From an optimization exercise on the open Yosys and OpenROAD flow, aimed at small area, a short achievable clock period and few clock cycles; shortcuts taken in it are not production practice. Where RTL was checked, it was by simulation tests only, not by an equivalence proof against the original. Not every run is shown, and edits may drop behaviour that the tests do not exercise. The RTL of run 4 was laid out without a check of its function. Power and IR drop assume default switching activity.

==> design/flow/design.v <==
`default_nettype none
module riscv32i (
    input  wire         clk,
    input  wire [31:0]  GPIO0_R0_CH1,    
    input  wire [31:0]  GPIO0_R0_CH2,    
    input  wire [31:0]  GPIO0_R1_CH1,    
    input  wire [31:0]  GPIO0_R1_CH2,    
    output wire         STOP_sim,
    output wire         data_mem_enb,
    output wire [3:0]   data_mem_web,
    output wire [31:0]  data_mem_addrb,
    output wire [31:0]  data_mem_dinb,
    input  wire [31:0]  data_mem_doutb,
    output wire         ins_mem_enb,
    output wire [31:0]  ins_mem_addrb,
    input  wire [31:0]  ins_mem_doutb
);
    reg  [1:0] ctl_prev;
    reg        rst_p, start_p, run;
    always @(posedge clk) begin
        ctl_prev <= GPIO0_R0_CH1[1:0];
        rst_p    <= GPIO0_R0_CH1[1] & ~ctl_prev[1];
        start_p  <= GPIO0_R0_CH1[0] & ~ctl_prev[0];
    end
    wire reset = rst_p;
    always @(posedge clk)
        if (reset)        run <= 1'b0;
        else if (start_p) run <= 1'b1;
    wire go = run | start_p;
    reg  [31:0] pc_f;            
    reg  [31:0] pc_d;            
    reg         d_valid;
    reg         x_valid;
    reg  [31:0] x_a, x_b, x_t, x_c2;
    reg  [31:0] noff;            
    reg  [4:0]  x_sh;            
    reg         xa_m1, xa_m2, xb_m1, xb_m2;    
    reg  [4:0]  x_rd;
    reg         x_we;            
    reg  [2:0]  x_f3;
    reg         x_sub, x_arith, x_uset, x_link, x_br, x_pred, x_jalr, x_ld, x_st;
    reg  [31:0] m1_res;
    reg  [4:0]  m1_rd;
    reg         m1_we, m1_ld;
    reg  [2:0]  m1_f3;
    reg  [31:0] m2_res;
    reg  [4:0]  m2_rd;
    reg         m2_we, m2_ld;
    reg  [2:0]  m2_f3;
    reg  [1:0]  m2_al;
    reg         dm_en;
    reg  [3:0]  dm_we;
    reg  [31:0] dm_addr, dm_din;
    reg  [31:0] rf [1:31];
    reg  [31:0] rfv;
    wire [31:0] m2_wdata;
    wire [31:0] ins = ins_mem_doutb;
    wire [6:0]  op  = ins[6:0];
    wire [4:0]  rd  = ins[11:7];
    wire [2:0]  f3  = ins[14:12];
    wire [4:0]  rs1 = ins[19:15];
    wire [4:0]  rs2 = ins[24:20];
    wire op_lui   = (op == 7'b0110111);
    wire op_auipc = (op == 7'b0010111);
    wire op_jal   = (op == 7'b1101111);
    wire op_jalr  = (op == 7'b1100111);
    wire op_br    = (op == 7'b1100011);
    wire op_ld    = (op == 7'b0000011);
    wire op_st    = (op == 7'b0100011);
    wire op_alur  = (op == 7'b0110011);
    wire [31:0] imm_i = {{20{ins[31]}}, ins[31:20]};
    wire [31:0] imm_s = {{20{ins[31]}}, ins[31:25], ins[11:7]};
    wire [31:0] imm_b = {{19{ins[31]}}, ins[31], ins[7], ins[30:25], ins[11:8], 1'b0};
    wire [31:0] imm_u = {ins[31:12], 12'b0};
    wire [31:0] imm_j = {{11{ins[31]}}, ins[31], ins[19:12], ins[20], ins[30:21], 1'b0};
    wire use_rs1 = ~(op_lui | op_auipc | op_jal);
    wire use_rs2 = op_alur | op_br | op_st;
    wire wr_rd   = ~(op_br | op_st) & (rd != 5'd0);
    wire [31:0] x_res;
    wire f21 = m2_we & (m2_rd == rs1);
    wire f22 = m2_we & (m2_rd == rs2);
    wire [31:0] rf1 = (rs1 == 5'd0 || !rfv[rs1]) ? 32'd0 : rf[rs1];
    wire [31:0] rf2 = (rs2 == 5'd0 || !rfv[rs2]) ? 32'd0 : rf[rs2];
    wire [31:0] rv1 = f21 ? m2_wdata : rf1;
    wire [31:0] rv2 = f22 ? m2_wdata : rf2;
    wire ld_x  = x_we & x_ld;
    wire ld_m1 = m1_we & m1_ld;
    wire replay = (use_rs1 & ((ld_x & (x_rd == rs1)) | (ld_m1 & (m1_rd == rs1)))) |
                  (use_rs2 & ((ld_x & (x_rd == rs2)) | (ld_m1 & (m1_rd == rs2))));
    wire [31:0] sum_j = pc_d + imm_j;
    wire [31:0] sum_b = pc_d + imm_b;
    wire [31:0] sum_u = pc_d + imm_u;
    wire [31:0] pc4   = pc_d + 32'd4;
    wire pred = op_br & ins[31];             
    wire        x_redir;
    wire [31:0] x_target;
    wire d_ok    = go & d_valid & ~x_redir;
    wire d_pass  = d_ok & ~replay;
    wire d_redir = d_pass & (op_jal | pred);
    assign ins_mem_enb   = go | ~d_valid;
    assign ins_mem_addrb = pc_f;
    always @(posedge clk) begin
        if (reset) begin
            pc_f    <= GPIO0_R1_CH1;
            d_valid <= 1'b0;
        end else if (!go) begin
            if (!d_valid) begin
                d_valid <= 1'b1;
                pc_d    <= pc_f;
                pc_f    <= pc_f + 32'd4;
            end
        end else begin
            pc_d <= pc_f;
            if (x_redir) begin
                pc_f    <= x_target;
                d_valid <= 1'b0;
            end else if (d_ok & replay) begin
                pc_f    <= pc_d;
                d_valid <= 1'b0;
            end else if (d_redir) begin
                pc_f    <= op_jal ? sum_j : sum_b;
                d_valid <= 1'b0;
            end else begin
                pc_f    <= pc_f + 32'd4;
                d_valid <= 1'b1;
            end
        end
    end
    always @(posedge clk) begin
        if (reset) begin
            x_valid <= 1'b0;
            x_we    <= 1'b0;
        end else begin
            x_valid <= d_pass;
            x_we    <= d_pass & wr_rd;
        end
        x_rd   <= rd;
        x_f3   <= f3;
        x_a    <= rv1;
        xa_m1  <= x_we & (x_rd == rs1);
        xa_m2  <= m1_we & (m1_rd == rs1);
        xb_m1  <= use_rs2 & x_we & (x_rd == rs2);
        xb_m2  <= use_rs2 & m1_we & (m1_rd == rs2);
        x_b    <= (op_alur | op_br | op_st) ? rv2 :
                  op_lui ? imm_u : op_auipc ? sum_u : imm_i;
        x_sh   <= op_alur ? rv2[4:0] : ins[24:20];
        x_t    <= (pred | op_jal | op_jalr) ? pc4 : sum_b;
        x_c2   <= op_st ? imm_s : imm_i;
        x_sub  <= op_alur & ins[30];
        x_arith <= ins[30];
        x_uset <= op_lui | op_auipc;
        x_link <= op_jal | op_jalr;
        x_br   <= op_br;
        x_pred <= pred;
        x_jalr <= op_jalr;
        x_ld   <= op_ld;
        x_st   <= op_st;
    end
    wire [31:0] a  = xa_m1 ? m1_res : xa_m2 ? m2_res : x_a;
    wire [31:0] b  = xb_m1 ? m1_res : xb_m2 ? m2_res : x_b;
    wire [4:0]  sh = xb_m1 ? m1_res[4:0] : xb_m2 ? m2_res[4:0] : x_sh;
    wire [31:0] sum   = x_sub ? a - b : a + b;
    wire        eq    = (a == b);
    wire        ltu   = (a < b);
    wire        lt    = (a[31] != b[31]) ? a[31] : ltu;
    wire [31:0] sll   = a << sh;
    wire signed [32:0] sa = {x_arith & a[31], a};
    wire signed [32:0] sr = sa >>> sh;
    wire [31:0] srx   = sr[31:0];
    reg  [31:0] alu;
    always @(*) begin
        case (x_f3)
            3'd0: alu = sum;
            3'd1: alu = sll;
            3'd2: alu = {31'd0, lt};
            3'd3: alu = {31'd0, ltu};
            3'd4: alu = a ^ b;
            3'd5: alu = srx;
            3'd6: alu = a | b;
            default: alu = a & b;
        endcase
    end
    assign x_res = x_link ? x_t : x_uset ? x_b : alu;
    reg cond;
    always @(*) begin
        case (x_f3)
            3'd0: cond = eq;
            3'd1: cond = ~eq;
            3'd4: cond = lt;
            3'd5: cond = ~lt;
            3'd6: cond = ltu;
            default: cond = ~ltu;
        endcase
    end
    always @(posedge clk) noff <= 32'd0 - GPIO0_R0_CH2;
    wire [31:0] addr = a + x_c2 + noff;
    assign x_redir  = x_valid & (x_jalr | (x_br & (cond ^ x_pred)));
    assign x_target = x_jalr ? {sum[31:1], 1'b0} : x_t;
    reg [3:0]  web;
    reg [31:0] wdat;
    always @(*) begin
        case (x_f3[1:0])
            2'd0: begin web = 4'b0001 << addr[1:0];         wdat = {4{b[7:0]}};  end
            2'd1: begin web = addr[1] ? 4'b1100 : 4'b0011;  wdat = {2{b[15:0]}}; end
            default: begin web = 4'b1111;                   wdat = b;            end
        endcase
    end
    always @(posedge clk) begin
        if (reset) begin
            dm_en <= 1'b0;
            dm_we <= 4'b0000;
        end else begin
            dm_en <= x_valid & (x_ld | x_st);
            dm_we <= (x_valid & x_st) ? web : 4'b0000;
        end
        dm_addr <= addr;
        dm_din  <= wdat;
    end
    assign data_mem_enb   = dm_en;
    assign data_mem_web   = dm_we;
    assign data_mem_addrb = dm_addr;
    assign data_mem_dinb  = dm_din;
    always @(posedge clk) begin
        if (reset) begin
            m1_we <= 1'b0;
            m2_we <= 1'b0;
        end else begin
            m1_we <= x_we;
            m2_we <= m1_we;
        end
        m1_rd  <= x_rd;
        m1_res <= x_res;
        m1_ld  <= x_ld;
        m1_f3  <= x_f3;
        m2_rd  <= m1_rd;
        m2_res <= m1_res;
        m2_ld  <= m1_ld;
        m2_f3  <= m1_f3;
        m2_al  <= dm_addr[1:0];
    end
    wire [31:0] lw  = data_mem_doutb;
    wire [15:0] lh  = m2_al[1] ? lw[31:16] : lw[15:0];
    wire [7:0]  lb  = m2_al[0] ? lh[15:8] : lh[7:0];
    reg  [31:0] ldv;
    always @(*) begin
        case (m2_f3)
            3'd0: ldv = {{24{lb[7]}}, lb};
            3'd1: ldv = {{16{lh[15]}}, lh};
            3'd4: ldv = {24'd0, lb};
            3'd5: ldv = {16'd0, lh};
            default: ldv = lw;
        endcase
    end
    assign m2_wdata = m2_ld ? ldv : m2_res;
    integer k;
    always @(posedge clk) begin
        for (k = 1; k < 32; k = k + 1)
            if (m2_we && m2_rd == k) rf[k] <= m2_wdata;
    end
    always @(posedge clk) begin
        if (reset) rfv <= 32'd0;
        else if (m2_we) rfv[m2_rd] <= 1'b1;
    end
    reg       hit, stop;
    reg [4:0] cnt;
    always @(posedge clk) begin
        if (reset) begin
            hit  <= 1'b0;
            cnt  <= 5'd0;
            stop <= 1'b0;
        end else begin
            if (dm_we == 4'b1111 && dm_addr[31:2] == 30'd0 && dm_din == GPIO0_R1_CH2)
                hit <= 1'b1;
            if (hit && cnt != 5'd31) cnt <= cnt + 5'd1;
            if (cnt >= 5'd30) stop <= 1'b1;
        end
    end
    assign STOP_sim = stop;
endmodule
==> design/flow/run.sh <==
#!/bin/bash
# synth_recipe.tcl (not shown) runs the flow's synth.tcl, then flattens the netlist and writes it again
# the make line also repeats each setting of config.mk as NAME=value (left out here)
make -C /OpenROAD-flow-scripts/flow DESIGN_CONFIG=/design/flow/config.mk WORK_HOME=/design/flow/orfs CLKGATE_MAP_FILE= SYNTH_SCRIPT=/design/flow/synth_recipe.tcl finish
==> design/flow/config.mk <==
export PLATFORM = sky130hd
export DESIGN_NAME = riscv32i
export DESIGN_NICKNAME = riscv32i
export VERILOG_FILES = /design/flow/design.v
export SDC_FILE = /design/flow/constraint.sdc
export NUM_CORES = 4
export LEC_CHECK = 0
export CAP_MARGIN = 20
export CORE_MARGIN = 2
export CORE_UTILIZATION = 30
export PLACE_DENSITY = 0.5
export SLEW_MARGIN = 20
==> design/flow/constraint.sdc <==
create_clock -name core_clock -period 10.0 [get_ports {clk}]
set_input_delay 2.0000 -clock core_clock [delete_from_list [all_inputs] [get_ports {clk}]]
set_output_delay 2.0000 -clock core_clock [all_outputs]
set_load 0.01 [all_outputs]
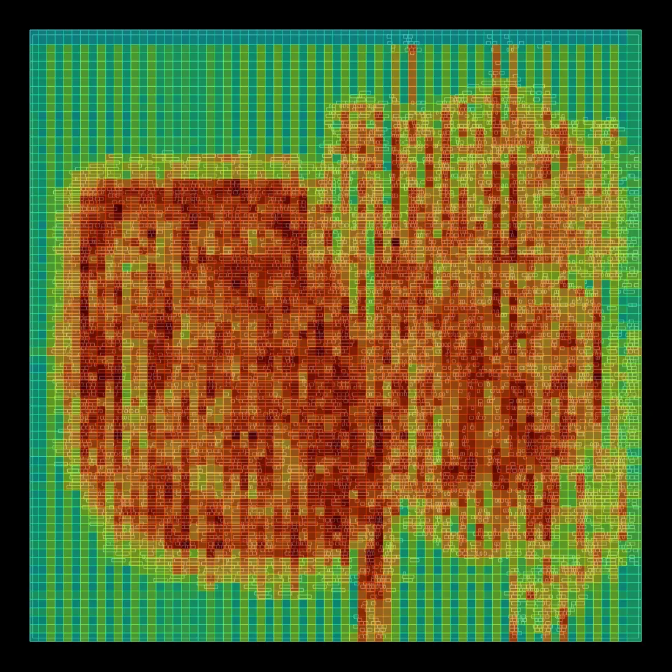
Fig. 1. Track usage over the die (run 1).
M2 GR Usage: 0.4512
WL/cell: 38.72 um
share of the core filled with cells: 0.3544

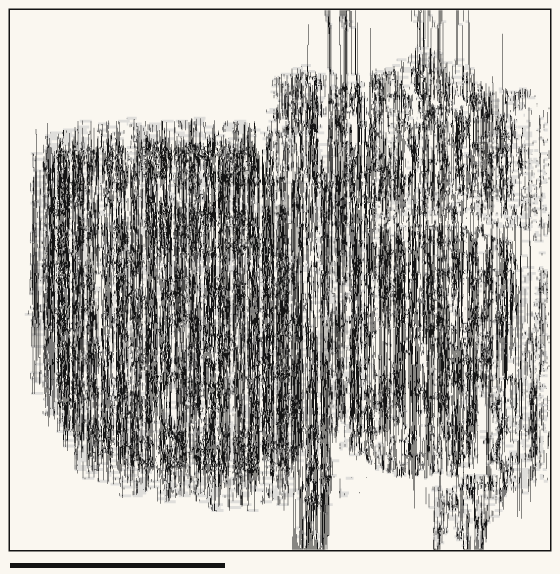
Fig. 2. Signal wires on met2 (run 1).
Scale bar: 200 um.
The layer holds 42% of the routed length. 6107 nets have wire on it. The longest straight run is 220 um.
Vias: 67.09k
aggregate routed wire length: 401000 um

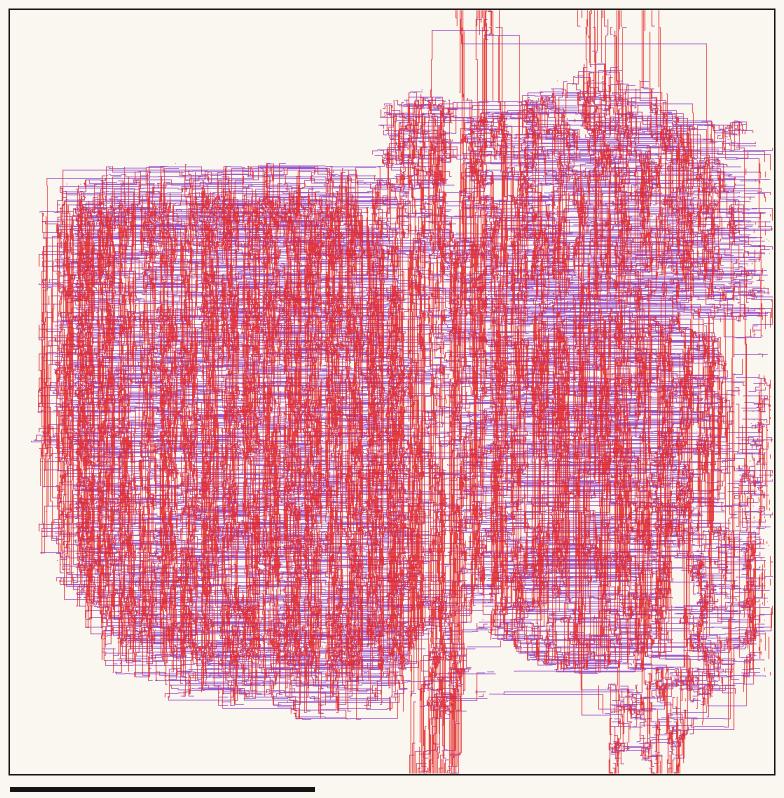
Fig. 3. Routed metal, one colour a layer (run 1).
Scale bar: 200 um. Only two layers are drawn.
Key: met1 = purple [wire length 149 mm]; met2 = red [wire length 169 mm]
gr usage total: 0.3061

==> flow_metrics.env, run 1 <==
export IMPL_dp_final_hpwl_um=255700
export IMPL_cts_sinks=1422
export IMPL_dieArea_mm2=0.2517
export IMPL_final_cell_area_mm2=0.08724
export IMPL_synth_distinct_cells=92
export IMPL_cts_buffers=156
export IMPL_slowest_delay_ps=860
export IMPL_clk_latency_ps=860
export IMPL_ys_async_sr_fraction=0
export IMPL_nets=7331
export IMPL_place_gp_congestion=1.001
export IMPL_crit_chain="buf_4 -> mux2i_1 -> nor2_1 -> a21oi_1 -> ha_1 -> nor4_1 -> nand3_1 -> nor4_1 -> nor3_1 -> a21oi_1 -> o211a_1 -> a2111oi_4 -> o21ai_4 -> buf_4 -> nand2b_1 -> a211oi_1 -> or4b_1"
export IMPL_ys_warnings_count=34
export IMPL_drive_above_1_share=0.1029
export IMPL_drc_errors=0
export IMPL_path_buf_inv=2
export IMPL_initial_core_util=0.3019
export IMPL_critical_path_class="reg2reg"
export IMPL_ys_flop_type="edfxtp_1"
export IMPL_fin_worst_skew_ps=61.16
export IMPL_post_dp_cell_area_mm2=0.08202
export IMPL_layout_common_cells="1056 x edfxtp_1, 501 x nand2_1, 425 x a221oi_1"
export IMPL_postCtsSetupBuffers=0
export IMPL_synth_avg_cell_area_um2=11.05
export IMPL_grt_ovfl_total=0
export IMPL_syn_to_final_growth_pct=17.38
export IMPL_nFillCells=24245
export IMPL_slew_viol_final=0
export IMPL_clock_path_buffers=3
export IMPL_finalSetupViolations=0
export IMPL_core_area_mm2=0.2462
export IMPL_netlist_area_mm2=0.07433
export IMPL_num_rows=182
export IMPL_ctsResizeCount=0
export IMPL_dr_first_iter_drc_count=12187
export IMPL_top_usage_layer="met2"
export IMPL_final_common_cell="edfxtp_1"
export IMPL_synthesis_nets=7145
export IMPL_required_ps=10580
export IMPL_timing_final_crit_share=0.7071
export IMPL_synth_seq_cells=1422
export IMPL_root_buffer="clkbuf_16"
export IMPL_first_global_vias=62842
export IMPL_p_leak_uw=0.03029
export IMPL_htreeDepth=4
export IMPL_seq_area_frac_synth=0.5252
export IMPL_tightest_slew_ps=1264
export IMPL_grt_max_degree=62
export IMPL_power_density_mw_per_mm2=187.6
export IMPL_avgViaCountPerCell=6.477
export IMPL_ant_nets=0
export IMPL_die_y_um=501.7
export IMPL_clkTransAtPathRegs_ps=60
export IMPL_fmax_mhz=141.4
export IMPL_path_max_fanout=22
export IMPL_grt_pass1_wl_um=534600
export IMPL_rsz0062_at_grt="false"
export IMPL_antenna_found_initial=22
export IMPL_hold_buffers=0
export IMPL_grtUsageMet3=0.09701
export IMPL_cts_tree="built"
export IMPL_drtPass1Iterations=10
export IMPL_outcome="no timing/DRC/antenna violations"
export IMPL_path_delay_family="simple AND/OR/NAND/NOR gates"
export IMPL_startpoint_type="flip-flop"
export IMPL_cp_slowest_cell="a21oi_1"
export IMPL_dieWidth_um=501.7
export IMPL_fin_tns_setup_ps=0
export IMPL_worstHoldPathType="reg2reg"
export IMPL_ioPinCount=296
export IMPL_postSynthCellCount=6724
export IMPL_post_route_min_period_ps=7071
export IMPL_maxSlewHeadroom=0.1575
export IMPL_synth_edf_count=1056
export IMPL_endpoint_kind="flip-flop"
export IMPL_use_met1=0.3828
export IMPL_arrival_ps=7650
Testbench counts for the RTL of run 1, summed over its fixed seeds: cycles 32,556.
## run 1: routing by layer
layer / routed length, um / vias to the layer above
met5: 127 / -
met4: 32470 / 18
met3: 50880 / 1446
met2: 168800 / 5684
met1: 148700 / 33143
li1: - / 26795
## run 1: logic make-up (layout without fill, tap and decap cells)
family | after synthesis | count (layout) | synth area share
flip-flops | 1422 | 1422 | 0.5252
AND/OR/NAND/NOR | 1621 | 1621 | 0.1008
other | 0 | 9 | 0
buffers and inverters | 681 | 993 | 0.03495
AO/OA/AOI/OAI | 2188 | 2188 | 0.2185
multiplexers | 305 | 305 | 0.04550
adder cells (fa/ha/maj) | 228 | 228 | 0.04212
XOR/XNOR | 279 | 279 | 0.03288
## run 1: cells in the mapped netlist, types with 37 or more instances
library cell  number  area (um^2)
o21ai_0          227         1136
a21oi_1          386         1932
nand3_1           99        495.5
xnor2_1          171         1498
nor2b_1           45        281.5
a221oi_1         425         3722
edfxtp_1        1056        31710
mux2i_1          249         2492
a22o_1           334         2925
o22ai_1           86        538.0
nor2_1           507         1903
dfxtp_1          366         7327
a31oi_1           48        300.3
a211oi_1          75        563.0
ha_1             191         2390
fa_1              37        740.7
inv_1            199        747.0
a21o_1            47        352.8
a22oi_1          138         1036
nand2b_1          43        269.0
nor3_1            86        430.4
nand4_1          155        969.7
o21a_1            50        375.4
xor2_1           108        945.9
clkbuf_1         414         1554
a222oi_1          66        660.6
o211ai_1          41        307.8
buf_1             45        168.9
nand2_1          503         1888
## run 1: final cells by class
class,count,area (um^2),area share
flip-flops and latches,1422,39060,0.4477
multi-input cells,4621,33610,0.3852
repair buffers,506,4497,0.05154
clock buffers,200,4193,0.04806
well taps,3312,4144,0.04750
clock inverters,84,959.7,0.01100
inverters,203,762.0,0.008734
diodes,9,22.52,0.0002581
## run 1: through the flow
| step | setup WS (ps) | util | total power [uW] | hold WS, ps | cells |
|---|---|---|---|---|---|
| after floorplan | 4760 | - | 8842 | 309.6 | 6724 |
| after global routing | 2758 | 0.3543 | 16810 | 348.3 | 10349 |
| after CTS | 3089 | 0.3541 | 16280 | 334.9 | 10347 |
| after global placement | 2893 | 0.3332 | 10430 | 321.2 | 10063 |
| after detailed placement | 2946 | 0.3332 | 10430 | 316.1 | 10063 |
| final | 2929 | 0.3544 | 16370 | 334.8 | 10357 |
## run 1: power breakdown
| group | switching [uW] | total (uW) | leakage, uW | internal, uW |
|---|---|---|---|---|
| logic | 2120 | 3250 | 0.0151 | 1120 |
| clock network | 2580 | 5930 | 0.00249 | 3350 |
| registers | 402 | 7190 | 0.0127 | 6790 |
## run 1: flip-flops by register name, indices dropped and copies added (netlist names), 12 cells and up
register and count:
x_b 32, rf 992, m1_res 32, x_t 32, noff 32, x_a 32
pc_f 32, rfv 31, dm_din 32, dm_addr 32, m2_res 32, x_c2 12
pc_d 32
## run 1: path summary, 6_finish.rpt
check                           slack [ps]     start  endpoint  cells past startpoint
worst max-delay path                  2930     xb_m2  pc_f[31]                     17
worst min-delay path                   330  m1_f3[1]  m2_f3[1]                      0
worst max register to register        2930     xb_m2  pc_f[31]                     17
worst min register to register         330  m1_f3[1]  m2_f3[1]                      0
## Run 2: what changed since run 1
--- a/design/flow/config.mk
+++ b/design/flow/config.mk
@@ -7,6 +7,7 @@
 export LEC_CHECK = 0
 export CAP_MARGIN = 20
 export CORE_MARGIN = 2
-export CORE_UTILIZATION = 30
-export PLACE_DENSITY = 0.5
+export CORE_UTILIZATION = 50
+export PLACE_DENSITY = 0.65
+export SETUP_SLACK_MARGIN = 5
 export SLEW_MARGIN = 20
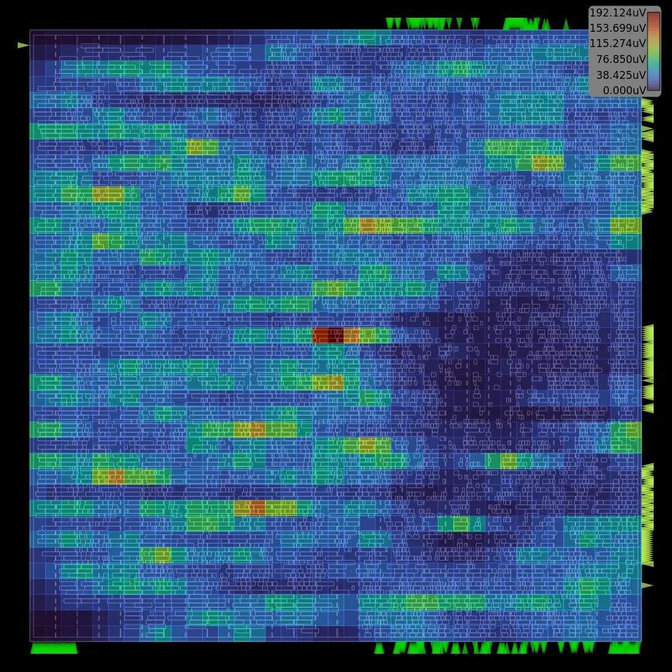
Fig. 4. IR drop map (run 2).
power density cells: 187.7 mW/mm^2
total power: 16570 uW
Sw Pwr: 5133 uW
Internal: 11440 uW

==> flow_metrics.env, run 2 <==
export IMPL_fin_tns_setup_ps=0
export IMPL_initial_core_util=0.5033
export IMPL_ant_nets=0
export IMPL_routedWlPerCell_um=41.34
export IMPL_ioPinCount=296
export IMPL_clkTransAtPathRegs_ps=60
export IMPL_drc_errors=0
export IMPL_outcome="no timing/DRC/antenna violations"
export IMPL_synth_top_cell_by_area="edfxtp_1"
export IMPL_top_register="rf"
export IMPL_gr_usage_all_layers=0.4771
export IMPL_maxSlewHeadroom=0.2030
export IMPL_ir_worst_vdd_uv=178.8
export IMPL_required_ps=10650
export IMPL_r2r_slack_ps=4780
export IMPL_cts_tree="built"
export IMPL_power_frac_seq=0.433
export IMPL_nets=7434
export IMPL_root_buffer="clkbuf_16"
export IMPL_drtPass1Iterations=11
export IMPL_core_area_mm2=0.1477
export IMPL_avgViaCountPerCell=7.635
export IMPL_finalSetupViolations=0
export IMPL_antenna_found_initial=20
export IMPL_reg2reg_depth=17
export IMPL_dieArea_mm2=0.1517
export IMPL_rsz0062_at_grt="true"
export IMPL_reg2reg_from="xb_m1"
export IMPL_drv_cap=0
export IMPL_min_from="m1_f3[1]"
export IMPL_tightest_slew_ps=1193
export IMPL_htreeDepth=4
export IMPL_slew_viol_final=0
export IMPL_dieWidth_um=389.6
export IMPL_path_max_fanout=18
export IMPL_synth_seq_cells=1422
export IMPL_dp_final_hpwl_um=236500
export IMPL_fmax_mhz=191.4
export IMPL_synthTopCellsByCount="1056 x edfxtp_1, 507 x nor2_1, 503 x nand2_1"
export IMPL_clockPowerShare=0.359
export IMPL_p_leak_uw=0.03122
export IMPL_min_to="m2_f3[1]"
export IMPL_synth_distinct_cells=92
export IMPL_dr_first_iter_drc_count=13881
export IMPL_register_area_mm2=0.03906
export IMPL_seq_area_frac_synth=0.5252
export IMPL_drive_above_1_share=0.1478
export IMPL_first_global_vias=64226
export IMPL_finalHoldViolCount=0
export IMPL_swShare=0.3097
export IMPL_fin_worst_skew_ps=61.62
export IMPL_syn_to_final_growth_pct=18.79
export IMPL_netlist_area_mm2=0.07433
export IMPL_endpoint_kind="flip-flop"
export IMPL_synth_edf_count=1056
export IMPL_post_route_min_period_ps=5224
export IMPL_critical_path_class="in2reg"
export IMPL_io_buffers=265
export IMPL_ys_async_sr_fraction=0
export IMPL_worstHoldPathType="reg2reg"
export IMPL_ys_flop_type="edfxtp_1"
export IMPL_holdPathStages=0
export IMPL_hold_buffers=0
export IMPL_num_rows=141
export IMPL_cts_sinks=1422
export IMPL_postSynthCellCount=6724
export IMPL_die_y_um=389.6
export IMPL_arrival_ps=5880
export IMPL_final_common_cell="edfxtp_1"
export IMPL_grt_max_degree=61
export IMPL_synth_most_common_cell="edfxtp_1"
export IMPL_grt_ovfl_total=0
export IMPL_timing_final_crit_share=0.5224
export IMPL_clock_path_buffers=3
export IMPL_ys_warnings_count=34
export IMPL_grt_pass1_wl_um=506600
export IMPL_r2r_end="pc_f[14]"
export IMPL_cts_buffers=151
export IMPL_clk_latency_ps=810
export IMPL_layout_common_cells="1056 x edfxtp_1, 494 x nand2_1, 417 x a221oi_1"
export IMPL_synthesis_nets=7145
export IMPL_nFillCells=12075
export IMPL_p_comb_frac=0.208
export IMPL_startpoint_type="primary input"
export IMPL_synth_avg_cell_area_um2=11.05
export IMPL_largest_reg_flops=992
export IMPL_place_gp_congestion=1.067
export IMPL_multi_input_area_mm2=0.03503
export IMPL_synthTopCellsByArea="edfxtp_1 43%, dfxtp_1 9.9%, a221oi_1 5.0%"
export IMPL_synth_top_area_share=0.4266
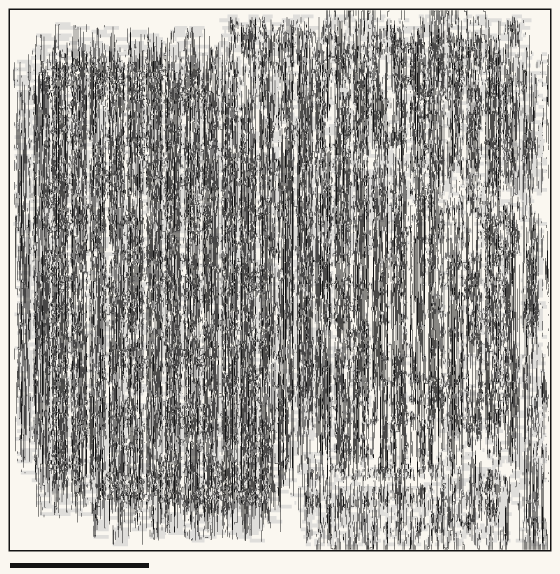
Fig. 5. Signal wires on met2 (run 2).
Scale bar: 100 um.
The longest straight run is 131 um. The layer carries 151 mm of wire. The layer holds 40% of the routed length. The wires run mostly vertical.
M2 GR Usage: 0.6689
Vias: 69.37k
aggregate routed wire length: 375700 um

-- run 2: worst max path at each step --
stage	startpoint	to	slack, ps	cells past startpoint
after floorplan	ins_mem_doutb[25]	pc_f[28]	5000	13
after global placement	ins_mem_doutb[6]	pc_f[0]	3040	12
after detailed placement	ins_mem_doutb[6]	pc_f[0]	2940	12
after CTS	xa_m2	pc_f[31]	4930	20
after global routing	xb_m2	pc_f[14]	4750	18
final	ins_mem_doutb[19]	x_a[28]	4780	8
-- run 2: what timing repair did --
item / in CTS / in global routing
gates resized for setup: 226 / 139
setup endpoints to repair: 260 / 126
pin swaps: 35 / 40
cloned: 9 / 5
setup buffers: 69 / 47
-- run 2: layout make-up --
type                            instances  share of cell area
Sequential cell                      1422              0.4424
Multi-Input combinational cell       4625              0.3968
Timing Repair Buffer                  607             0.06430
Clock buffer                          182             0.04550
Tap cell                             1930             0.02735
Clock inverter                         97             0.01390
Inverter                              203            0.009070
Antenna cell                           17           0.0004818
Timing Repair inverter                  3           0.0002267
-- run 2: logic make-up after synthesis --
| logic type | share of synthesized area |
|---|---|
| AO/OA/AOI/OAI | 0.2185 |
| AND/OR/NAND/NOR | 0.1008 |
| flip-flops | 0.5252 |
| buffers and inverters | 0.03495 |
| multiplexers | 0.04550 |
| XOR/XNOR | 0.03288 |
| adder cells (fa/ha/maj) | 0.04212 |
-- run 2: metrics by stage --
step | cells | util | setup slack [ps] | hold slack (ps) | area (um^2)
2_1_floorplan | 6724 | - | 5004 | 309.6 | 74360
3_3_place_gp | 8657 | 0.5427 | 3043 | 313.3 | 80130
3_5_place_dp | 8658 | 0.5430 | 2942 | 313.6 | 80190
4_1_cts | 9015 | 0.5898 | 4934 | 321.0 | 87100
5_1_grt | 9073 | 0.5977 | 4745 | 329.1 | 88260
6_report | 9086 | 0.5979 | 4776 | 321.6 | 88290
-- run 2: power groups by stage --
stage	clock network, uW	registers [uW]	logic, uW
finish	5950	7170	3460
global placement	0	7260	3060
CTS	5930	7140	3190
global route	6170	7170	3570
floorplan	0	7130	1720
detailed placement	0	7250	3070
-- run 2: per-layer routing --
metal / global-route usage / up-vias / routed length, um
met2: 0.6689 / 7007 / 151200
met3: 0.1805 / 2129 / 58680
li1: - / 27012 / -
met4: 0.3796 / 16 / 38760
met1: 0.5871 / 33209 / 126900
met5: 0.008931 / - / 139
-- run 2: worst max-delay path: stages --
cell and delay, ps:
dlygate4sd2_1 790, nand3b_1 480, nor2_4 920, buf_4 580
a222oi_1 200, nand4_1 150, o22ai_1 210, o22ai_1 480
## Run 3: what changed since run 2
==> design/flow/flow/run.sh (new file) <==
#!/bin/bash
# Standard ORFS layout (standard.sh), with these changes:
#  - port buffers are sky130_fd_sc_hd__buf_4 instead of the default delay-cell buffers
#  - the resizer may swap cells across footprints (MATCH_CELL_FOOTPRINT=0)
#  - setup repair aims for a margin of SETUP_SLACK_MARGIN below the design's period
set -euo pipefail
bash standard.sh \
  "BUFFER_PORTS_ARGS=-buffer_cell sky130_fd_sc_hd__buf_4" \
  MATCH_CELL_FOOTPRINT=0 \
  SETUP_SLACK_MARGIN=5.5 \
  finish > make_finish.log 2>&1
==> design/flow/standard.sh (new file) <==
#!/bin/bash
# synth_recipe.tcl (not shown) runs the flow's synth.tcl, then flattens the netlist and writes it again
# the make line also repeats each setting of config.mk as NAME=value (left out here)
make -C /OpenROAD-flow-scripts/flow DESIGN_CONFIG=/design/flow/config.mk WORK_HOME=/design/flow/orfs CLKGATE_MAP_FILE= SYNTH_SCRIPT=/design/flow/synth_recipe.tcl "${@:-finish}"
--- a/design/flow/config.mk
+++ b/design/flow/config.mk
@@ -9,5 +9,4 @@
 export CORE_MARGIN = 2
 export CORE_UTILIZATION = 50
 export PLACE_DENSITY = 0.65
-export SETUP_SLACK_MARGIN = 5
 export SLEW_MARGIN = 20
removed: design/flow/run.sh
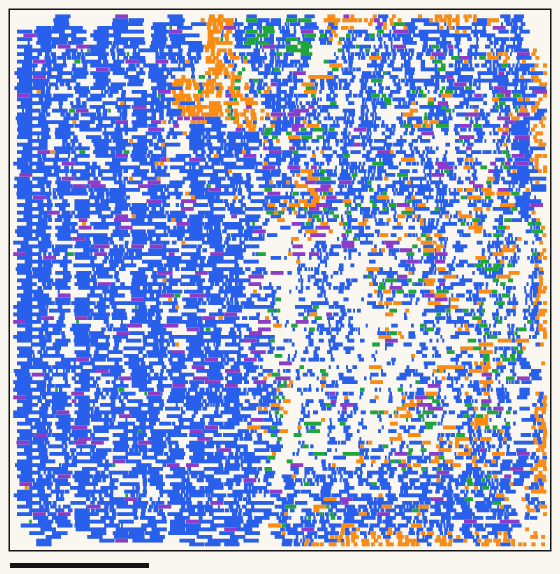
Fig. 6. Sizing map (run 3).
Scale bar: 100 um.
Key: drive 2 = green [cells 331, share 4.6%]; drive 3 to 4 = orange [cells 790, share 11%]; drive 6 and up = purple [cells 258, share 3.6%]; drive 1 or less = blue [cells 5743, share 81%]
bufs w/o clock: 596
post-layout instance area: 0.08827 mm^2

==> flow_metrics.env, run 3 <==
export IMPL_outcome="no timing/DRC/antenna violations"
export IMPL_netlist_area_mm2=0.07433
export IMPL_routedWlPerCell_um=41.99
export IMPL_critical_path_class="reg2reg"
export IMPL_timing_final_crit_share=0.5098
export IMPL_power_density_mw_per_mm2=188.0
export IMPL_slew_viol_final=0
export IMPL_finalHoldViolCount=0
export IMPL_synth_most_common_cell="edfxtp_1"
export IMPL_dieArea_mm2=0.1517
export IMPL_switchingPower_uw=5235
export IMPL_power_frac_seq=0.433
export IMPL_maxSlewHeadroom=0.1459
export IMPL_drive_above_1_share=0.1936
export IMPL_postSynthCellCount=6724
export IMPL_setup_ws_ps=4902
export IMPL_reg2reg_from="xa_m2"
export IMPL_synth_edf_count=1056
export IMPL_post_dp_cell_area_mm2=0.07954
export IMPL_drtPass1Iterations=13
export IMPL_clk_latency_ps=840
export IMPL_ioPinCount=296
export IMPL_synth_top_area_share=0.4266
export IMPL_root_buffer="clkbuf_16"
export IMPL_seq_area_frac_synth=0.5252
export IMPL_dp_final_hpwl_um=232500
export IMPL_fin_tns_setup_ps=0
export IMPL_syn_to_final_growth_pct=18.76
export IMPL_endpoint_kind="flip-flop"
export IMPL_drc_errors=0
export IMPL_cts_tree="built"
export IMPL_utilization=0.5978
export IMPL_clkTransAtPathRegs_ps=70
export IMPL_via_count=68922
export IMPL_route_final_wire_length_um=380900
export IMPL_io_buffers=265
export IMPL_slowest_delay_ps=640
export IMPL_r2r_end="pc_f[31]"
export IMPL_crit_chain="buf_4 -> clkbuf_16 -> mux2i_1 -> o21a_1 -> ha_1 -> nor3_1 -> nand4b_1 -> buf_4 -> o22ai_2 -> a21o_4 -> a311oi_4 -> a2111oi_4 -> o21ai_4 -> buf_12 -> nor2b_4 -> o211ai_1 -> or4b_1"
export IMPL_first_global_vias=63307
export IMPL_dieWidth_um=389.6
export IMPL_ir_worst_vdd_uv=196.6
export IMPL_synthTopCellsByCount="1056 x edfxtp_1, 507 x nor2_1, 503 x nand2_1"
export IMPL_grt_pass1_wl_um=507700
export IMPL_largest_reg_flops=992
export IMPL_cp_common_cell="buf_4"
export IMPL_swShare=0.3155
export IMPL_cts_buffers=151
export IMPL_clockPowerShare=0.355
export IMPL_post_route_min_period_ps=5098
export IMPL_fmax_mhz=196.2
export IMPL_path_max_fanout=10
export IMPL_nets=7420
export IMPL_dr_first_iter_drc_count=14367
export IMPL_nFillCells=12064
export IMPL_layout_common_cells="1056 x edfxtp_1, 535 x buf_4, 491 x nand2_1"
export IMPL_antenna_found_initial=19
export IMPL_htreeDepth=4
export IMPL_ys_flop_type="edfxtp_1"
export IMPL_synth_seq_cells=1422
export IMPL_finalSetupViolations=0
export IMPL_gr_usage_all_layers=0.4822
export IMPL_startpoint_type="flip-flop"
export IMPL_cts_sinks=1422
export IMPL_p_leak_uw=0.03147
export IMPL_endpoint="pc_f[31]"
export IMPL_num_rows=141
export IMPL_grt_max_degree=61
export IMPL_final_common_cell="edfxtp_1"
export IMPL_intPower_uw=11360
export IMPL_synthesis_nets=7145
export IMPL_setup_worst_path_start="xa_m2"
export IMPL_drv_cap=0
export IMPL_synth_top_cell_by_area="edfxtp_1"
export IMPL_register_area_mm2=0.03906
export IMPL_die_y_um=389.6
export IMPL_clock_path_buffers=3
export IMPL_post_place_ws_ps=3169
export IMPL_top_register="rf"
export IMPL_ys_async_sr_fraction=0
export IMPL_fin_worst_skew_ps=76.46
export IMPL_synth_distinct_cells=92
export IMPL_reg2reg_depth=17
export IMPL_tightest_slew_ps=1272
export IMPL_place_gp_congestion=1.021
export IMPL_hold_buffers=0
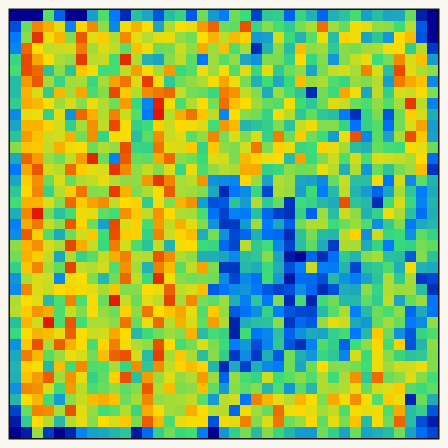
Fig. 7. Local utilization (run 3).
The die is cut into 39 by 39 equal tiles; dark blue is low, red is high, 0 to 100% covered.
The fullest tile reaches 98%. The mean over all tiles is 56%. 0.80% of the tiles are nearly empty.
core box area: 0.1477 mm^2
Initial Util: 0.5033

run 3: logic make-up after synthesis:
group,synth area share
xor gates and xnor gates,0.03288
buffers and inverters,0.03495
AOI/OAI and AO/OA,0.2185
adders and majority gates,0.04212
muxes,0.04550
and+or+nand+nor,0.1008
DFF,0.5252
run 3: worst max-delay path, delay by kind of cell, from the launching register on:
| family | cells | cell delay, ps |
|---|---|---|
| muxes | 1 | 200 |
| AOI/OAI and AO/OA | 7 | 1980 |
| buffers and inverters | 4 | 740 |
| and+or+nand+nor | 4 | 970 |
| adders and majority gates | 1 | 490 |
| DFF | 1 | 420 |
run 3: final cells by class:
| class | count | area share |
|---|---|---|
| repair inverters | 2 | 0.0001134 |
| clock buffers | 191 | 0.04673 |
| repair buffers | 596 | 0.05663 |
| multi-input cells | 4623 | 0.4050 |
| clock inverters | 85 | 0.01195 |
| inverters | 203 | 0.009143 |
| flip-flops and latches | 1422 | 0.4426 |
| well taps | 1930 | 0.02736 |
| diodes | 18 | 0.0005103 |
run 3: how the worst min path moves through the flow:
stage / start / to / slack (ps) / cells after the start
3_3_place_gp: m1_f3[1] / m2_f3[1] / 310 / 0
5_1_grt: m1_f3[0] / m2_f3[0] / 330 / 0
4_1_cts: m1_res[3] / m2_res[3] / 330 / 0
3_5_place_dp: m1_f3[0] / m2_f3[0] / 320 / 0
6_report: m1_f3[0] / m2_f3[0] / 330 / 0
2_1_floorplan: m1_f3[0] / m2_f3[0] / 310 / 0
run 3: through the flow:
step	hold slack, ps	total power, uW	cells
after floorplan	309.6	8881	6724
after global placement	313.5	10360	8624
after detailed placement	315.4	10370	8625
after CTS	329.2	16290	8996
after global routing	329.8	16940	9061
final	326.5	16590	9070
run 3: per-layer routing:
metal | wire length, um | GRT usage | vias up
li1 | - | - | 26970
met1 | 129800 | 0.5975 | 32926
met2 | 154700 | 0.6879 | 6962
met3 | 58100 | 0.1720 | 2044
met4 | 37900 | 0.3639 | 20
met5 | 344 | 0.01116 | -
run 3: timing repair:
action | 4_1_cts | 5_1_grt
buffers inserted | 84 | 54
pin swaps | 67 | 70
resized for setup | 266 | 170
gates cloned | 11 | 2
setup endpoints to repair | 215 | 141
run 3: power by group through the flow:
stage          Combinational (uW)  Clock, uW  Sequential (uW)
2_1_floorplan                1750          0             7130
3_3_place_gp                 3090          0             7270
3_5_place_dp                 3100          0             7260
4_1_cts                      3250       5890             7150
5_1_grt                      3640       6110             7180
6_report                     3520       5890             7180
## Run 4: what changed since run 3
--- a/design/flow/design.v
+++ b/design/flow/design.v
@@ -34,11 +34,12 @@
     reg  [31:0] x_a, x_b, x_t, x_c2;
     reg  [31:0] noff;            
     reg  [4:0]  x_sh;            
-    reg         xa_m1, xa_m2, xb_m1, xb_m2;    
+    reg         xa_m1, xb_m1;    
+    reg         r_eq, r_ne, r_lt, r_ge, r_ltu, r_geu, r_jr;   
     reg  [4:0]  x_rd;
     reg         x_we;            
     reg  [2:0]  x_f3;
-    reg         x_sub, x_arith, x_uset, x_link, x_br, x_pred, x_jalr, x_ld, x_st;
+    reg         x_sub, x_arith, x_uset, x_link, x_jalr, x_ld, x_st;
     reg  [31:0] m1_res;
     reg  [4:0]  m1_rd;
     reg         m1_we, m1_ld;
@@ -77,19 +78,23 @@
     wire use_rs2 = op_alur | op_br | op_st;
     wire wr_rd   = ~(op_br | op_st) & (rd != 5'd0);
     wire [31:0] x_res;
+    wire f11 = m1_we & (m1_rd == rs1);
+    wire f12 = m1_we & (m1_rd == rs2);
     wire f21 = m2_we & (m2_rd == rs1);
     wire f22 = m2_we & (m2_rd == rs2);
     wire [31:0] rf1 = (rs1 == 5'd0 || !rfv[rs1]) ? 32'd0 : rf[rs1];
     wire [31:0] rf2 = (rs2 == 5'd0 || !rfv[rs2]) ? 32'd0 : rf[rs2];
-    wire [31:0] rv1 = f21 ? m2_wdata : rf1;
-    wire [31:0] rv2 = f22 ? m2_wdata : rf2;
+    wire [31:0] rv1 = f11 ? m1_res : f21 ? m2_wdata : rf1;
+    wire [31:0] rv2 = f12 ? m1_res : f22 ? m2_wdata : rf2;
     wire ld_x  = x_we & x_ld;
     wire ld_m1 = m1_we & m1_ld;
     wire replay = (use_rs1 & ((ld_x & (x_rd == rs1)) | (ld_m1 & (m1_rd == rs1)))) |
                   (use_rs2 & ((ld_x & (x_rd == rs2)) | (ld_m1 & (m1_rd == rs2))));
-    wire [31:0] sum_j = pc_d + imm_j;
-    wire [31:0] sum_b = pc_d + imm_b;
-    wire [31:0] sum_u = pc_d + imm_u;
+    wire [31:0] sum_j, sum_b, sum_u;
+    wire        co_j, co_b, co_u;
+    ks_add add_j (.a(pc_d), .b(imm_j), .ci(1'b0), .s(sum_j), .co(co_j));
+    ks_add add_b (.a(pc_d), .b(imm_b), .ci(1'b0), .s(sum_b), .co(co_b));
+    ks_add add_u (.a(pc_d), .b(imm_u), .ci(1'b0), .s(sum_u), .co(co_u));
     wire [31:0] pc4   = pc_d + 32'd4;
     wire pred = op_br & ins[31];             
     wire        x_redir;
@@ -126,21 +131,30 @@
             end
         end
     end
+    wire bq = d_pass & op_br;
+    wire [2:0] bf = {f3[2:1], f3[0] ^ pred};
     always @(posedge clk) begin
         if (reset) begin
             x_valid <= 1'b0;
             x_we    <= 1'b0;
+            r_eq <= 1'b0; r_ne <= 1'b0; r_lt <= 1'b0; r_ge <= 1'b0;
+            r_ltu <= 1'b0; r_geu <= 1'b0; r_jr <= 1'b0;
         end else begin
             x_valid <= d_pass;
             x_we    <= d_pass & wr_rd;
+            r_eq  <= bq & (bf == 3'd0);
+            r_ne  <= bq & (bf == 3'd1);
+            r_lt  <= bq & (bf == 3'd4);
+            r_ge  <= bq & (bf == 3'd5);
+            r_ltu <= bq & (bf == 3'd6);
+            r_geu <= bq & (bf == 3'd7);
+            r_jr  <= d_pass & op_jalr;
         end
         x_rd   <= rd;
         x_f3   <= f3;
         x_a    <= rv1;
         xa_m1  <= x_we & (x_rd == rs1);
-        xa_m2  <= m1_we & (m1_rd == rs1);
         xb_m1  <= use_rs2 & x_we & (x_rd == rs2);
-        xb_m2  <= use_rs2 & m1_we & (m1_rd == rs2);
         x_b    <= (op_alur | op_br | op_st) ? rv2 :
                   op_lui ? imm_u : op_auipc ? sum_u : imm_i;
         x_sh   <= op_alur ? rv2[4:0] : ins[24:20];
@@ -150,18 +164,19 @@
         x_arith <= ins[30];
         x_uset <= op_lui | op_auipc;
         x_link <= op_jal | op_jalr;
-        x_br   <= op_br;
-        x_pred <= pred;
         x_jalr <= op_jalr;
         x_ld   <= op_ld;
         x_st   <= op_st;
     end
-    wire [31:0] a  = xa_m1 ? m1_res : xa_m2 ? m2_res : x_a;
-    wire [31:0] b  = xb_m1 ? m1_res : xb_m2 ? m2_res : x_b;
-    wire [4:0]  sh = xb_m1 ? m1_res[4:0] : xb_m2 ? m2_res[4:0] : x_sh;
-    wire [31:0] sum   = x_sub ? a - b : a + b;
+    wire [31:0] a  = xa_m1 ? m1_res : x_a;
+    wire [31:0] b  = xb_m1 ? m1_res : x_b;
+    wire [4:0]  sh = xb_m1 ? m1_res[4:0] : x_sh;
+    wire [31:0] sum, dif;
+    wire        co_s, co_d;
+    ks_add add_s (.a(a), .b(x_sub ? ~b : b), .ci(x_sub), .s(sum), .co(co_s));
+    ks_add add_d (.a(a), .b(~b), .ci(1'b1), .s(dif), .co(co_d));    
     wire        eq    = (a == b);
-    wire        ltu   = (a < b);
+    wire        ltu   = ~co_d;
     wire        lt    = (a[31] != b[31]) ? a[31] : ltu;
     wire [31:0] sll   = a << sh;
     wire signed [32:0] sa = {x_arith & a[31], a};
@@ -181,20 +196,14 @@
         endcase
     end
     assign x_res = x_link ? x_t : x_uset ? x_b : alu;
-    reg cond;
-    always @(*) begin
-        case (x_f3)
-            3'd0: cond = eq;
-            3'd1: cond = ~eq;
-            3'd4: cond = lt;
-            3'd5: cond = ~lt;
-            3'd6: cond = ltu;
-            default: cond = ~ltu;
-        endcase
-    end
     always @(posedge clk) noff <= 32'd0 - GPIO0_R0_CH2;
-    wire [31:0] addr = a + x_c2 + noff;
-    assign x_redir  = x_valid & (x_jalr | (x_br & (cond ^ x_pred)));
+    wire [31:0] cs_s = a ^ x_c2 ^ noff;
+    wire [31:0] cs_c = (a & x_c2) | (a & noff) | (x_c2 & noff);
+    wire [31:0] addr;
+    wire        co_a;
+    ks_add add_a (.a(cs_s), .b({cs_c[30:0], 1'b0}), .ci(1'b0), .s(addr), .co(co_a));
+    assign x_redir  = (r_eq & eq) | (r_ne & ~eq) | (r_lt & lt) | (r_ge & ~lt) |
+                      (r_ltu & ltu) | (r_geu & ~ltu) | r_jr;
     assign x_target = x_jalr ? {sum[31:1], 1'b0} : x_t;
     reg [3:0]  web;
     reg [31:0] wdat;
@@ -277,3 +286,33 @@
     end
     assign STOP_sim = stop;
 endmodule
+module ks_add (
+    input  wire [31:0] a,
+    input  wire [31:0] b,
+    input  wire        ci,
+    output wire [31:0] s,
+    output wire        co
+);
+    wire [31:0] p0 = a ^ b;
+    wire [31:0] g0 = a & b;
+    wire [32:0] g [0:6];
+    wire [32:0] p [0:6];
+    assign g[0] = {g0, ci};
+    assign p[0] = {p0, 1'b0};
+    genvar k, i;
+    generate
+        for (k = 0; k < 6; k = k + 1) begin : lv
+            for (i = 0; i < 33; i = i + 1) begin : bt
+                if (i >= (1 << k)) begin : c
+                    assign g[k+1][i] = g[k][i] | (p[k][i] & g[k][i - (1 << k)]);
+                    assign p[k+1][i] = p[k][i] & p[k][i - (1 << k)];
+                end else begin : n
+                    assign g[k+1][i] = g[k][i];
+                    assign p[k+1][i] = p[k][i];
+                end
+            end
+        end
+    endgenerate
+    assign s  = p0 ^ g[6][31:0];
+    assign co = g[6][32];
+endmodule
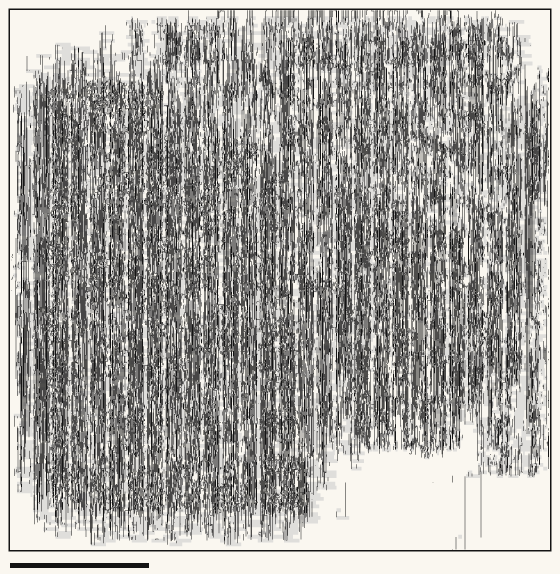
Fig. 8. Signal wires on met2 (run 4).
Scale bar: 100 um.
Vias: 70.00k
aggregate routed wire length: 368300 um
M2 GR Usage: 0.6584

==> flow_metrics.env, run 4 <==
export IMPL_outcome="no timing/DRC/antenna violations"
export IMPL_min_from="m1_f3[0]"
export IMPL_startpoint_type="primary input"
export IMPL_ioPinCount=296
export IMPL_synthTopCellsByArea="edfxtp_1 43%, dfxtp_1 10%, a22oi_1 3.9%"
export IMPL_grt_pass1_wl_um=497100
export IMPL_p_leak_uw=0.03145
export IMPL_synthTopCellsByCount="1056 x edfxtp_1, 496 x nor2_1, 463 x nand2_1"
export IMPL_nets=7540
export IMPL_critical_path_class="in2reg"
export IMPL_fin_worst_skew_ps=58.51
export IMPL_gr_usage_all_layers=0.4692
export IMPL_synthesis_nets=7134
export IMPL_clk_latency_ps=830
export IMPL_drc_errors=0
export IMPL_root_buffer="clkbuf_16"
export IMPL_p_comb_frac=0.179
export IMPL_place_gp_congestion=1.097
export IMPL_worstHoldPathType="reg2reg"
export IMPL_ys_warnings_count=35
export IMPL_avgViaCountPerCell=7.652
export IMPL_cts_tree="built"
export IMPL_routedWlPerCell_um=40.26
export IMPL_io_buffers=265
export IMPL_finalSetupViolations=0
export IMPL_netlist_area_mm2=0.07371
export IMPL_reg2reg_from="xa_m1"
export IMPL_post_route_min_period_ps=4818
export IMPL_endpoint_kind="flip-flop"
export IMPL_ir_worst_vdd_uv=160.6
export IMPL_num_rows=140
export IMPL_synth_edf_count=1056
export IMPL_grt_ovfl_total=0
export IMPL_largest_reg_flops=992
export IMPL_power_frac_seq=0.457
export IMPL_cts_sinks=1425
export IMPL_antenna_found_initial=17
export IMPL_synth_top_cell_by_area="edfxtp_1"
export IMPL_grt_max_degree=63
export IMPL_hold_buffers=0
export IMPL_synth_distinct_cells=94
export IMPL_switchingPower_uw=4661
export IMPL_swShare=0.3012
export IMPL_dr_first_iter_drc_count=14802
export IMPL_die_y_um=387.9
export IMPL_power_density_mw_per_mm2=175.5
export IMPL_timing_final_crit_share=0.4818
export IMPL_cts_buffers=150
export IMPL_maxSlewHeadroom=0.2155
export IMPL_drtPass1Iterations=17
export IMPL_ys_flop_type="edfxtp_1"
export IMPL_synth_avg_cell_area_um2=11.03
export IMPL_dp_final_hpwl_um=222000
export IMPL_arrival_ps=5130
export IMPL_htreeDepth=4
export IMPL_drive_above_1_share=0.1998
export IMPL_first_global_vias=64800
export IMPL_finalHoldViolCount=0
export IMPL_path_max_fanout=16
export IMPL_seq_area_frac_synth=0.5304
export IMPL_clkTransAtPathRegs_ps=60
export IMPL_top_register="rf"
export IMPL_fmax_mhz=207.5
export IMPL_required_ps=10310
export IMPL_postSynthCellCount=6684
export IMPL_setup_worst_path_start="data_mem_doutb[31]"
export IMPL_layout_common_cells="1056 x edfxtp_1, 619 x buf_4, 453 x nand2_1"
export IMPL_ant_nets=0
export IMPL_clock_path_buffers=3
export IMPL_slew_viol_final=0
export IMPL_dieWidth_um=387.9
export IMPL_drv_cap=0
export IMPL_intPower_uw=10810
export IMPL_fin_tns_setup_ps=0
export IMPL_synth_seq_cells=1425
export IMPL_rsz0062_at_grt="true"
export IMPL_synth_most_common_cell="edfxtp_1"
export IMPL_syn_to_final_growth_pct=19.64
export IMPL_ys_async_sr_fraction=0
export IMPL_clockPowerShare=0.364
export IMPL_final_common_cell="edfxtp_1"
export IMPL_finalPower_uw=15470
export IMPL_synth_top_area_share=0.4302
export IMPL_tightest_slew_ps=1170
export IMPL_dieArea_mm2=0.1505
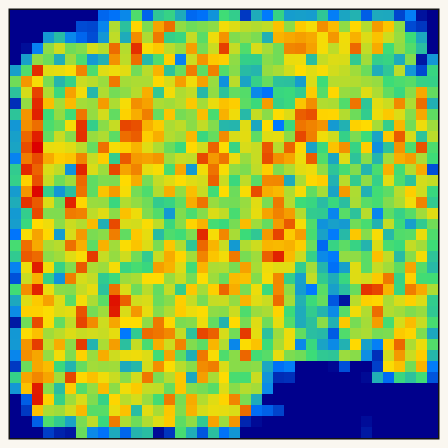
Fig. 9. Local utilization (run 4).
The die is cut into 39 by 39 equal tiles; dark blue is low, red is high, 0 to 100% covered.
The fullest tile reaches 100%. The emptiest ninth of the die: south-east. The mean over all tiles is 57%. 7.8% of the tiles are nearly empty. 24% of the tiles are over 75% full.
core box area: 0.1461 mm^2
Initial Util: 0.5045
share of the core filled with cells: 0.6036

==> run 4: cell count changes after synthesis, moves of 34 or more <==
cell / delta
a221oi_1: -157
nand2_1: -40
clkbuf_1: -34
mux2i_1: -55
o22ai_1: -66
inv_1: -36
a22o_1: -91
a21oi_1: +57
a22oi_1: +247
xor2_1: +38
o21ai_0: +46
nand3_1: +43
==> run 4: cell type report <==
cell class / count / area [um^2]
inverters: 167 / 704.4
fillers: 11789 / 57910
diodes: 22 / 55.05
well taps: 1917 / 2399
flip-flops and latches: 1425 / 39120
repair buffers: 697 / 5887
clock inverters: 81 / 845.8
clock buffers: 190 / 4019
multi-input cells: 4643 / 35120
repair inverters: 6 / 32.53
==> run 4: through the flow <==
stage	cells	utilization	setup WS [ps]	instance area (um^2)	hold slack, ps
after floorplan	6684	-	5316	74010	309.6
after global placement	8621	0.5409	3403	79020	313.9
after detailed placement	8624	0.5414	3348	79100	317.1
after CTS	9023	0.5913	5403	86380	331.4
after global routing	9127	0.6033	5283	88130	353.8
final	9148	0.6036	5182	88180	329.4
==> run 4: path summary, 6_finish.rpt <==
check	to	depth (start not counted)	slack, ps
worst max-delay path	rf[1][14]	9	5180
worst min-delay path	m2_f3[0]	0	330
worst max register to register	pc_f[7]	17	5340
worst min register to register	m2_f3[0]	0	330
==> run 4: timing repair <==
action / in CTS / in global routing
cloned: 15 / 6
setup endpoints to repair: 156 / 117
pin swaps: 66 / 72
resized for setup: 250 / 175
buffers inserted: 113 / 97
==> run 4: cell families (layout without fill, tap and decap cells) <==
logic type / after synthesis / in the layout / synth area share
adder cells (fa/ha/maj): 257 / 257 / 0.04719
multiplexers: 258 / 258 / 0.03918
XOR/XNOR: 317 / 317 / 0.03767
other: 0 / 22 / 0
AO/OA/AOI/OAI: 2152 / 2153 / 0.2077
buffers and inverters: 623 / 1141 / 0.03239
flip-flops: 1425 / 1425 / 0.5304
AND/OR/NAND/NOR: 1652 / 1658 / 0.1054
==> run 4: worst max-delay path: stages <==
cell	delay [ps]
buf_4	180
mux4_2	480
nor3b_1	170
a21oi_1	220
a21oi_1	290
nor2_1	180
a21oi_1	110
mux2i_2	590
clkinvlp_2	890
==> run 4: per-layer routing <==
| metal | up-vias | track usage | part of all wire |
|---|---|---|---|
| met3 | 2556 | 0.2177 | 0.17 |
| met4 | 22 | 0.3872 | 0.11 |
| met5 | - | 0.007337 | 0.00068 |
| met2 | 7537 | 0.6584 | 0.40 |
| met1 | 32888 | 0.5446 | 0.32 |
| li1 | 26996 | - | - |
==> run 4: power by group through the flow <==
stage | Combinational (uW) | Clock, uW | Sequential [uW]
after floorplan | 1430 | 0 | 7060
after global placement | 2430 | 0 | 7170
after detailed placement | 2450 | 0 | 7170
after CTS | 2550 | 5600 | 7060
after global routing | 2870 | 5820 | 7090
final | 2770 | 5630 | 7080
## Run 5: what changed since run 4
--- a/design/flow/design.v
+++ b/design/flow/design.v
@@ -27,17 +27,21 @@
         if (reset)        run <= 1'b0;
         else if (start_p) run <= 1'b1;
     wire go = run | start_p;
-    reg  [31:0] pc_f;            
+    reg  [31:0] pc_seq, pc_tgt;  
+    reg         use_tgt;
     reg  [31:0] pc_d;            
     reg         d_valid;
-    reg         x_valid;
+    reg         x_valid;         
+    reg         x_sq;            
     reg  [31:0] x_a, x_b, x_t, x_c2;
     reg  [31:0] noff;            
     reg  [4:0]  x_sh;            
     reg         xa_m1, xb_m1;    
     reg         r_eq, r_ne, r_lt, r_ge, r_ltu, r_geu, r_jr;   
     reg  [4:0]  x_rd;
-    reg         x_we;            
+    reg         x_we_r;          
+    wire        x_we = x_we_r & ~x_sq;
+    wire        xv   = x_valid & ~x_sq;
     reg  [2:0]  x_f3;
     reg         x_sub, x_arith, x_uset, x_link, x_jalr, x_ld, x_st;
     reg  [31:0] m1_res;
@@ -99,56 +103,55 @@
     wire pred = op_br & ins[31];             
     wire        x_redir;
     wire [31:0] x_target;
-    wire d_ok    = go & d_valid & ~x_redir;
-    wire d_pass  = d_ok & ~replay;
-    wire d_redir = d_pass & (op_jal | pred);
+    wire [31:0] pc_f = use_tgt ? pc_tgt : pc_seq;
+    wire d_seq = go & d_valid & ~replay;           
     assign ins_mem_enb   = go | ~d_valid;
     assign ins_mem_addrb = pc_f;
+    always @(posedge clk) pc_tgt <= x_target;
     always @(posedge clk) begin
         if (reset) begin
-            pc_f    <= GPIO0_R1_CH1;
+            pc_seq  <= GPIO0_R1_CH1;
+            use_tgt <= 1'b0;
             d_valid <= 1'b0;
         end else if (!go) begin
+            use_tgt <= 1'b0;
             if (!d_valid) begin
                 d_valid <= 1'b1;
                 pc_d    <= pc_f;
-                pc_f    <= pc_f + 32'd4;
+                pc_seq  <= pc_f + 32'd4;
             end
         end else begin
-            pc_d <= pc_f;
-            if (x_redir) begin
-                pc_f    <= x_target;
-                d_valid <= 1'b0;
-            end else if (d_ok & replay) begin
-                pc_f    <= pc_d;
-                d_valid <= 1'b0;
-            end else if (d_redir) begin
-                pc_f    <= op_jal ? sum_j : sum_b;
-                d_valid <= 1'b0;
-            end else begin
-                pc_f    <= pc_f + 32'd4;
-                d_valid <= 1'b1;
-            end
+            pc_d    <= pc_f;
+            use_tgt <= x_redir;
+            d_valid <= ~x_redir & ~(d_valid & (replay | op_jal | pred));
+            if (d_valid & replay)
+                pc_seq <= pc_d;
+            else if (d_seq & (op_jal | pred))
+                pc_seq <= op_jal ? sum_j : sum_b;
+            else
+                pc_seq <= pc_f + 32'd4;
         end
     end
-    wire bq = d_pass & op_br;
+    wire bq = d_seq & op_br;
     wire [2:0] bf = {f3[2:1], f3[0] ^ pred};
     always @(posedge clk) begin
         if (reset) begin
             x_valid <= 1'b0;
-            x_we    <= 1'b0;
+            x_we_r  <= 1'b0;
+            x_sq    <= 1'b0;
             r_eq <= 1'b0; r_ne <= 1'b0; r_lt <= 1'b0; r_ge <= 1'b0;
             r_ltu <= 1'b0; r_geu <= 1'b0; r_jr <= 1'b0;
         end else begin
-            x_valid <= d_pass;
-            x_we    <= d_pass & wr_rd;
+            x_valid <= d_seq;
+            x_we_r  <= d_seq & wr_rd;
+            x_sq    <= x_redir;
             r_eq  <= bq & (bf == 3'd0);
             r_ne  <= bq & (bf == 3'd1);
             r_lt  <= bq & (bf == 3'd4);
             r_ge  <= bq & (bf == 3'd5);
             r_ltu <= bq & (bf == 3'd6);
             r_geu <= bq & (bf == 3'd7);
-            r_jr  <= d_pass & op_jalr;
+            r_jr  <= d_seq & op_jalr;
         end
         x_rd   <= rd;
         x_f3   <= f3;
@@ -202,8 +205,8 @@
     wire [31:0] addr;
     wire        co_a;
     ks_add add_a (.a(cs_s), .b({cs_c[30:0], 1'b0}), .ci(1'b0), .s(addr), .co(co_a));
-    assign x_redir  = (r_eq & eq) | (r_ne & ~eq) | (r_lt & lt) | (r_ge & ~lt) |
-                      (r_ltu & ltu) | (r_geu & ~ltu) | r_jr;
+    assign x_redir  = ~x_sq & ((r_eq & eq) | (r_ne & ~eq) | (r_lt & lt) | (r_ge & ~lt) |
+                               (r_ltu & ltu) | (r_geu & ~ltu) | r_jr);
     assign x_target = x_jalr ? {sum[31:1], 1'b0} : x_t;
     reg [3:0]  web;
     reg [31:0] wdat;
@@ -219,8 +222,8 @@
             dm_en <= 1'b0;
             dm_we <= 4'b0000;
         end else begin
-            dm_en <= x_valid & (x_ld | x_st);
-            dm_we <= (x_valid & x_st) ? web : 4'b0000;
+            dm_en <= xv & (x_ld | x_st);
+            dm_we <= (xv & x_st) ? web : 4'b0000;
         end
         dm_addr <= addr;
         dm_din  <= wdat;
--- a/design/flow/config.mk
+++ b/design/flow/config.mk
@@ -7,6 +7,8 @@
 export LEC_CHECK = 0
 export CAP_MARGIN = 20
 export CORE_MARGIN = 2
-export CORE_UTILIZATION = 50
-export PLACE_DENSITY = 0.65
+export CORE_UTILIZATION = 40
+export CTS_CLUSTER_DIAMETER = 80
+export CTS_CLUSTER_SIZE = 24
+export PLACE_DENSITY = 0.6
 export SLEW_MARGIN = 20
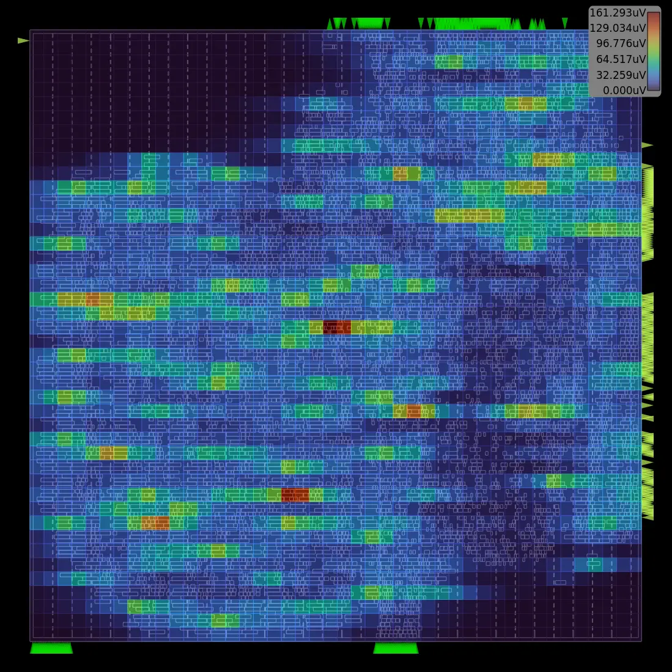
Fig. 10. IR drop map (run 5).
power density cells: 174.2 mW/mm^2
total power: 15060 uW

==> flow_metrics.env, run 5 <==
export IMPL_num_rows=159
export IMPL_gr_usage_all_layers=0.3799
export IMPL_swShare=0.3333
export IMPL_synth_xor_xnor_area_share=0.03724
export IMPL_fin_tns_setup_ps=0
export IMPL_final_common_cell="edfxtp_1"
export IMPL_grt_ovfl_total=0
export IMPL_root_buffer="clkbuf_16"
export IMPL_arrival_ps=5340
export IMPL_crit_chain="buf_4 -> nand3b_1 -> nor2_4 -> buf_4 -> buf_4 -> a22o_1 -> a221oi_1 -> nand3_1 -> nor3_1 -> nor3_1 -> a21oi_1 -> a21oi_1"
export IMPL_largest_reg_flops=992
export IMPL_nets=7575
export IMPL_route_final_wire_length_um=379100
export IMPL_clock_path_buffers=3
export IMPL_cts_sinks=1459
export IMPL_die_y_um=437.8
export IMPL_startpoint_type="primary input"
export IMPL_synth_avg_cell_area_um2=10.96
export IMPL_post_dp_cell_area_mm2=0.08135
export IMPL_synth_compound_area_frac=0.1993
export IMPL_synth_most_common_cell="edfxtp_1"
export IMPL_place_gp_congestion=1.025
export IMPL_path_buf_inv=3
export IMPL_endpoint_kind="flip-flop"
export IMPL_tightest_slew_ps=1185
export IMPL_p_leak_uw=0.03076
export IMPL_switchingPower_uw=5020
export IMPL_routedWlPerCell_um=39.03
export IMPL_synth_edf_count=1056
export IMPL_clk_latency_ps=840
export IMPL_dr_first_iter_drc_count=12910
export IMPL_cts_buffers=92
export IMPL_synth_top_cell_by_area="edfxtp_1"
export IMPL_drtPass1Iterations=13
export IMPL_top_register="rf"
export IMPL_syn_to_final_growth_pct=14.90
export IMPL_synth_distinct_cells=93
export IMPL_clockPowerShare=0.288
export IMPL_cp_slowest_cell="nor3_1"
export IMPL_antenna_found_initial=22
export IMPL_via_count=68405
export IMPL_drv_cap=0
export IMPL_layout_common_cells="1056 x edfxtp_1, 707 x a22oi_1, 593 x buf_4"
export IMPL_required_ps=10740
export IMPL_p_comb_frac=0.218
export IMPL_synth_top_family_by_area="compound AO/OA/AOI/OAI gates"
export IMPL_synth_seq_cells=1459
export IMPL_critical_path_class="in2reg"
export IMPL_outcome="no timing/DRC/antenna violations"
export IMPL_ioPinCount=296
export IMPL_hold_buffers=0
export IMPL_clkTransAtPathRegs_ps=100
export IMPL_finalSetupViolations=0
export IMPL_worstHoldPathType="reg2reg"
export IMPL_first_global_vias=63537
export IMPL_ys_flop_type="edfxtp_1"
export IMPL_post_place_ws_ps=3630
export IMPL_cp_common_cell="buf_4"
export IMPL_drc_errors=0
export IMPL_rsz0062_at_grt="true"
export IMPL_post_route_min_period_ps=4605
export IMPL_ys_warnings_count=35
export IMPL_avgViaCountPerCell=7.043
export IMPL_netlist_area_mm2=0.07526
export IMPL_dp_final_hpwl_um=237100
export IMPL_synthesis_nets=7319
export IMPL_synthTopCellsByArea="edfxtp_1 42%, dfxtp_1 11%, a22oi_1 7.1%"
export IMPL_synthMuxAreaShare=0.04577
export IMPL_path_delay_family="buffers and inverters"
export IMPL_drive_above_1_share=0.1641
export IMPL_setup_ws_ps=5396
export IMPL_final_cell_area_mm2=0.08647
export IMPL_seq_area_frac_synth=0.5286
export IMPL_cts_tree="built"
export IMPL_path_max_fanout=19
export IMPL_fin_worst_skew_ps=86.90
export IMPL_htreeDepth=3
export IMPL_synth_fa_ha_area_frac=0.04622
export IMPL_io_buffers=265
export IMPL_slew_viol_final=0
export IMPL_grt_max_degree=65
export IMPL_postSynthCellCount=6869
export IMPL_synth_top_area_share=0.4214
export IMPL_dieWidth_um=437.8
export IMPL_grt_pass1_wl_um=509700
export IMPL_slowest_delay_ps=610
export IMPL_ys_async_sr_fraction=0
export IMPL_fmax_mhz=217.2
Testbench counts for the RTL of run 5, summed over its fixed seeds: cycles 32,556.
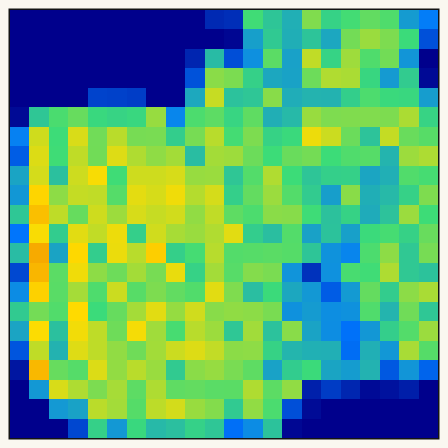
Fig. 11. Local utilization (run 5).
The die is cut into 22 by 22 equal tiles; dark blue is low, red is high, 0 to 100% covered.
1.9% of the tiles are over 75% full. 14% of the tiles are nearly empty. The fullest tile reaches 81%. The emptiest ninth of the die: north-west. The mean over all tiles is 44%.
core box area: 0.1874 mm^2
share of the core filled with cells: 0.4614
Initial Util: 0.4016

run 5: logic make-up after synthesis:
kind of cell,Yosys count
XOR/XNOR,320
multiplexers,304
AND/OR/NAND/NOR,1721
buffers and inverters,646
adder cells (fa/ha/maj),257
flip-flops,1459
AO/OA/AOI/OAI,2162
run 5: final cells by class:
cell class | count | area (um^2)
Clock inverter | 57 | 803.3
Multi-Input combinational cell | 4764 | 34580
Sequential cell | 1459 | 39800
Inverter | 180 | 708.2
Fill cell | 17222 | 100900
Antenna cell | 23 | 57.56
Clock buffer | 107 | 2411
Timing Repair Buffer | 628 | 4982
Tap cell | 2495 | 3122
run 5: per-layer routing:
metal	share of wire	track usage	vias to the layer above
li1	-	-	27065
met1	0.34	0.4538	32909
met2	0.42	0.5631	6490
met3	0.14	0.1387	1919
met4	0.096	0.2771	22
met5	0.0011	0.001985	-
run 5: power groups by stage:
| stage | Sequential, uW | Clock (uW) | Combinational (uW) |
|---|---|---|---|
| global placement | 7550 | 0 | 3010 |
| floorplan | 7300 | 0 | 1730 |
| CTS | 7410 | 4330 | 3090 |
| global route | 7440 | 4550 | 3440 |
| finish | 7440 | 4340 | 3290 |
| detailed placement | 7550 | 0 | 3020 |
run 5: timing repair:
action	4_1_cts	5_1_grt
cloned	0	1
setup endpoints to repair	171	95
pin swaps	18	22
setup buffers	37	60
hold endpoints to repair	0	0
gates resized for setup	106	102
run 5: metrics by stage:
stage / utilization / hold slack (ps) / cells / power [uW]
2_1_floorplan: - / 309.6 / 6869 / 9031
3_3_place_gp: 0.4340 / 316.2 / 9427 / 10560
3_5_place_dp: 0.4341 / 312.1 / 9428 / 10570
4_1_cts: 0.4558 / 338.2 / 9629 / 14840
5_1_grt: 0.4611 / 339.9 / 9691 / 15420
6_report: 0.4614 / 336.1 / 9713 / 15060
run 5: worst register-to-register path, cell delays in order, from the launching register on:
cell and delay (ps):
dfxtp_4 370, buf_4 160, clkbuf_16 230, mux2i_1 230, buf_4 200, ha_1 270
nor4_1 810, nand2_1 280, nor4_4 450, o21ai_0 230, nand4b_1 310, o21ai_0 240
mux2i_1 160, and3_1 270, o31a_1 270
run 5: path summary, 6_finish.rpt:
check	slack, ps	to	cells after the start	start
setup / recovery	5400	x_a[8]	12	ins_mem_doutb[18]
hold / removal	340	m2_f3[1]	0	m1_f3[1]
setup reg to reg	5420	d_valid	14	xa_m1
hold reg to reg	340	m2_f3[1]	0	m1_f3[1]
## Run 6: what changed since run 5
--- a/design/flow/config.mk
+++ b/design/flow/config.mk
@@ -8,7 +8,5 @@
 export CAP_MARGIN = 20
 export CORE_MARGIN = 2
 export CORE_UTILIZATION = 40
-export CTS_CLUSTER_DIAMETER = 80
-export CTS_CLUSTER_SIZE = 24
 export PLACE_DENSITY = 0.6
 export SLEW_MARGIN = 20
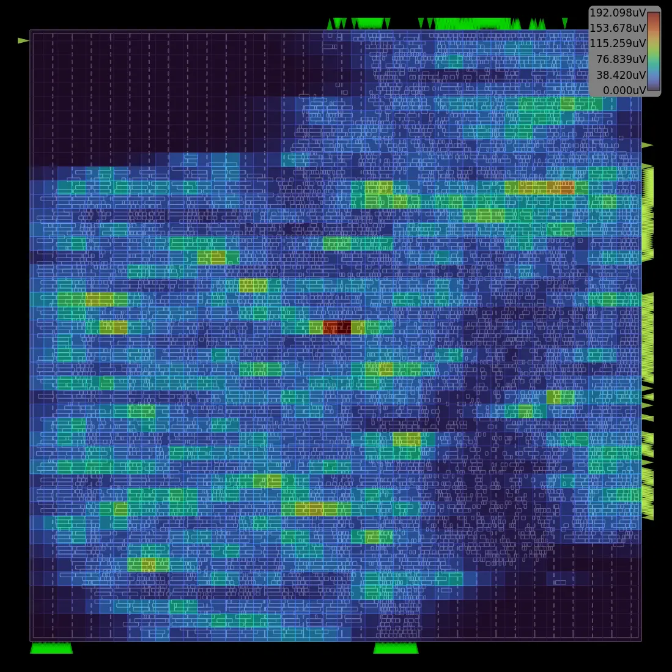
Fig. 12. IR drop map (run 6).
Internal: 11590 uW
Sw Pwr: 5225 uW
total power: 16820 uW
power density cells: 190.0 mW/mm^2

==> flow_metrics.env, run 6 <==
export IMPL_outcome="no timing/DRC/antenna violations"
export IMPL_first_global_vias=64275
export IMPL_synth_distinct_cells=93
export IMPL_synthesis_nets=7319
export IMPL_arrival_ps=5410
export IMPL_synth_seq_cells=1459
export IMPL_grt_max_degree=65
export IMPL_finalHoldViolCount=0
export IMPL_synthTopCellsByCount="1056 x edfxtp_1, 707 x a22oi_1, 543 x nor2_1"
export IMPL_post_dp_cell_area_mm2=0.08135
export IMPL_drc_errors=0
export IMPL_nets=7644
export IMPL_required_ps=10740
export IMPL_root_buffer="clkbuf_16"
export IMPL_htreeDepth=4
export IMPL_dieArea_mm2=0.1916
export IMPL_synth_edf_count=1056
export IMPL_startpoint_type="primary input"
export IMPL_synth_top_family_by_area="compound AO/OA/AOI/OAI gates"
export IMPL_synthMuxAreaShare=0.04577
export IMPL_routedWlPerCell_um=38.71
export IMPL_endpoint_kind="flip-flop"
export IMPL_syn_to_final_growth_pct=17.65
export IMPL_dr_first_iter_drc_count=13401
export IMPL_timing_final_crit_share=0.4670
export IMPL_initial_core_util=0.4016
export IMPL_cts_tree="built"
export IMPL_synth_top_cell_by_area="edfxtp_1"
export IMPL_gr_usage_all_layers=0.3814
export IMPL_setup_worst_path_start="ins_mem_doutb[15]"
export IMPL_num_rows=159
export IMPL_fin_tns_setup_ps=0
export IMPL_path_max_fanout=25
export IMPL_cp_slowest_cell="buf_4"
export IMPL_antenna_found_initial=28
export IMPL_synth_top_area_share=0.4214
export IMPL_post_route_min_period_ps=4670
export IMPL_ys_async_sr_fraction=0
export IMPL_ys_warnings_count=35
export IMPL_drtPass1Iterations=13
export IMPL_io_buffers=265
export IMPL_layout_common_cells="1056 x edfxtp_1, 707 x a22oi_1, 594 x buf_4"
export IMPL_synth_most_common_cell="edfxtp_1"
export IMPL_postSynthCellCount=6869
export IMPL_rsz0062_at_grt="true"
export IMPL_fin_worst_skew_ps=82.30
export IMPL_slew_viol_final=0
export IMPL_synth_simple_area_share=0.1082
export IMPL_synth_compound_area_frac=0.1993
export IMPL_ys_flop_type="edfxtp_1"
export IMPL_drv_cap=0
export IMPL_clock_path_buffers=3
export IMPL_netlist_area_mm2=0.07526
export IMPL_crit_chain="buf_4 -> or2_2 -> nor2_4 -> buf_4 -> a22oi_1 -> nand3_1 -> nor4_1 -> nor3_2 -> a21oi_1 -> a21oi_1"
export IMPL_fmax_mhz=214.1
export IMPL_maxSlewHeadroom=0.1653
export IMPL_slowest_delay_ps=740
export IMPL_reg2reg_depth=14
export IMPL_top_register="rf"
export IMPL_grt_pass1_wl_um=512000
export IMPL_min_from="m1_f3[1]"
export IMPL_critical_path_class="in2reg"
export IMPL_largest_reg_flops=992
export IMPL_final_common_cell="edfxtp_1"
export IMPL_holdPathStages=0
export IMPL_worstHoldPathType="reg2reg"
export IMPL_dieWidth_um=437.8
export IMPL_avgViaCountPerCell=7.003
export IMPL_synth_fa_ha_area_frac=0.04622
export IMPL_cts_buffers=160
export IMPL_ioPinCount=296
export IMPL_ant_nets=0
export IMPL_reg2reg_from="xa_m1"
export IMPL_ir_worst_vdd_uv=146.1
export IMPL_finalSetupViolations=0
export IMPL_cts_sinks=1459
export IMPL_hold_buffers=0
export IMPL_final_cell_area_mm2=0.08854
export IMPL_seq_area_frac_synth=0.5286
export IMPL_core_area_mm2=0.1874
export IMPL_synthTopCellsByArea="edfxtp_1 42%, dfxtp_1 11%, a22oi_1 7.1%"
export IMPL_synth_xor_xnor_area_share=0.03724
export IMPL_p_leak_uw=0.03184
export IMPL_die_y_um=437.8
export IMPL_clk_latency_ps=870
export IMPL_tightest_slew_ps=1239
export IMPL_clkTransAtPathRegs_ps=60
export IMPL_drive_above_1_share=0.1738
export IMPL_place_gp_congestion=1.025
export IMPL_dp_final_hpwl_um=237100
export IMPL_synth_avg_cell_area_um2=10.96
export IMPL_hold_ws_ps=329.6
export IMPL_grt_ovfl_total=0
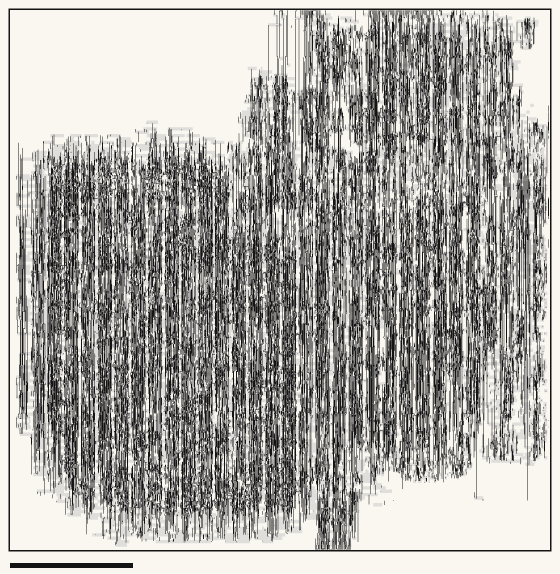
Fig. 13. Signal wires on met2 (run 6).
Scale bar: 100 um.
The layer holds 42% of the routed length. The wires run mostly vertical. The longest straight run is 163 um. The layer carries 159 mm of wire.
Vias: 68.86k
M2 GR Usage: 0.5631
aggregate routed wire length: 380600 um

## run 6: cell types whose count changed in the layout (fill, tap and decap cells not counted), moves of 12 or more
| cell | delta |
|---|---|
| clkbuf_16 | +70 |
| clkinv_2 | +21 |
| clkinv_1 | +23 |
| bufinv_16 | +12 |
| clkbuf_1 | +16 |
## run 6: logic make-up after synthesis
kind of cell	after synthesis
buffers and inverters	646
AND/OR/NAND/NOR	1721
XOR/XNOR	320
flip-flops	1459
multiplexers	304
adder cells (fa/ha/maj)	257
AO/OA/AOI/OAI	2162
## run 6: worst max-delay path: cells and delay by family
family                 cells  cell delay, ps
AOI/OAI and AO/OA          3             530
buffers and inverters      2             960
and+or+nand+nor            5            1870
## run 6: through the flow
step                      setup WS [ps]  instances    util
after CTS                          5397       9757  0.4668
after detailed placement           3630       9428  0.4341
after global placement             3614       9427  0.4340
final                              5330       9833  0.4724
after floorplan                    5439       6869       -
after global routing               5406       9822  0.4723
## run 6: final timing paths
check	to	slack [ps]
min reg2reg	m2_f3[1]	330
max	x_a[20]	5330
max reg2reg	m1_res[18]	5490
min	m2_f3[1]	330
## run 6: power breakdown
group	internal, uW	switching, uW
sequential	6990	459
clock	3450	2630
combinational	1150	2130
total	11600	5220
## run 6: cell type report
class	instances	area, um^2
multi-input combinational	4764	34560
inverter	180	698.2
clock inverter	92	1011
clock buffer	201	4322
tap	2495	3122
fill	17034	98860
timing repair buffer	629	4989
sequential	1459	39800
antenna	13	32.53
## run 6: metal layers
metal,vias up,global-route usage,wire length [um]
li1,27263,-,-
met1,33053,0.4557,129000
met2,6494,0.5631,158700
met3,2014,0.1398,55150
met4,33,0.2820,37320
met5,-,0.001985,408
## run 6: timing repair
item                       4_1_cts  5_1_grt
setup buffers                   36       60
setup endpoints to repair      173       98
hold endpoints to repair         0        0
pin swaps                       19       19
cloned                           0        2
gates resized for setup        103       99
## Run 7: what changed since run 6
--- a/design/flow/flow/run.sh
+++ b/design/flow/flow/run.sh
@@ -7,5 +7,5 @@
 bash standard.sh \
   "BUFFER_PORTS_ARGS=-buffer_cell sky130_fd_sc_hd__buf_4" \
   MATCH_CELL_FOOTPRINT=0 \
-  SETUP_SLACK_MARGIN=5.5 \
+  SETUP_SLACK_MARGIN=6.5 \
   finish > make_finish.log 2>&1
--- a/design/flow/config.mk
+++ b/design/flow/config.mk
@@ -8,5 +8,7 @@
 export CAP_MARGIN = 20
 export CORE_MARGIN = 2
 export CORE_UTILIZATION = 40
+export CTS_CLUSTER_DIAMETER = 80
+export CTS_CLUSTER_SIZE = 24
 export PLACE_DENSITY = 0.6
 export SLEW_MARGIN = 20
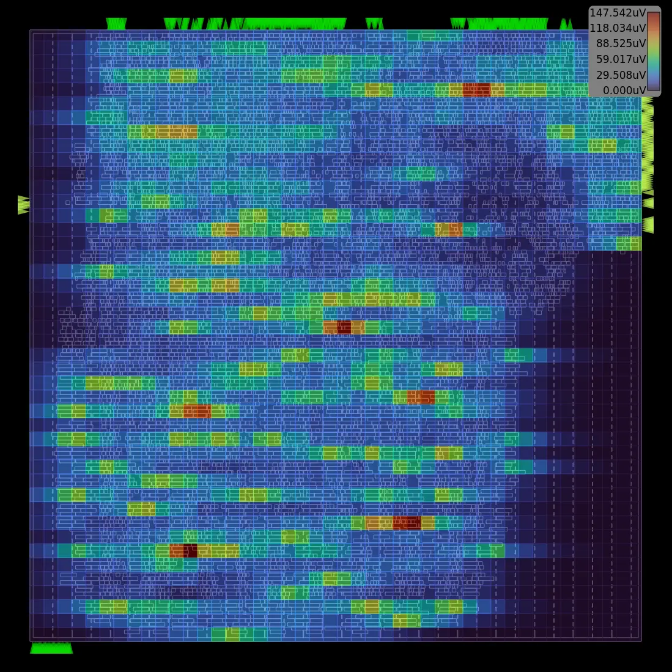
Fig. 14. IR drop map (run 7).
total power: 16360 uW
Sw Pwr: 5547 uW
Internal: 10810 uW
power density cells: 160.3 mW/mm^2

==> flow_metrics.env, run 7 <==
export IMPL_clock_path_buffers=3
export IMPL_reg2reg_depth=21
export IMPL_io_buffers=265
export IMPL_critical_path_class="in2reg"
export IMPL_clk_latency_ps=860
export IMPL_avgViaCountPerCell=7.335
export IMPL_post_route_min_period_ps=4241
export IMPL_nets=8251
export IMPL_initial_core_util=0.4016
export IMPL_hold_ws_ps=337.5
export IMPL_ys_flop_type="edfxtp_1"
export IMPL_grt_pass1_wl_um=561600
export IMPL_p_comb_frac=0.280
export IMPL_endpoint_kind="flip-flop"
export IMPL_largest_reg_flops=992
export IMPL_worstHoldPathType="reg2reg"
export IMPL_htreeDepth=3
export IMPL_ys_async_sr_fraction=0
export IMPL_seq_area_frac_synth=0.5286
export IMPL_synth_edf_count=1056
export IMPL_synth_simple_area_share=0.1082
export IMPL_grt_ovfl_total=0
export IMPL_num_rows=159
export IMPL_synth_compound_area_frac=0.1993
export IMPL_root_buffer="clkbuf_16"
export IMPL_synth_top_area_share=0.4214
export IMPL_holdPathStages=0
export IMPL_synth_top_family_by_area="compound AO/OA/AOI/OAI gates"
export IMPL_synth_fa_ha_area_frac=0.04622
export IMPL_ant_nets=0
export IMPL_drive_above_1_share=0.3337
export IMPL_drc_errors=0
export IMPL_synthMuxAreaShare=0.04577
export IMPL_synth_top_cell_by_area="edfxtp_1"
export IMPL_drtPass1Iterations=16
export IMPL_layout_common_cells="1056 x edfxtp_1, 796 x buf_4, 666 x a22oi_1"
export IMPL_gr_usage_all_layers=0.4210
export IMPL_synth_xor_xnor_area_share=0.03724
export IMPL_netlist_area_mm2=0.07526
export IMPL_hold_buffers=0
export IMPL_maxSlewHeadroom=0.1803
export IMPL_finalHoldViolCount=0
export IMPL_synthTopCellsByCount="1056 x edfxtp_1, 707 x a22oi_1, 543 x nor2_1"
export IMPL_fin_tns_setup_ps=0
export IMPL_path_max_fanout=8
export IMPL_fmax_mhz=235.8
export IMPL_ioPinCount=296
export IMPL_die_y_um=437.8
export IMPL_outcome="no timing/DRC/antenna violations"
export IMPL_cts_sinks=1459
export IMPL_top_register="rf"
export IMPL_ys_warnings_count=35
export IMPL_dieArea_mm2=0.1916
export IMPL_synthesis_nets=7319
export IMPL_place_gp_congestion=1.059
export IMPL_syn_to_final_growth_pct=35.60
export IMPL_drv_cap=0
export IMPL_timing_final_crit_share=0.4241
export IMPL_final_common_cell="edfxtp_1"
export IMPL_cts_tree="built"
export IMPL_synth_avg_cell_area_um2=10.96
export IMPL_grt_max_degree=65
export IMPL_synth_most_common_cell="edfxtp_1"
export IMPL_rsz0062_at_grt="true"
export IMPL_tightest_slew_ps=1230
export IMPL_p_leak_uw=0.03656
export IMPL_dieWidth_um=437.8
export IMPL_clockPowerShare=0.265
export IMPL_dp_final_hpwl_um=231400
export IMPL_fin_worst_skew_ps=102.3
export IMPL_routedWlPerCell_um=41.41
export IMPL_antenna_found_initial=31
export IMPL_required_ps=10670
export IMPL_ir_worst_vdd_uv=163.1
export IMPL_synth_seq_cells=1459
export IMPL_startpoint_type="primary input"
export IMPL_synth_distinct_cells=93
export IMPL_core_area_mm2=0.1874
export IMPL_swShare=0.3391
export IMPL_power_frac_seq=0.455
export IMPL_dr_first_iter_drc_count=17178
export IMPL_arrival_ps=4920
export IMPL_cts_buffers=88
export IMPL_clkTransAtPathRegs_ps=100
export IMPL_synthTopCellsByArea="edfxtp_1 42%, dfxtp_1 11%, a22oi_1 7.1%"
export IMPL_finalSetupViolations=0
export IMPL_first_global_vias=69182
export IMPL_slew_viol_final=0
export IMPL_postSynthCellCount=6869
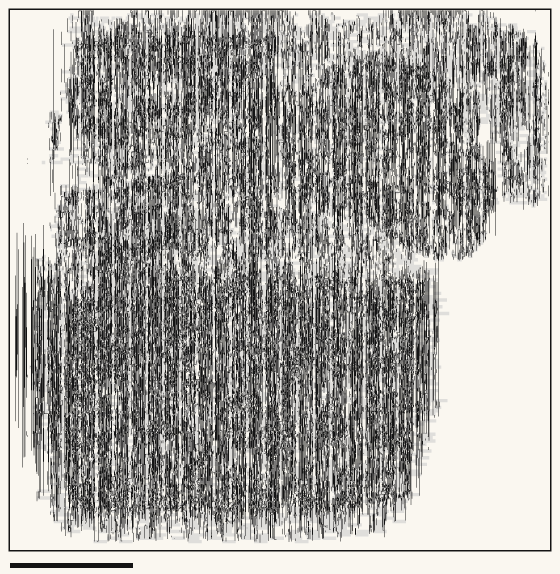
Fig. 15. Signal wires on met2 (run 7).
Scale bar: 100 um.
The layer carries 165 mm of wire. The longest straight run is 186 um.
Vias: 76.16k
aggregate routed wire length: 430000 um

==> run 7: cell counts after synthesis <==
Identical to the previous run, type by type.
==> run 7: logic make-up (layout without fill, tap and decap cells) <==
kind of cell | after synthesis | in the layout
AO/OA/AOI/OAI | 2162 | 2177
XOR/XNOR | 320 | 320
adder cells (fa/ha/maj) | 257 | 257
buffers and inverters | 646 | 1619
flip-flops | 1459 | 1459
multiplexers | 304 | 305
other | 0 | 28
AND/OR/NAND/NOR | 1721 | 1723
==> run 7: metrics by stage <==
step	area [um^2]	util	cells	setup WS [ps]
detailed placement	82060	0.4379	9357	3722
global route	102000	0.5442	10356	5738
finish	102000	0.5445	10383	5759
CTS	97410	0.5198	10128	6009
floorplan	77080	-	6869	5534
global placement	82050	0.4378	9357	3742
==> run 7: final timing paths <==
kind                                   startpoint    endpoint  slack (ps)
worst min-delay path                     m1_f3[1]    m2_f3[1]         340
worst max register to register              xa_m1  pc_tgt[25]        5780
worst max-delay path            ins_mem_doutb[24]     x_b[10]        5760
worst min register to register           m1_f3[1]    m2_f3[1]         340
==> run 7: layer usage <==
metal,up-vias,part of all wire,global-route usage
met4,48,0.10,0.2991
li1,28491,-,-
met1,36690,0.33,0.5162
met3,2613,0.18,0.2073
met5,-,0.0020,0.01017
met2,8316,0.38,0.5704
==> run 7: power by group through the flow <==
stage | clock network, uW | registers [uW] | logic (uW)
after floorplan | 0 | 7310 | 1850
after global placement | 0 | 7500 | 3040
after detailed placement | 0 | 7500 | 3060
after CTS | 4260 | 7390 | 3960
after global routing | 4490 | 7440 | 4700
final | 4330 | 7440 | 4590
==> run 7: layout make-up <==
type / count / area, um^2
Antenna cell: 28 / 70.07
Clock buffer: 95 / 2271
Clock inverter: 54 / 827.0
Fill cell: 15341 / 85360
Inverter: 180 / 825.8
Multi-Input combinational cell: 4782 / 40830
Sequential cell: 1459 / 39810
Tap cell: 2495 / 3122
Timing Repair Buffer: 1289 / 14280
Timing Repair inverter: 1 / 5.005
==> run 7: worst max-delay path, cell delays in order <==
cell	delay, ps
buf_16	130
or3b_4	290
buf_6	120
nor2_4	40
buf_12	160
buf_12	180
a22oi_1	170
nand4_1	130
or3_4	400
o32ai_4	650
o211ai_1	200
o211ai_1	280
o21ai_1	110
==> run 7: repair_timing <==
action / in CTS / in global routing
gates cloned: 64 / 13
pin swaps: 425 / 367
setup buffers: 558 / 212
gates resized for setup: 1288 / 495
setup endpoints to repair: 430 / 341
## Run 8: what changed since run 7
--- a/design/flow/flow/run.sh
+++ b/design/flow/flow/run.sh
@@ -7,5 +7,5 @@
 bash standard.sh \
   "BUFFER_PORTS_ARGS=-buffer_cell sky130_fd_sc_hd__buf_4" \
   MATCH_CELL_FOOTPRINT=0 \
-  SETUP_SLACK_MARGIN=6.5 \
+  SETUP_SLACK_MARGIN=5.5 \
   finish > make_finish.log 2>&1
--- a/design/flow/config.mk
+++ b/design/flow/config.mk
@@ -7,8 +7,8 @@
 export LEC_CHECK = 0
 export CAP_MARGIN = 20
 export CORE_MARGIN = 2
-export CORE_UTILIZATION = 40
-export CTS_CLUSTER_DIAMETER = 80
-export CTS_CLUSTER_SIZE = 24
-export PLACE_DENSITY = 0.6
+export CORE_UTILIZATION = 45
+export CTS_CLUSTER_DIAMETER = 85
+export CTS_CLUSTER_SIZE = 26
+export PLACE_DENSITY = 0.65
 export SLEW_MARGIN = 20
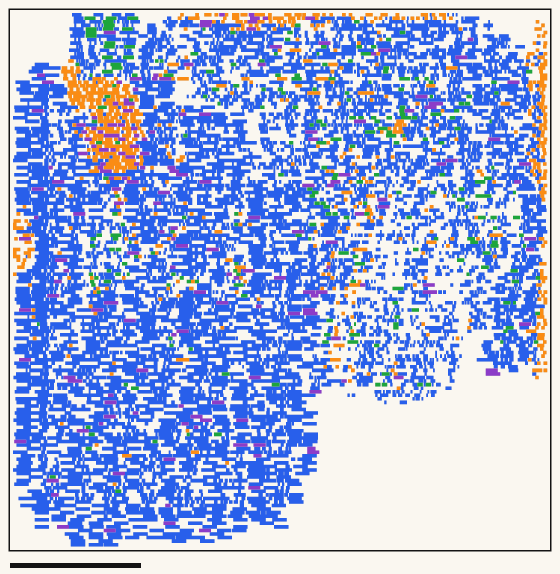
Fig. 16. Sizing map (run 8).
Scale bar: 100 um.
bufs w/o clock: 632
area grow syn2layout: 13.83%
post-layout instance area: 0.08566 mm^2
PnR worst setup slack: 5260 ps

==> flow_metrics.env, run 8 <==
export IMPL_outcome="no timing/DRC/antenna violations"
export IMPL_synthTopCellsByArea="edfxtp_1 42%, dfxtp_1 11%, a22oi_1 7.1%"
export IMPL_setup_worst_path_start="ins_mem_doutb[17]"
export IMPL_grt_max_degree=65
export IMPL_worstHoldPathType="reg2reg"
export IMPL_clkTransAtPathRegs_ps=110
export IMPL_cts_buffers=76
export IMPL_postSynthCellCount=6869
export IMPL_utilization=0.5140
export IMPL_post_place_cells=9128
export IMPL_root_buffer="clkbuf_16"
export IMPL_ioPinCount=296
export IMPL_drive_above_1_share=0.1602
export IMPL_p_comb_frac=0.224
export IMPL_grt_pass1_wl_um=509700
export IMPL_netlist_area_mm2=0.07526
export IMPL_power_frac_seq=0.512
export IMPL_tightest_slew_ps=1250
export IMPL_endpoint="x_a[19]"
export IMPL_r2r_slack_ps=5440
export IMPL_largest_reg_flops=992
export IMPL_hold_ws_ps=307.7
export IMPL_synth_top_cell_by_area="edfxtp_1"
export IMPL_drv_cap=0
export IMPL_io_buffers=265
export IMPL_synth_top_area_share=0.4214
export IMPL_top_register="rf"
export IMPL_startpoint_type="primary input"
export IMPL_core_area_mm2=0.1667
export IMPL_drc_errors=0
export IMPL_finalHoldViolCount=0
export IMPL_post_dp_cell_area_mm2=0.08090
export IMPL_post_route_min_period_ps=4740
export IMPL_ys_async_sr_fraction=0
export IMPL_dp_final_hpwl_um=233800
export IMPL_r2r_end="m1_res[14]"
export IMPL_gr_usage_all_layers=0.4296
export IMPL_synth_seq_cells=1459
export IMPL_clock_path_buffers=3
export IMPL_synth_most_common_cell="edfxtp_1"
export IMPL_slew_viol_final=0
export IMPL_ir_worst_vdd_uv=199.9
export IMPL_reg2reg_from="xa_m1"
export IMPL_avgViaCountPerCell=7.436
export IMPL_fin_worst_skew_ps=75.46
export IMPL_maxSlewHeadroom=0.1667
export IMPL_ys_flop_type="edfxtp_1"
export IMPL_path_max_fanout=22
export IMPL_stdcell_count=9393
export IMPL_antenna_found_initial=20
export IMPL_intPower_uw=9733
export IMPL_required_ps=10600
export IMPL_synth_distinct_cells=93
export IMPL_critical_path_class="in2reg"
export IMPL_fin_tns_setup_ps=0
export IMPL_initial_core_util=0.4516
export IMPL_swShare=0.3276
export IMPL_synthTopCellsByCount="1056 x edfxtp_1, 707 x a22oi_1, 543 x nor2_1"
export IMPL_fmax_mhz=211.0
export IMPL_synth_avg_cell_area_um2=10.96
export IMPL_cts_sinks=1459
export IMPL_num_rows=150
export IMPL_seq_area_frac_synth=0.5286
export IMPL_reg2reg_depth=15
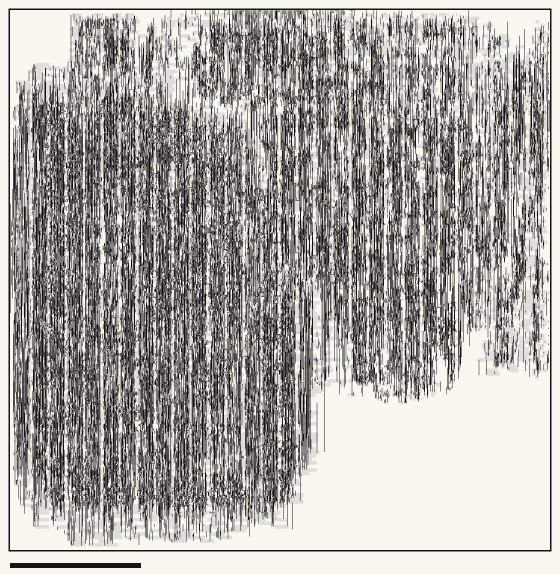
Fig. 17. Signal wires on met2 (run 8).
Scale bar: 100 um.
The longest straight run is 132 um. The layer carries 150 mm of wire. The wires run mostly vertical. The layer holds 39% of the routed length.
aggregate routed wire length: 380400 um
Vias: 69.84k
M2 GR Usage: 0.6003

==> run 8: cell counts after synthesis <==
No cell type changed its count.
==> run 8: kinds of logic (layout without fill, tap and decap cells) <==
group	Yosys count	count (layout)	synth area share
other	0	22	0
buffers and inverters	646	944	0.03470
muxes	304	304	0.04577
adders and majority gates	257	257	0.04622
and+or+nand+nor	1721	1721	0.1082
AOI/OAI and AO/OA	2162	2162	0.1993
xor gates and xnor gates	320	320	0.03724
DFF	1459	1459	0.5286
==> run 8: power groups by stage <==
stage               sequential, uW  clock (uW)  combinational [uW]
global route                  7410        4000                3380
floorplan                     7300           0                1730
detailed placement            7520           0                2960
CTS                           7380        3790                3030
finish                        7410        3830                3240
global placement              7510           0                2930
==> run 8: how the worst min path moves through the flow <==
stage               cells past startpoint       end  slack (ps)  startpoint
floorplan                               0  m2_f3[0]         310    m1_f3[0]
global placement                        0  m2_f3[1]         320    m1_f3[1]
detailed placement                      0  m2_f3[1]         320    m1_f3[1]
CTS                                     0  m2_f3[1]         320    m1_f3[1]
global route                            0  m2_f3[1]         330    m1_f3[1]
finish                                  0  m2_f3[1]         310    m1_f3[1]
==> run 8: layout make-up <==
class / instances / area (um^2)
antenna: 22 / 55.05
clock buffer: 93 / 1997
clock inverter: 38 / 578.1
fill: 14658 / 81000
inverter: 180 / 701.9
multi-input combinational: 4764 / 34490
sequential: 1459 / 39800
tap: 2204 / 2758
timing repair buffer: 632 / 5276
timing repair inverter: 1 / 5.005
==> run 8: timing repair <==
action	in CTS	in global routing
hold buffers	0	0
setup endpoints to repair	162	104
pin swaps	29	25
gates cloned	1	3
gates resized for setup	145	135
buffers inserted	56	52
==> run 8: per-stage QoR <==
stage               total power [uW]  worst slack [ps]
finish                         14480              5260
global route                   14790              5492
CTS                            14210              5426
detailed placement             10470              3457
global placement               10450              3498
floorplan                       9031              5439
==> run 8: per-layer routing <==
| layer | track usage | routed length (um) |
|---|---|---|
| met5 | 0.02120 | 790 |
| met2 | 0.6003 | 149900 |
| met3 | 0.2047 | 65060 |
| met1 | 0.5074 | 124500 |
| met4 | 0.3229 | 40170 |
==> run 8: critical path: stages <==
cell and delay (ps):
buf_4 340, nand3b_1 360, nor2_4 160, buf_4 360, buf_4 630, a22oi_1 220
nand4_1 140, nor4_1 80, nor3_2 330, a21oi_1 110, a21oi_1 530

## Gallery

Track usage over the die.
panel A
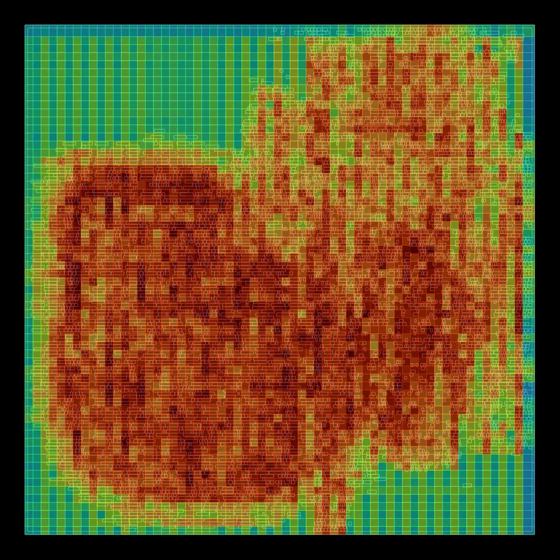
panel B
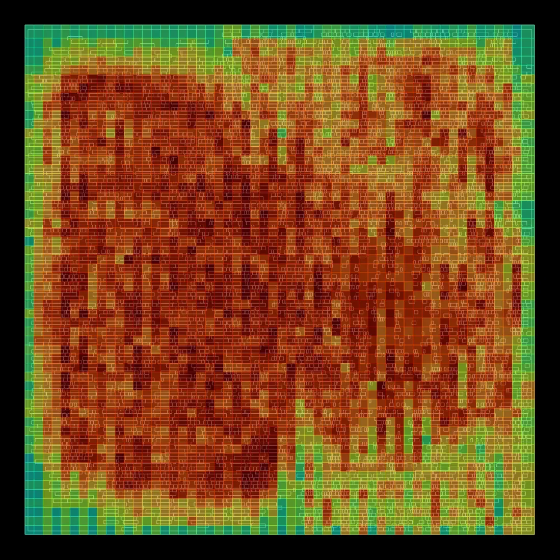
panel C
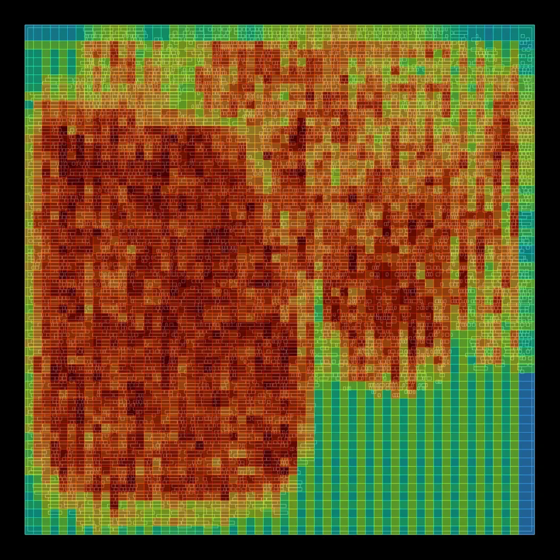
panel D
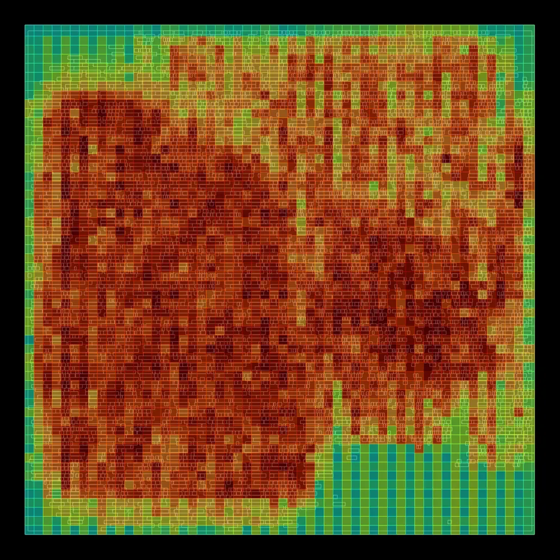
panel E
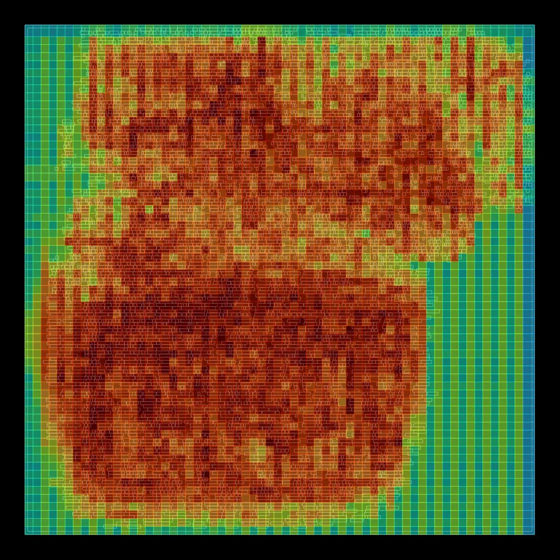
- run 4 = panel D
- run 2 = panel B
- run 7 = panel E
- run 8 = panel C
- run 6 = panel A


## Gallery

Routed metal, one colour a layer.
Scale bar: 100 um. Only two layers are drawn.
shot_01.png
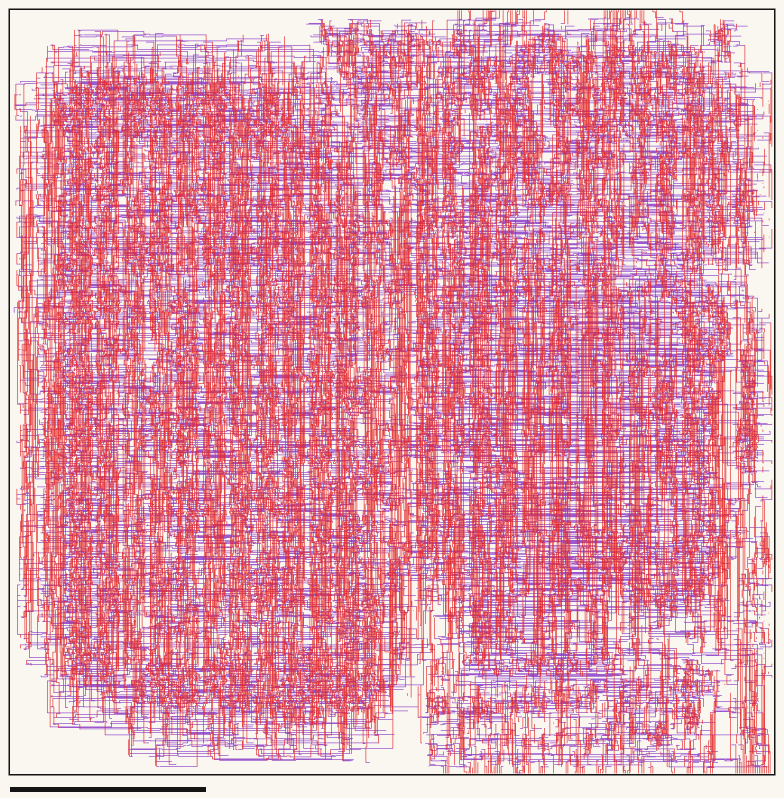
shot_02.png
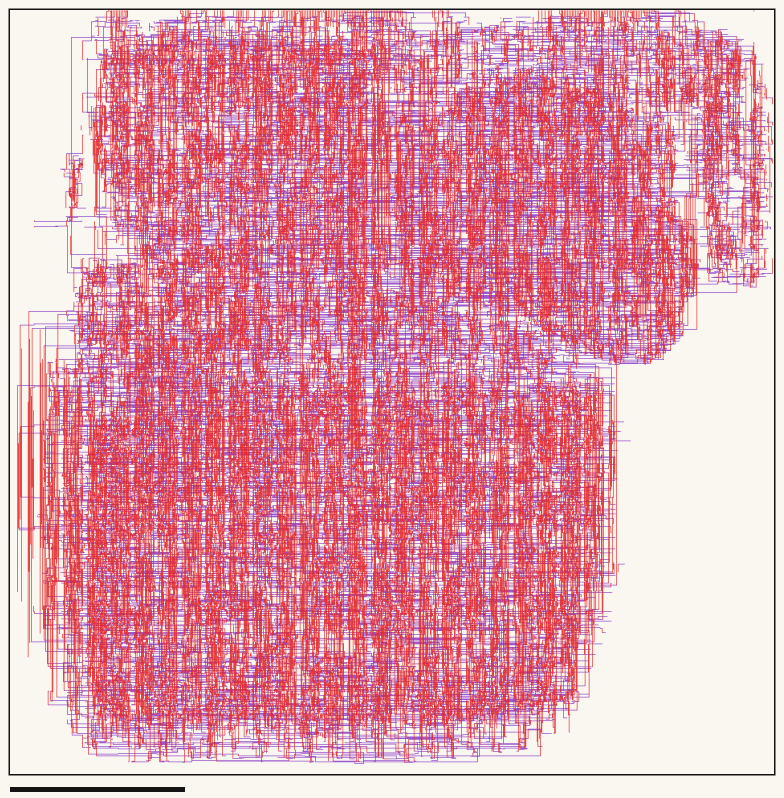
shot_03.png
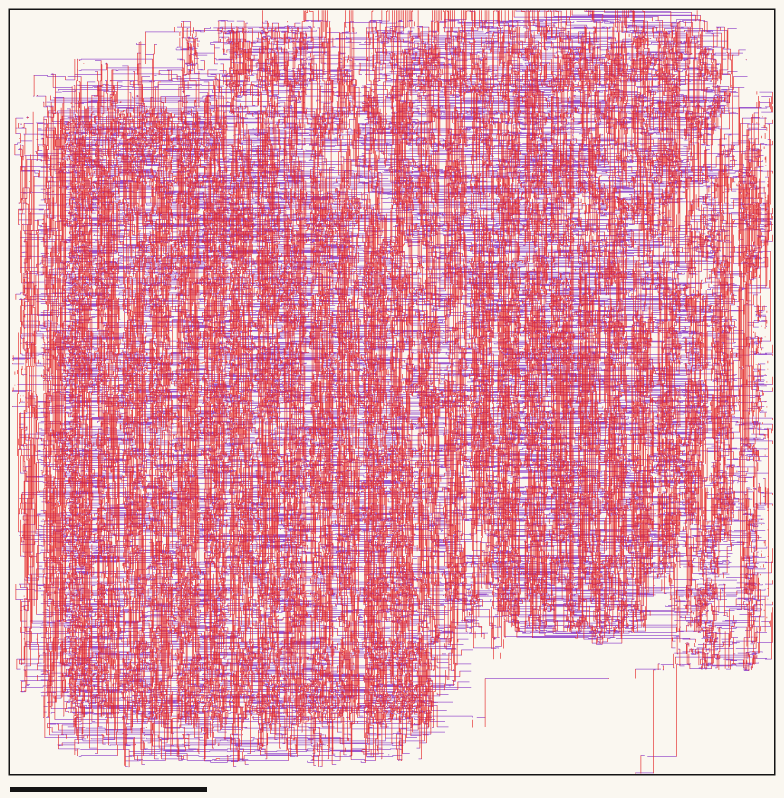
shot_04.png
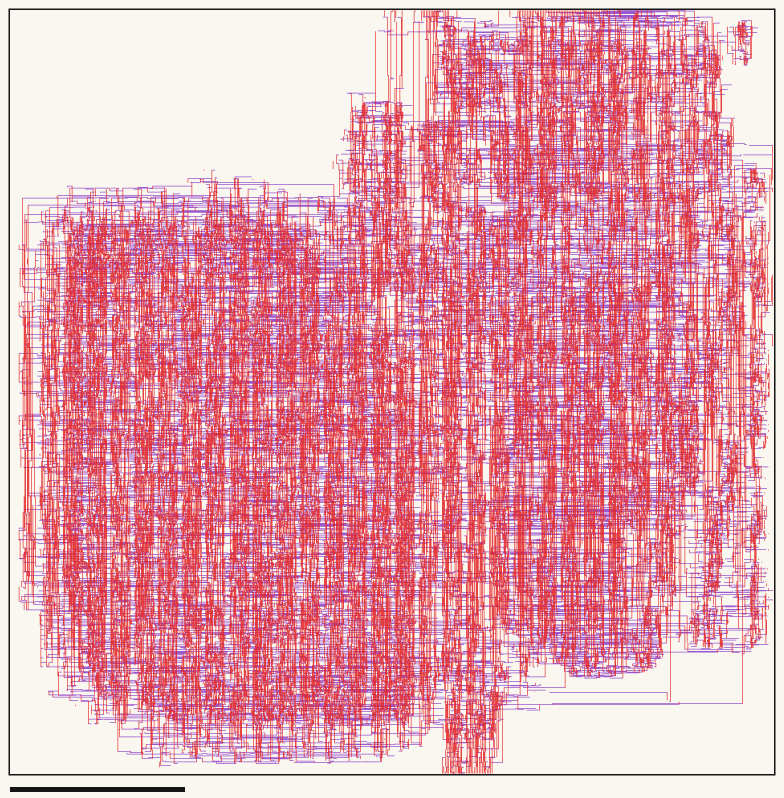
run 4: shot_03.png
run 2: shot_01.png
run 6: shot_04.png
run 7: shot_02.png

Key to shot_02.png:
Key: met2 = red [wire length 165 mm]; met1 = purple [wire length 142 mm]

==> afterwards: timing with drivers on the ports <==
In the flow no input, the clock included, has a driving cell. The finished layouts below were timed again as built, in two steps. Step 1 assumes that a clkbuf_16 drives the clock port and a buf_2 every other input. Step 2 also shifts input and output timing later by t, the mid clock arrival at the registers, as if the neighbouring blocks saw the same clock. Three values: ideal, step 1, step 2; two values: the first two.
run	t (ns)	slack for setup (ns)	hold slack, ns
run 1	0.916	2.929 / 2.929 / 2.929	0.335 / 0.335 / 0.335
run 2	0.867	4.776 / 4.778 / 3.969	0.322 / 0.322 / 0.322
run 3	0.883	4.902 / 4.902 / 4.305	0.326 / 0.326 / 0.326
run 4	0.887	5.182 / 5.239 / 4.353	0.329 / 0.329 / 0.329
run 5	0.887	5.395 / 5.418 / 4.563	0.336 / 0.336 / 0.336
run 6	0.910	5.330 / 5.377 / 4.467	0.330 / 0.330 / 0.330
run 7	0.915	5.759 / 5.541 / 4.625	0.337 / 0.337 / 0.337
run 8	0.856	5.260 / 5.331 / 4.476	0.308 / 0.308 / 0.308
After both steps every run listed still meets setup and hold. The setup slack of run 7, which loses most, moves by -0.218 ns with the drivers and by -1.134 ns with both steps.
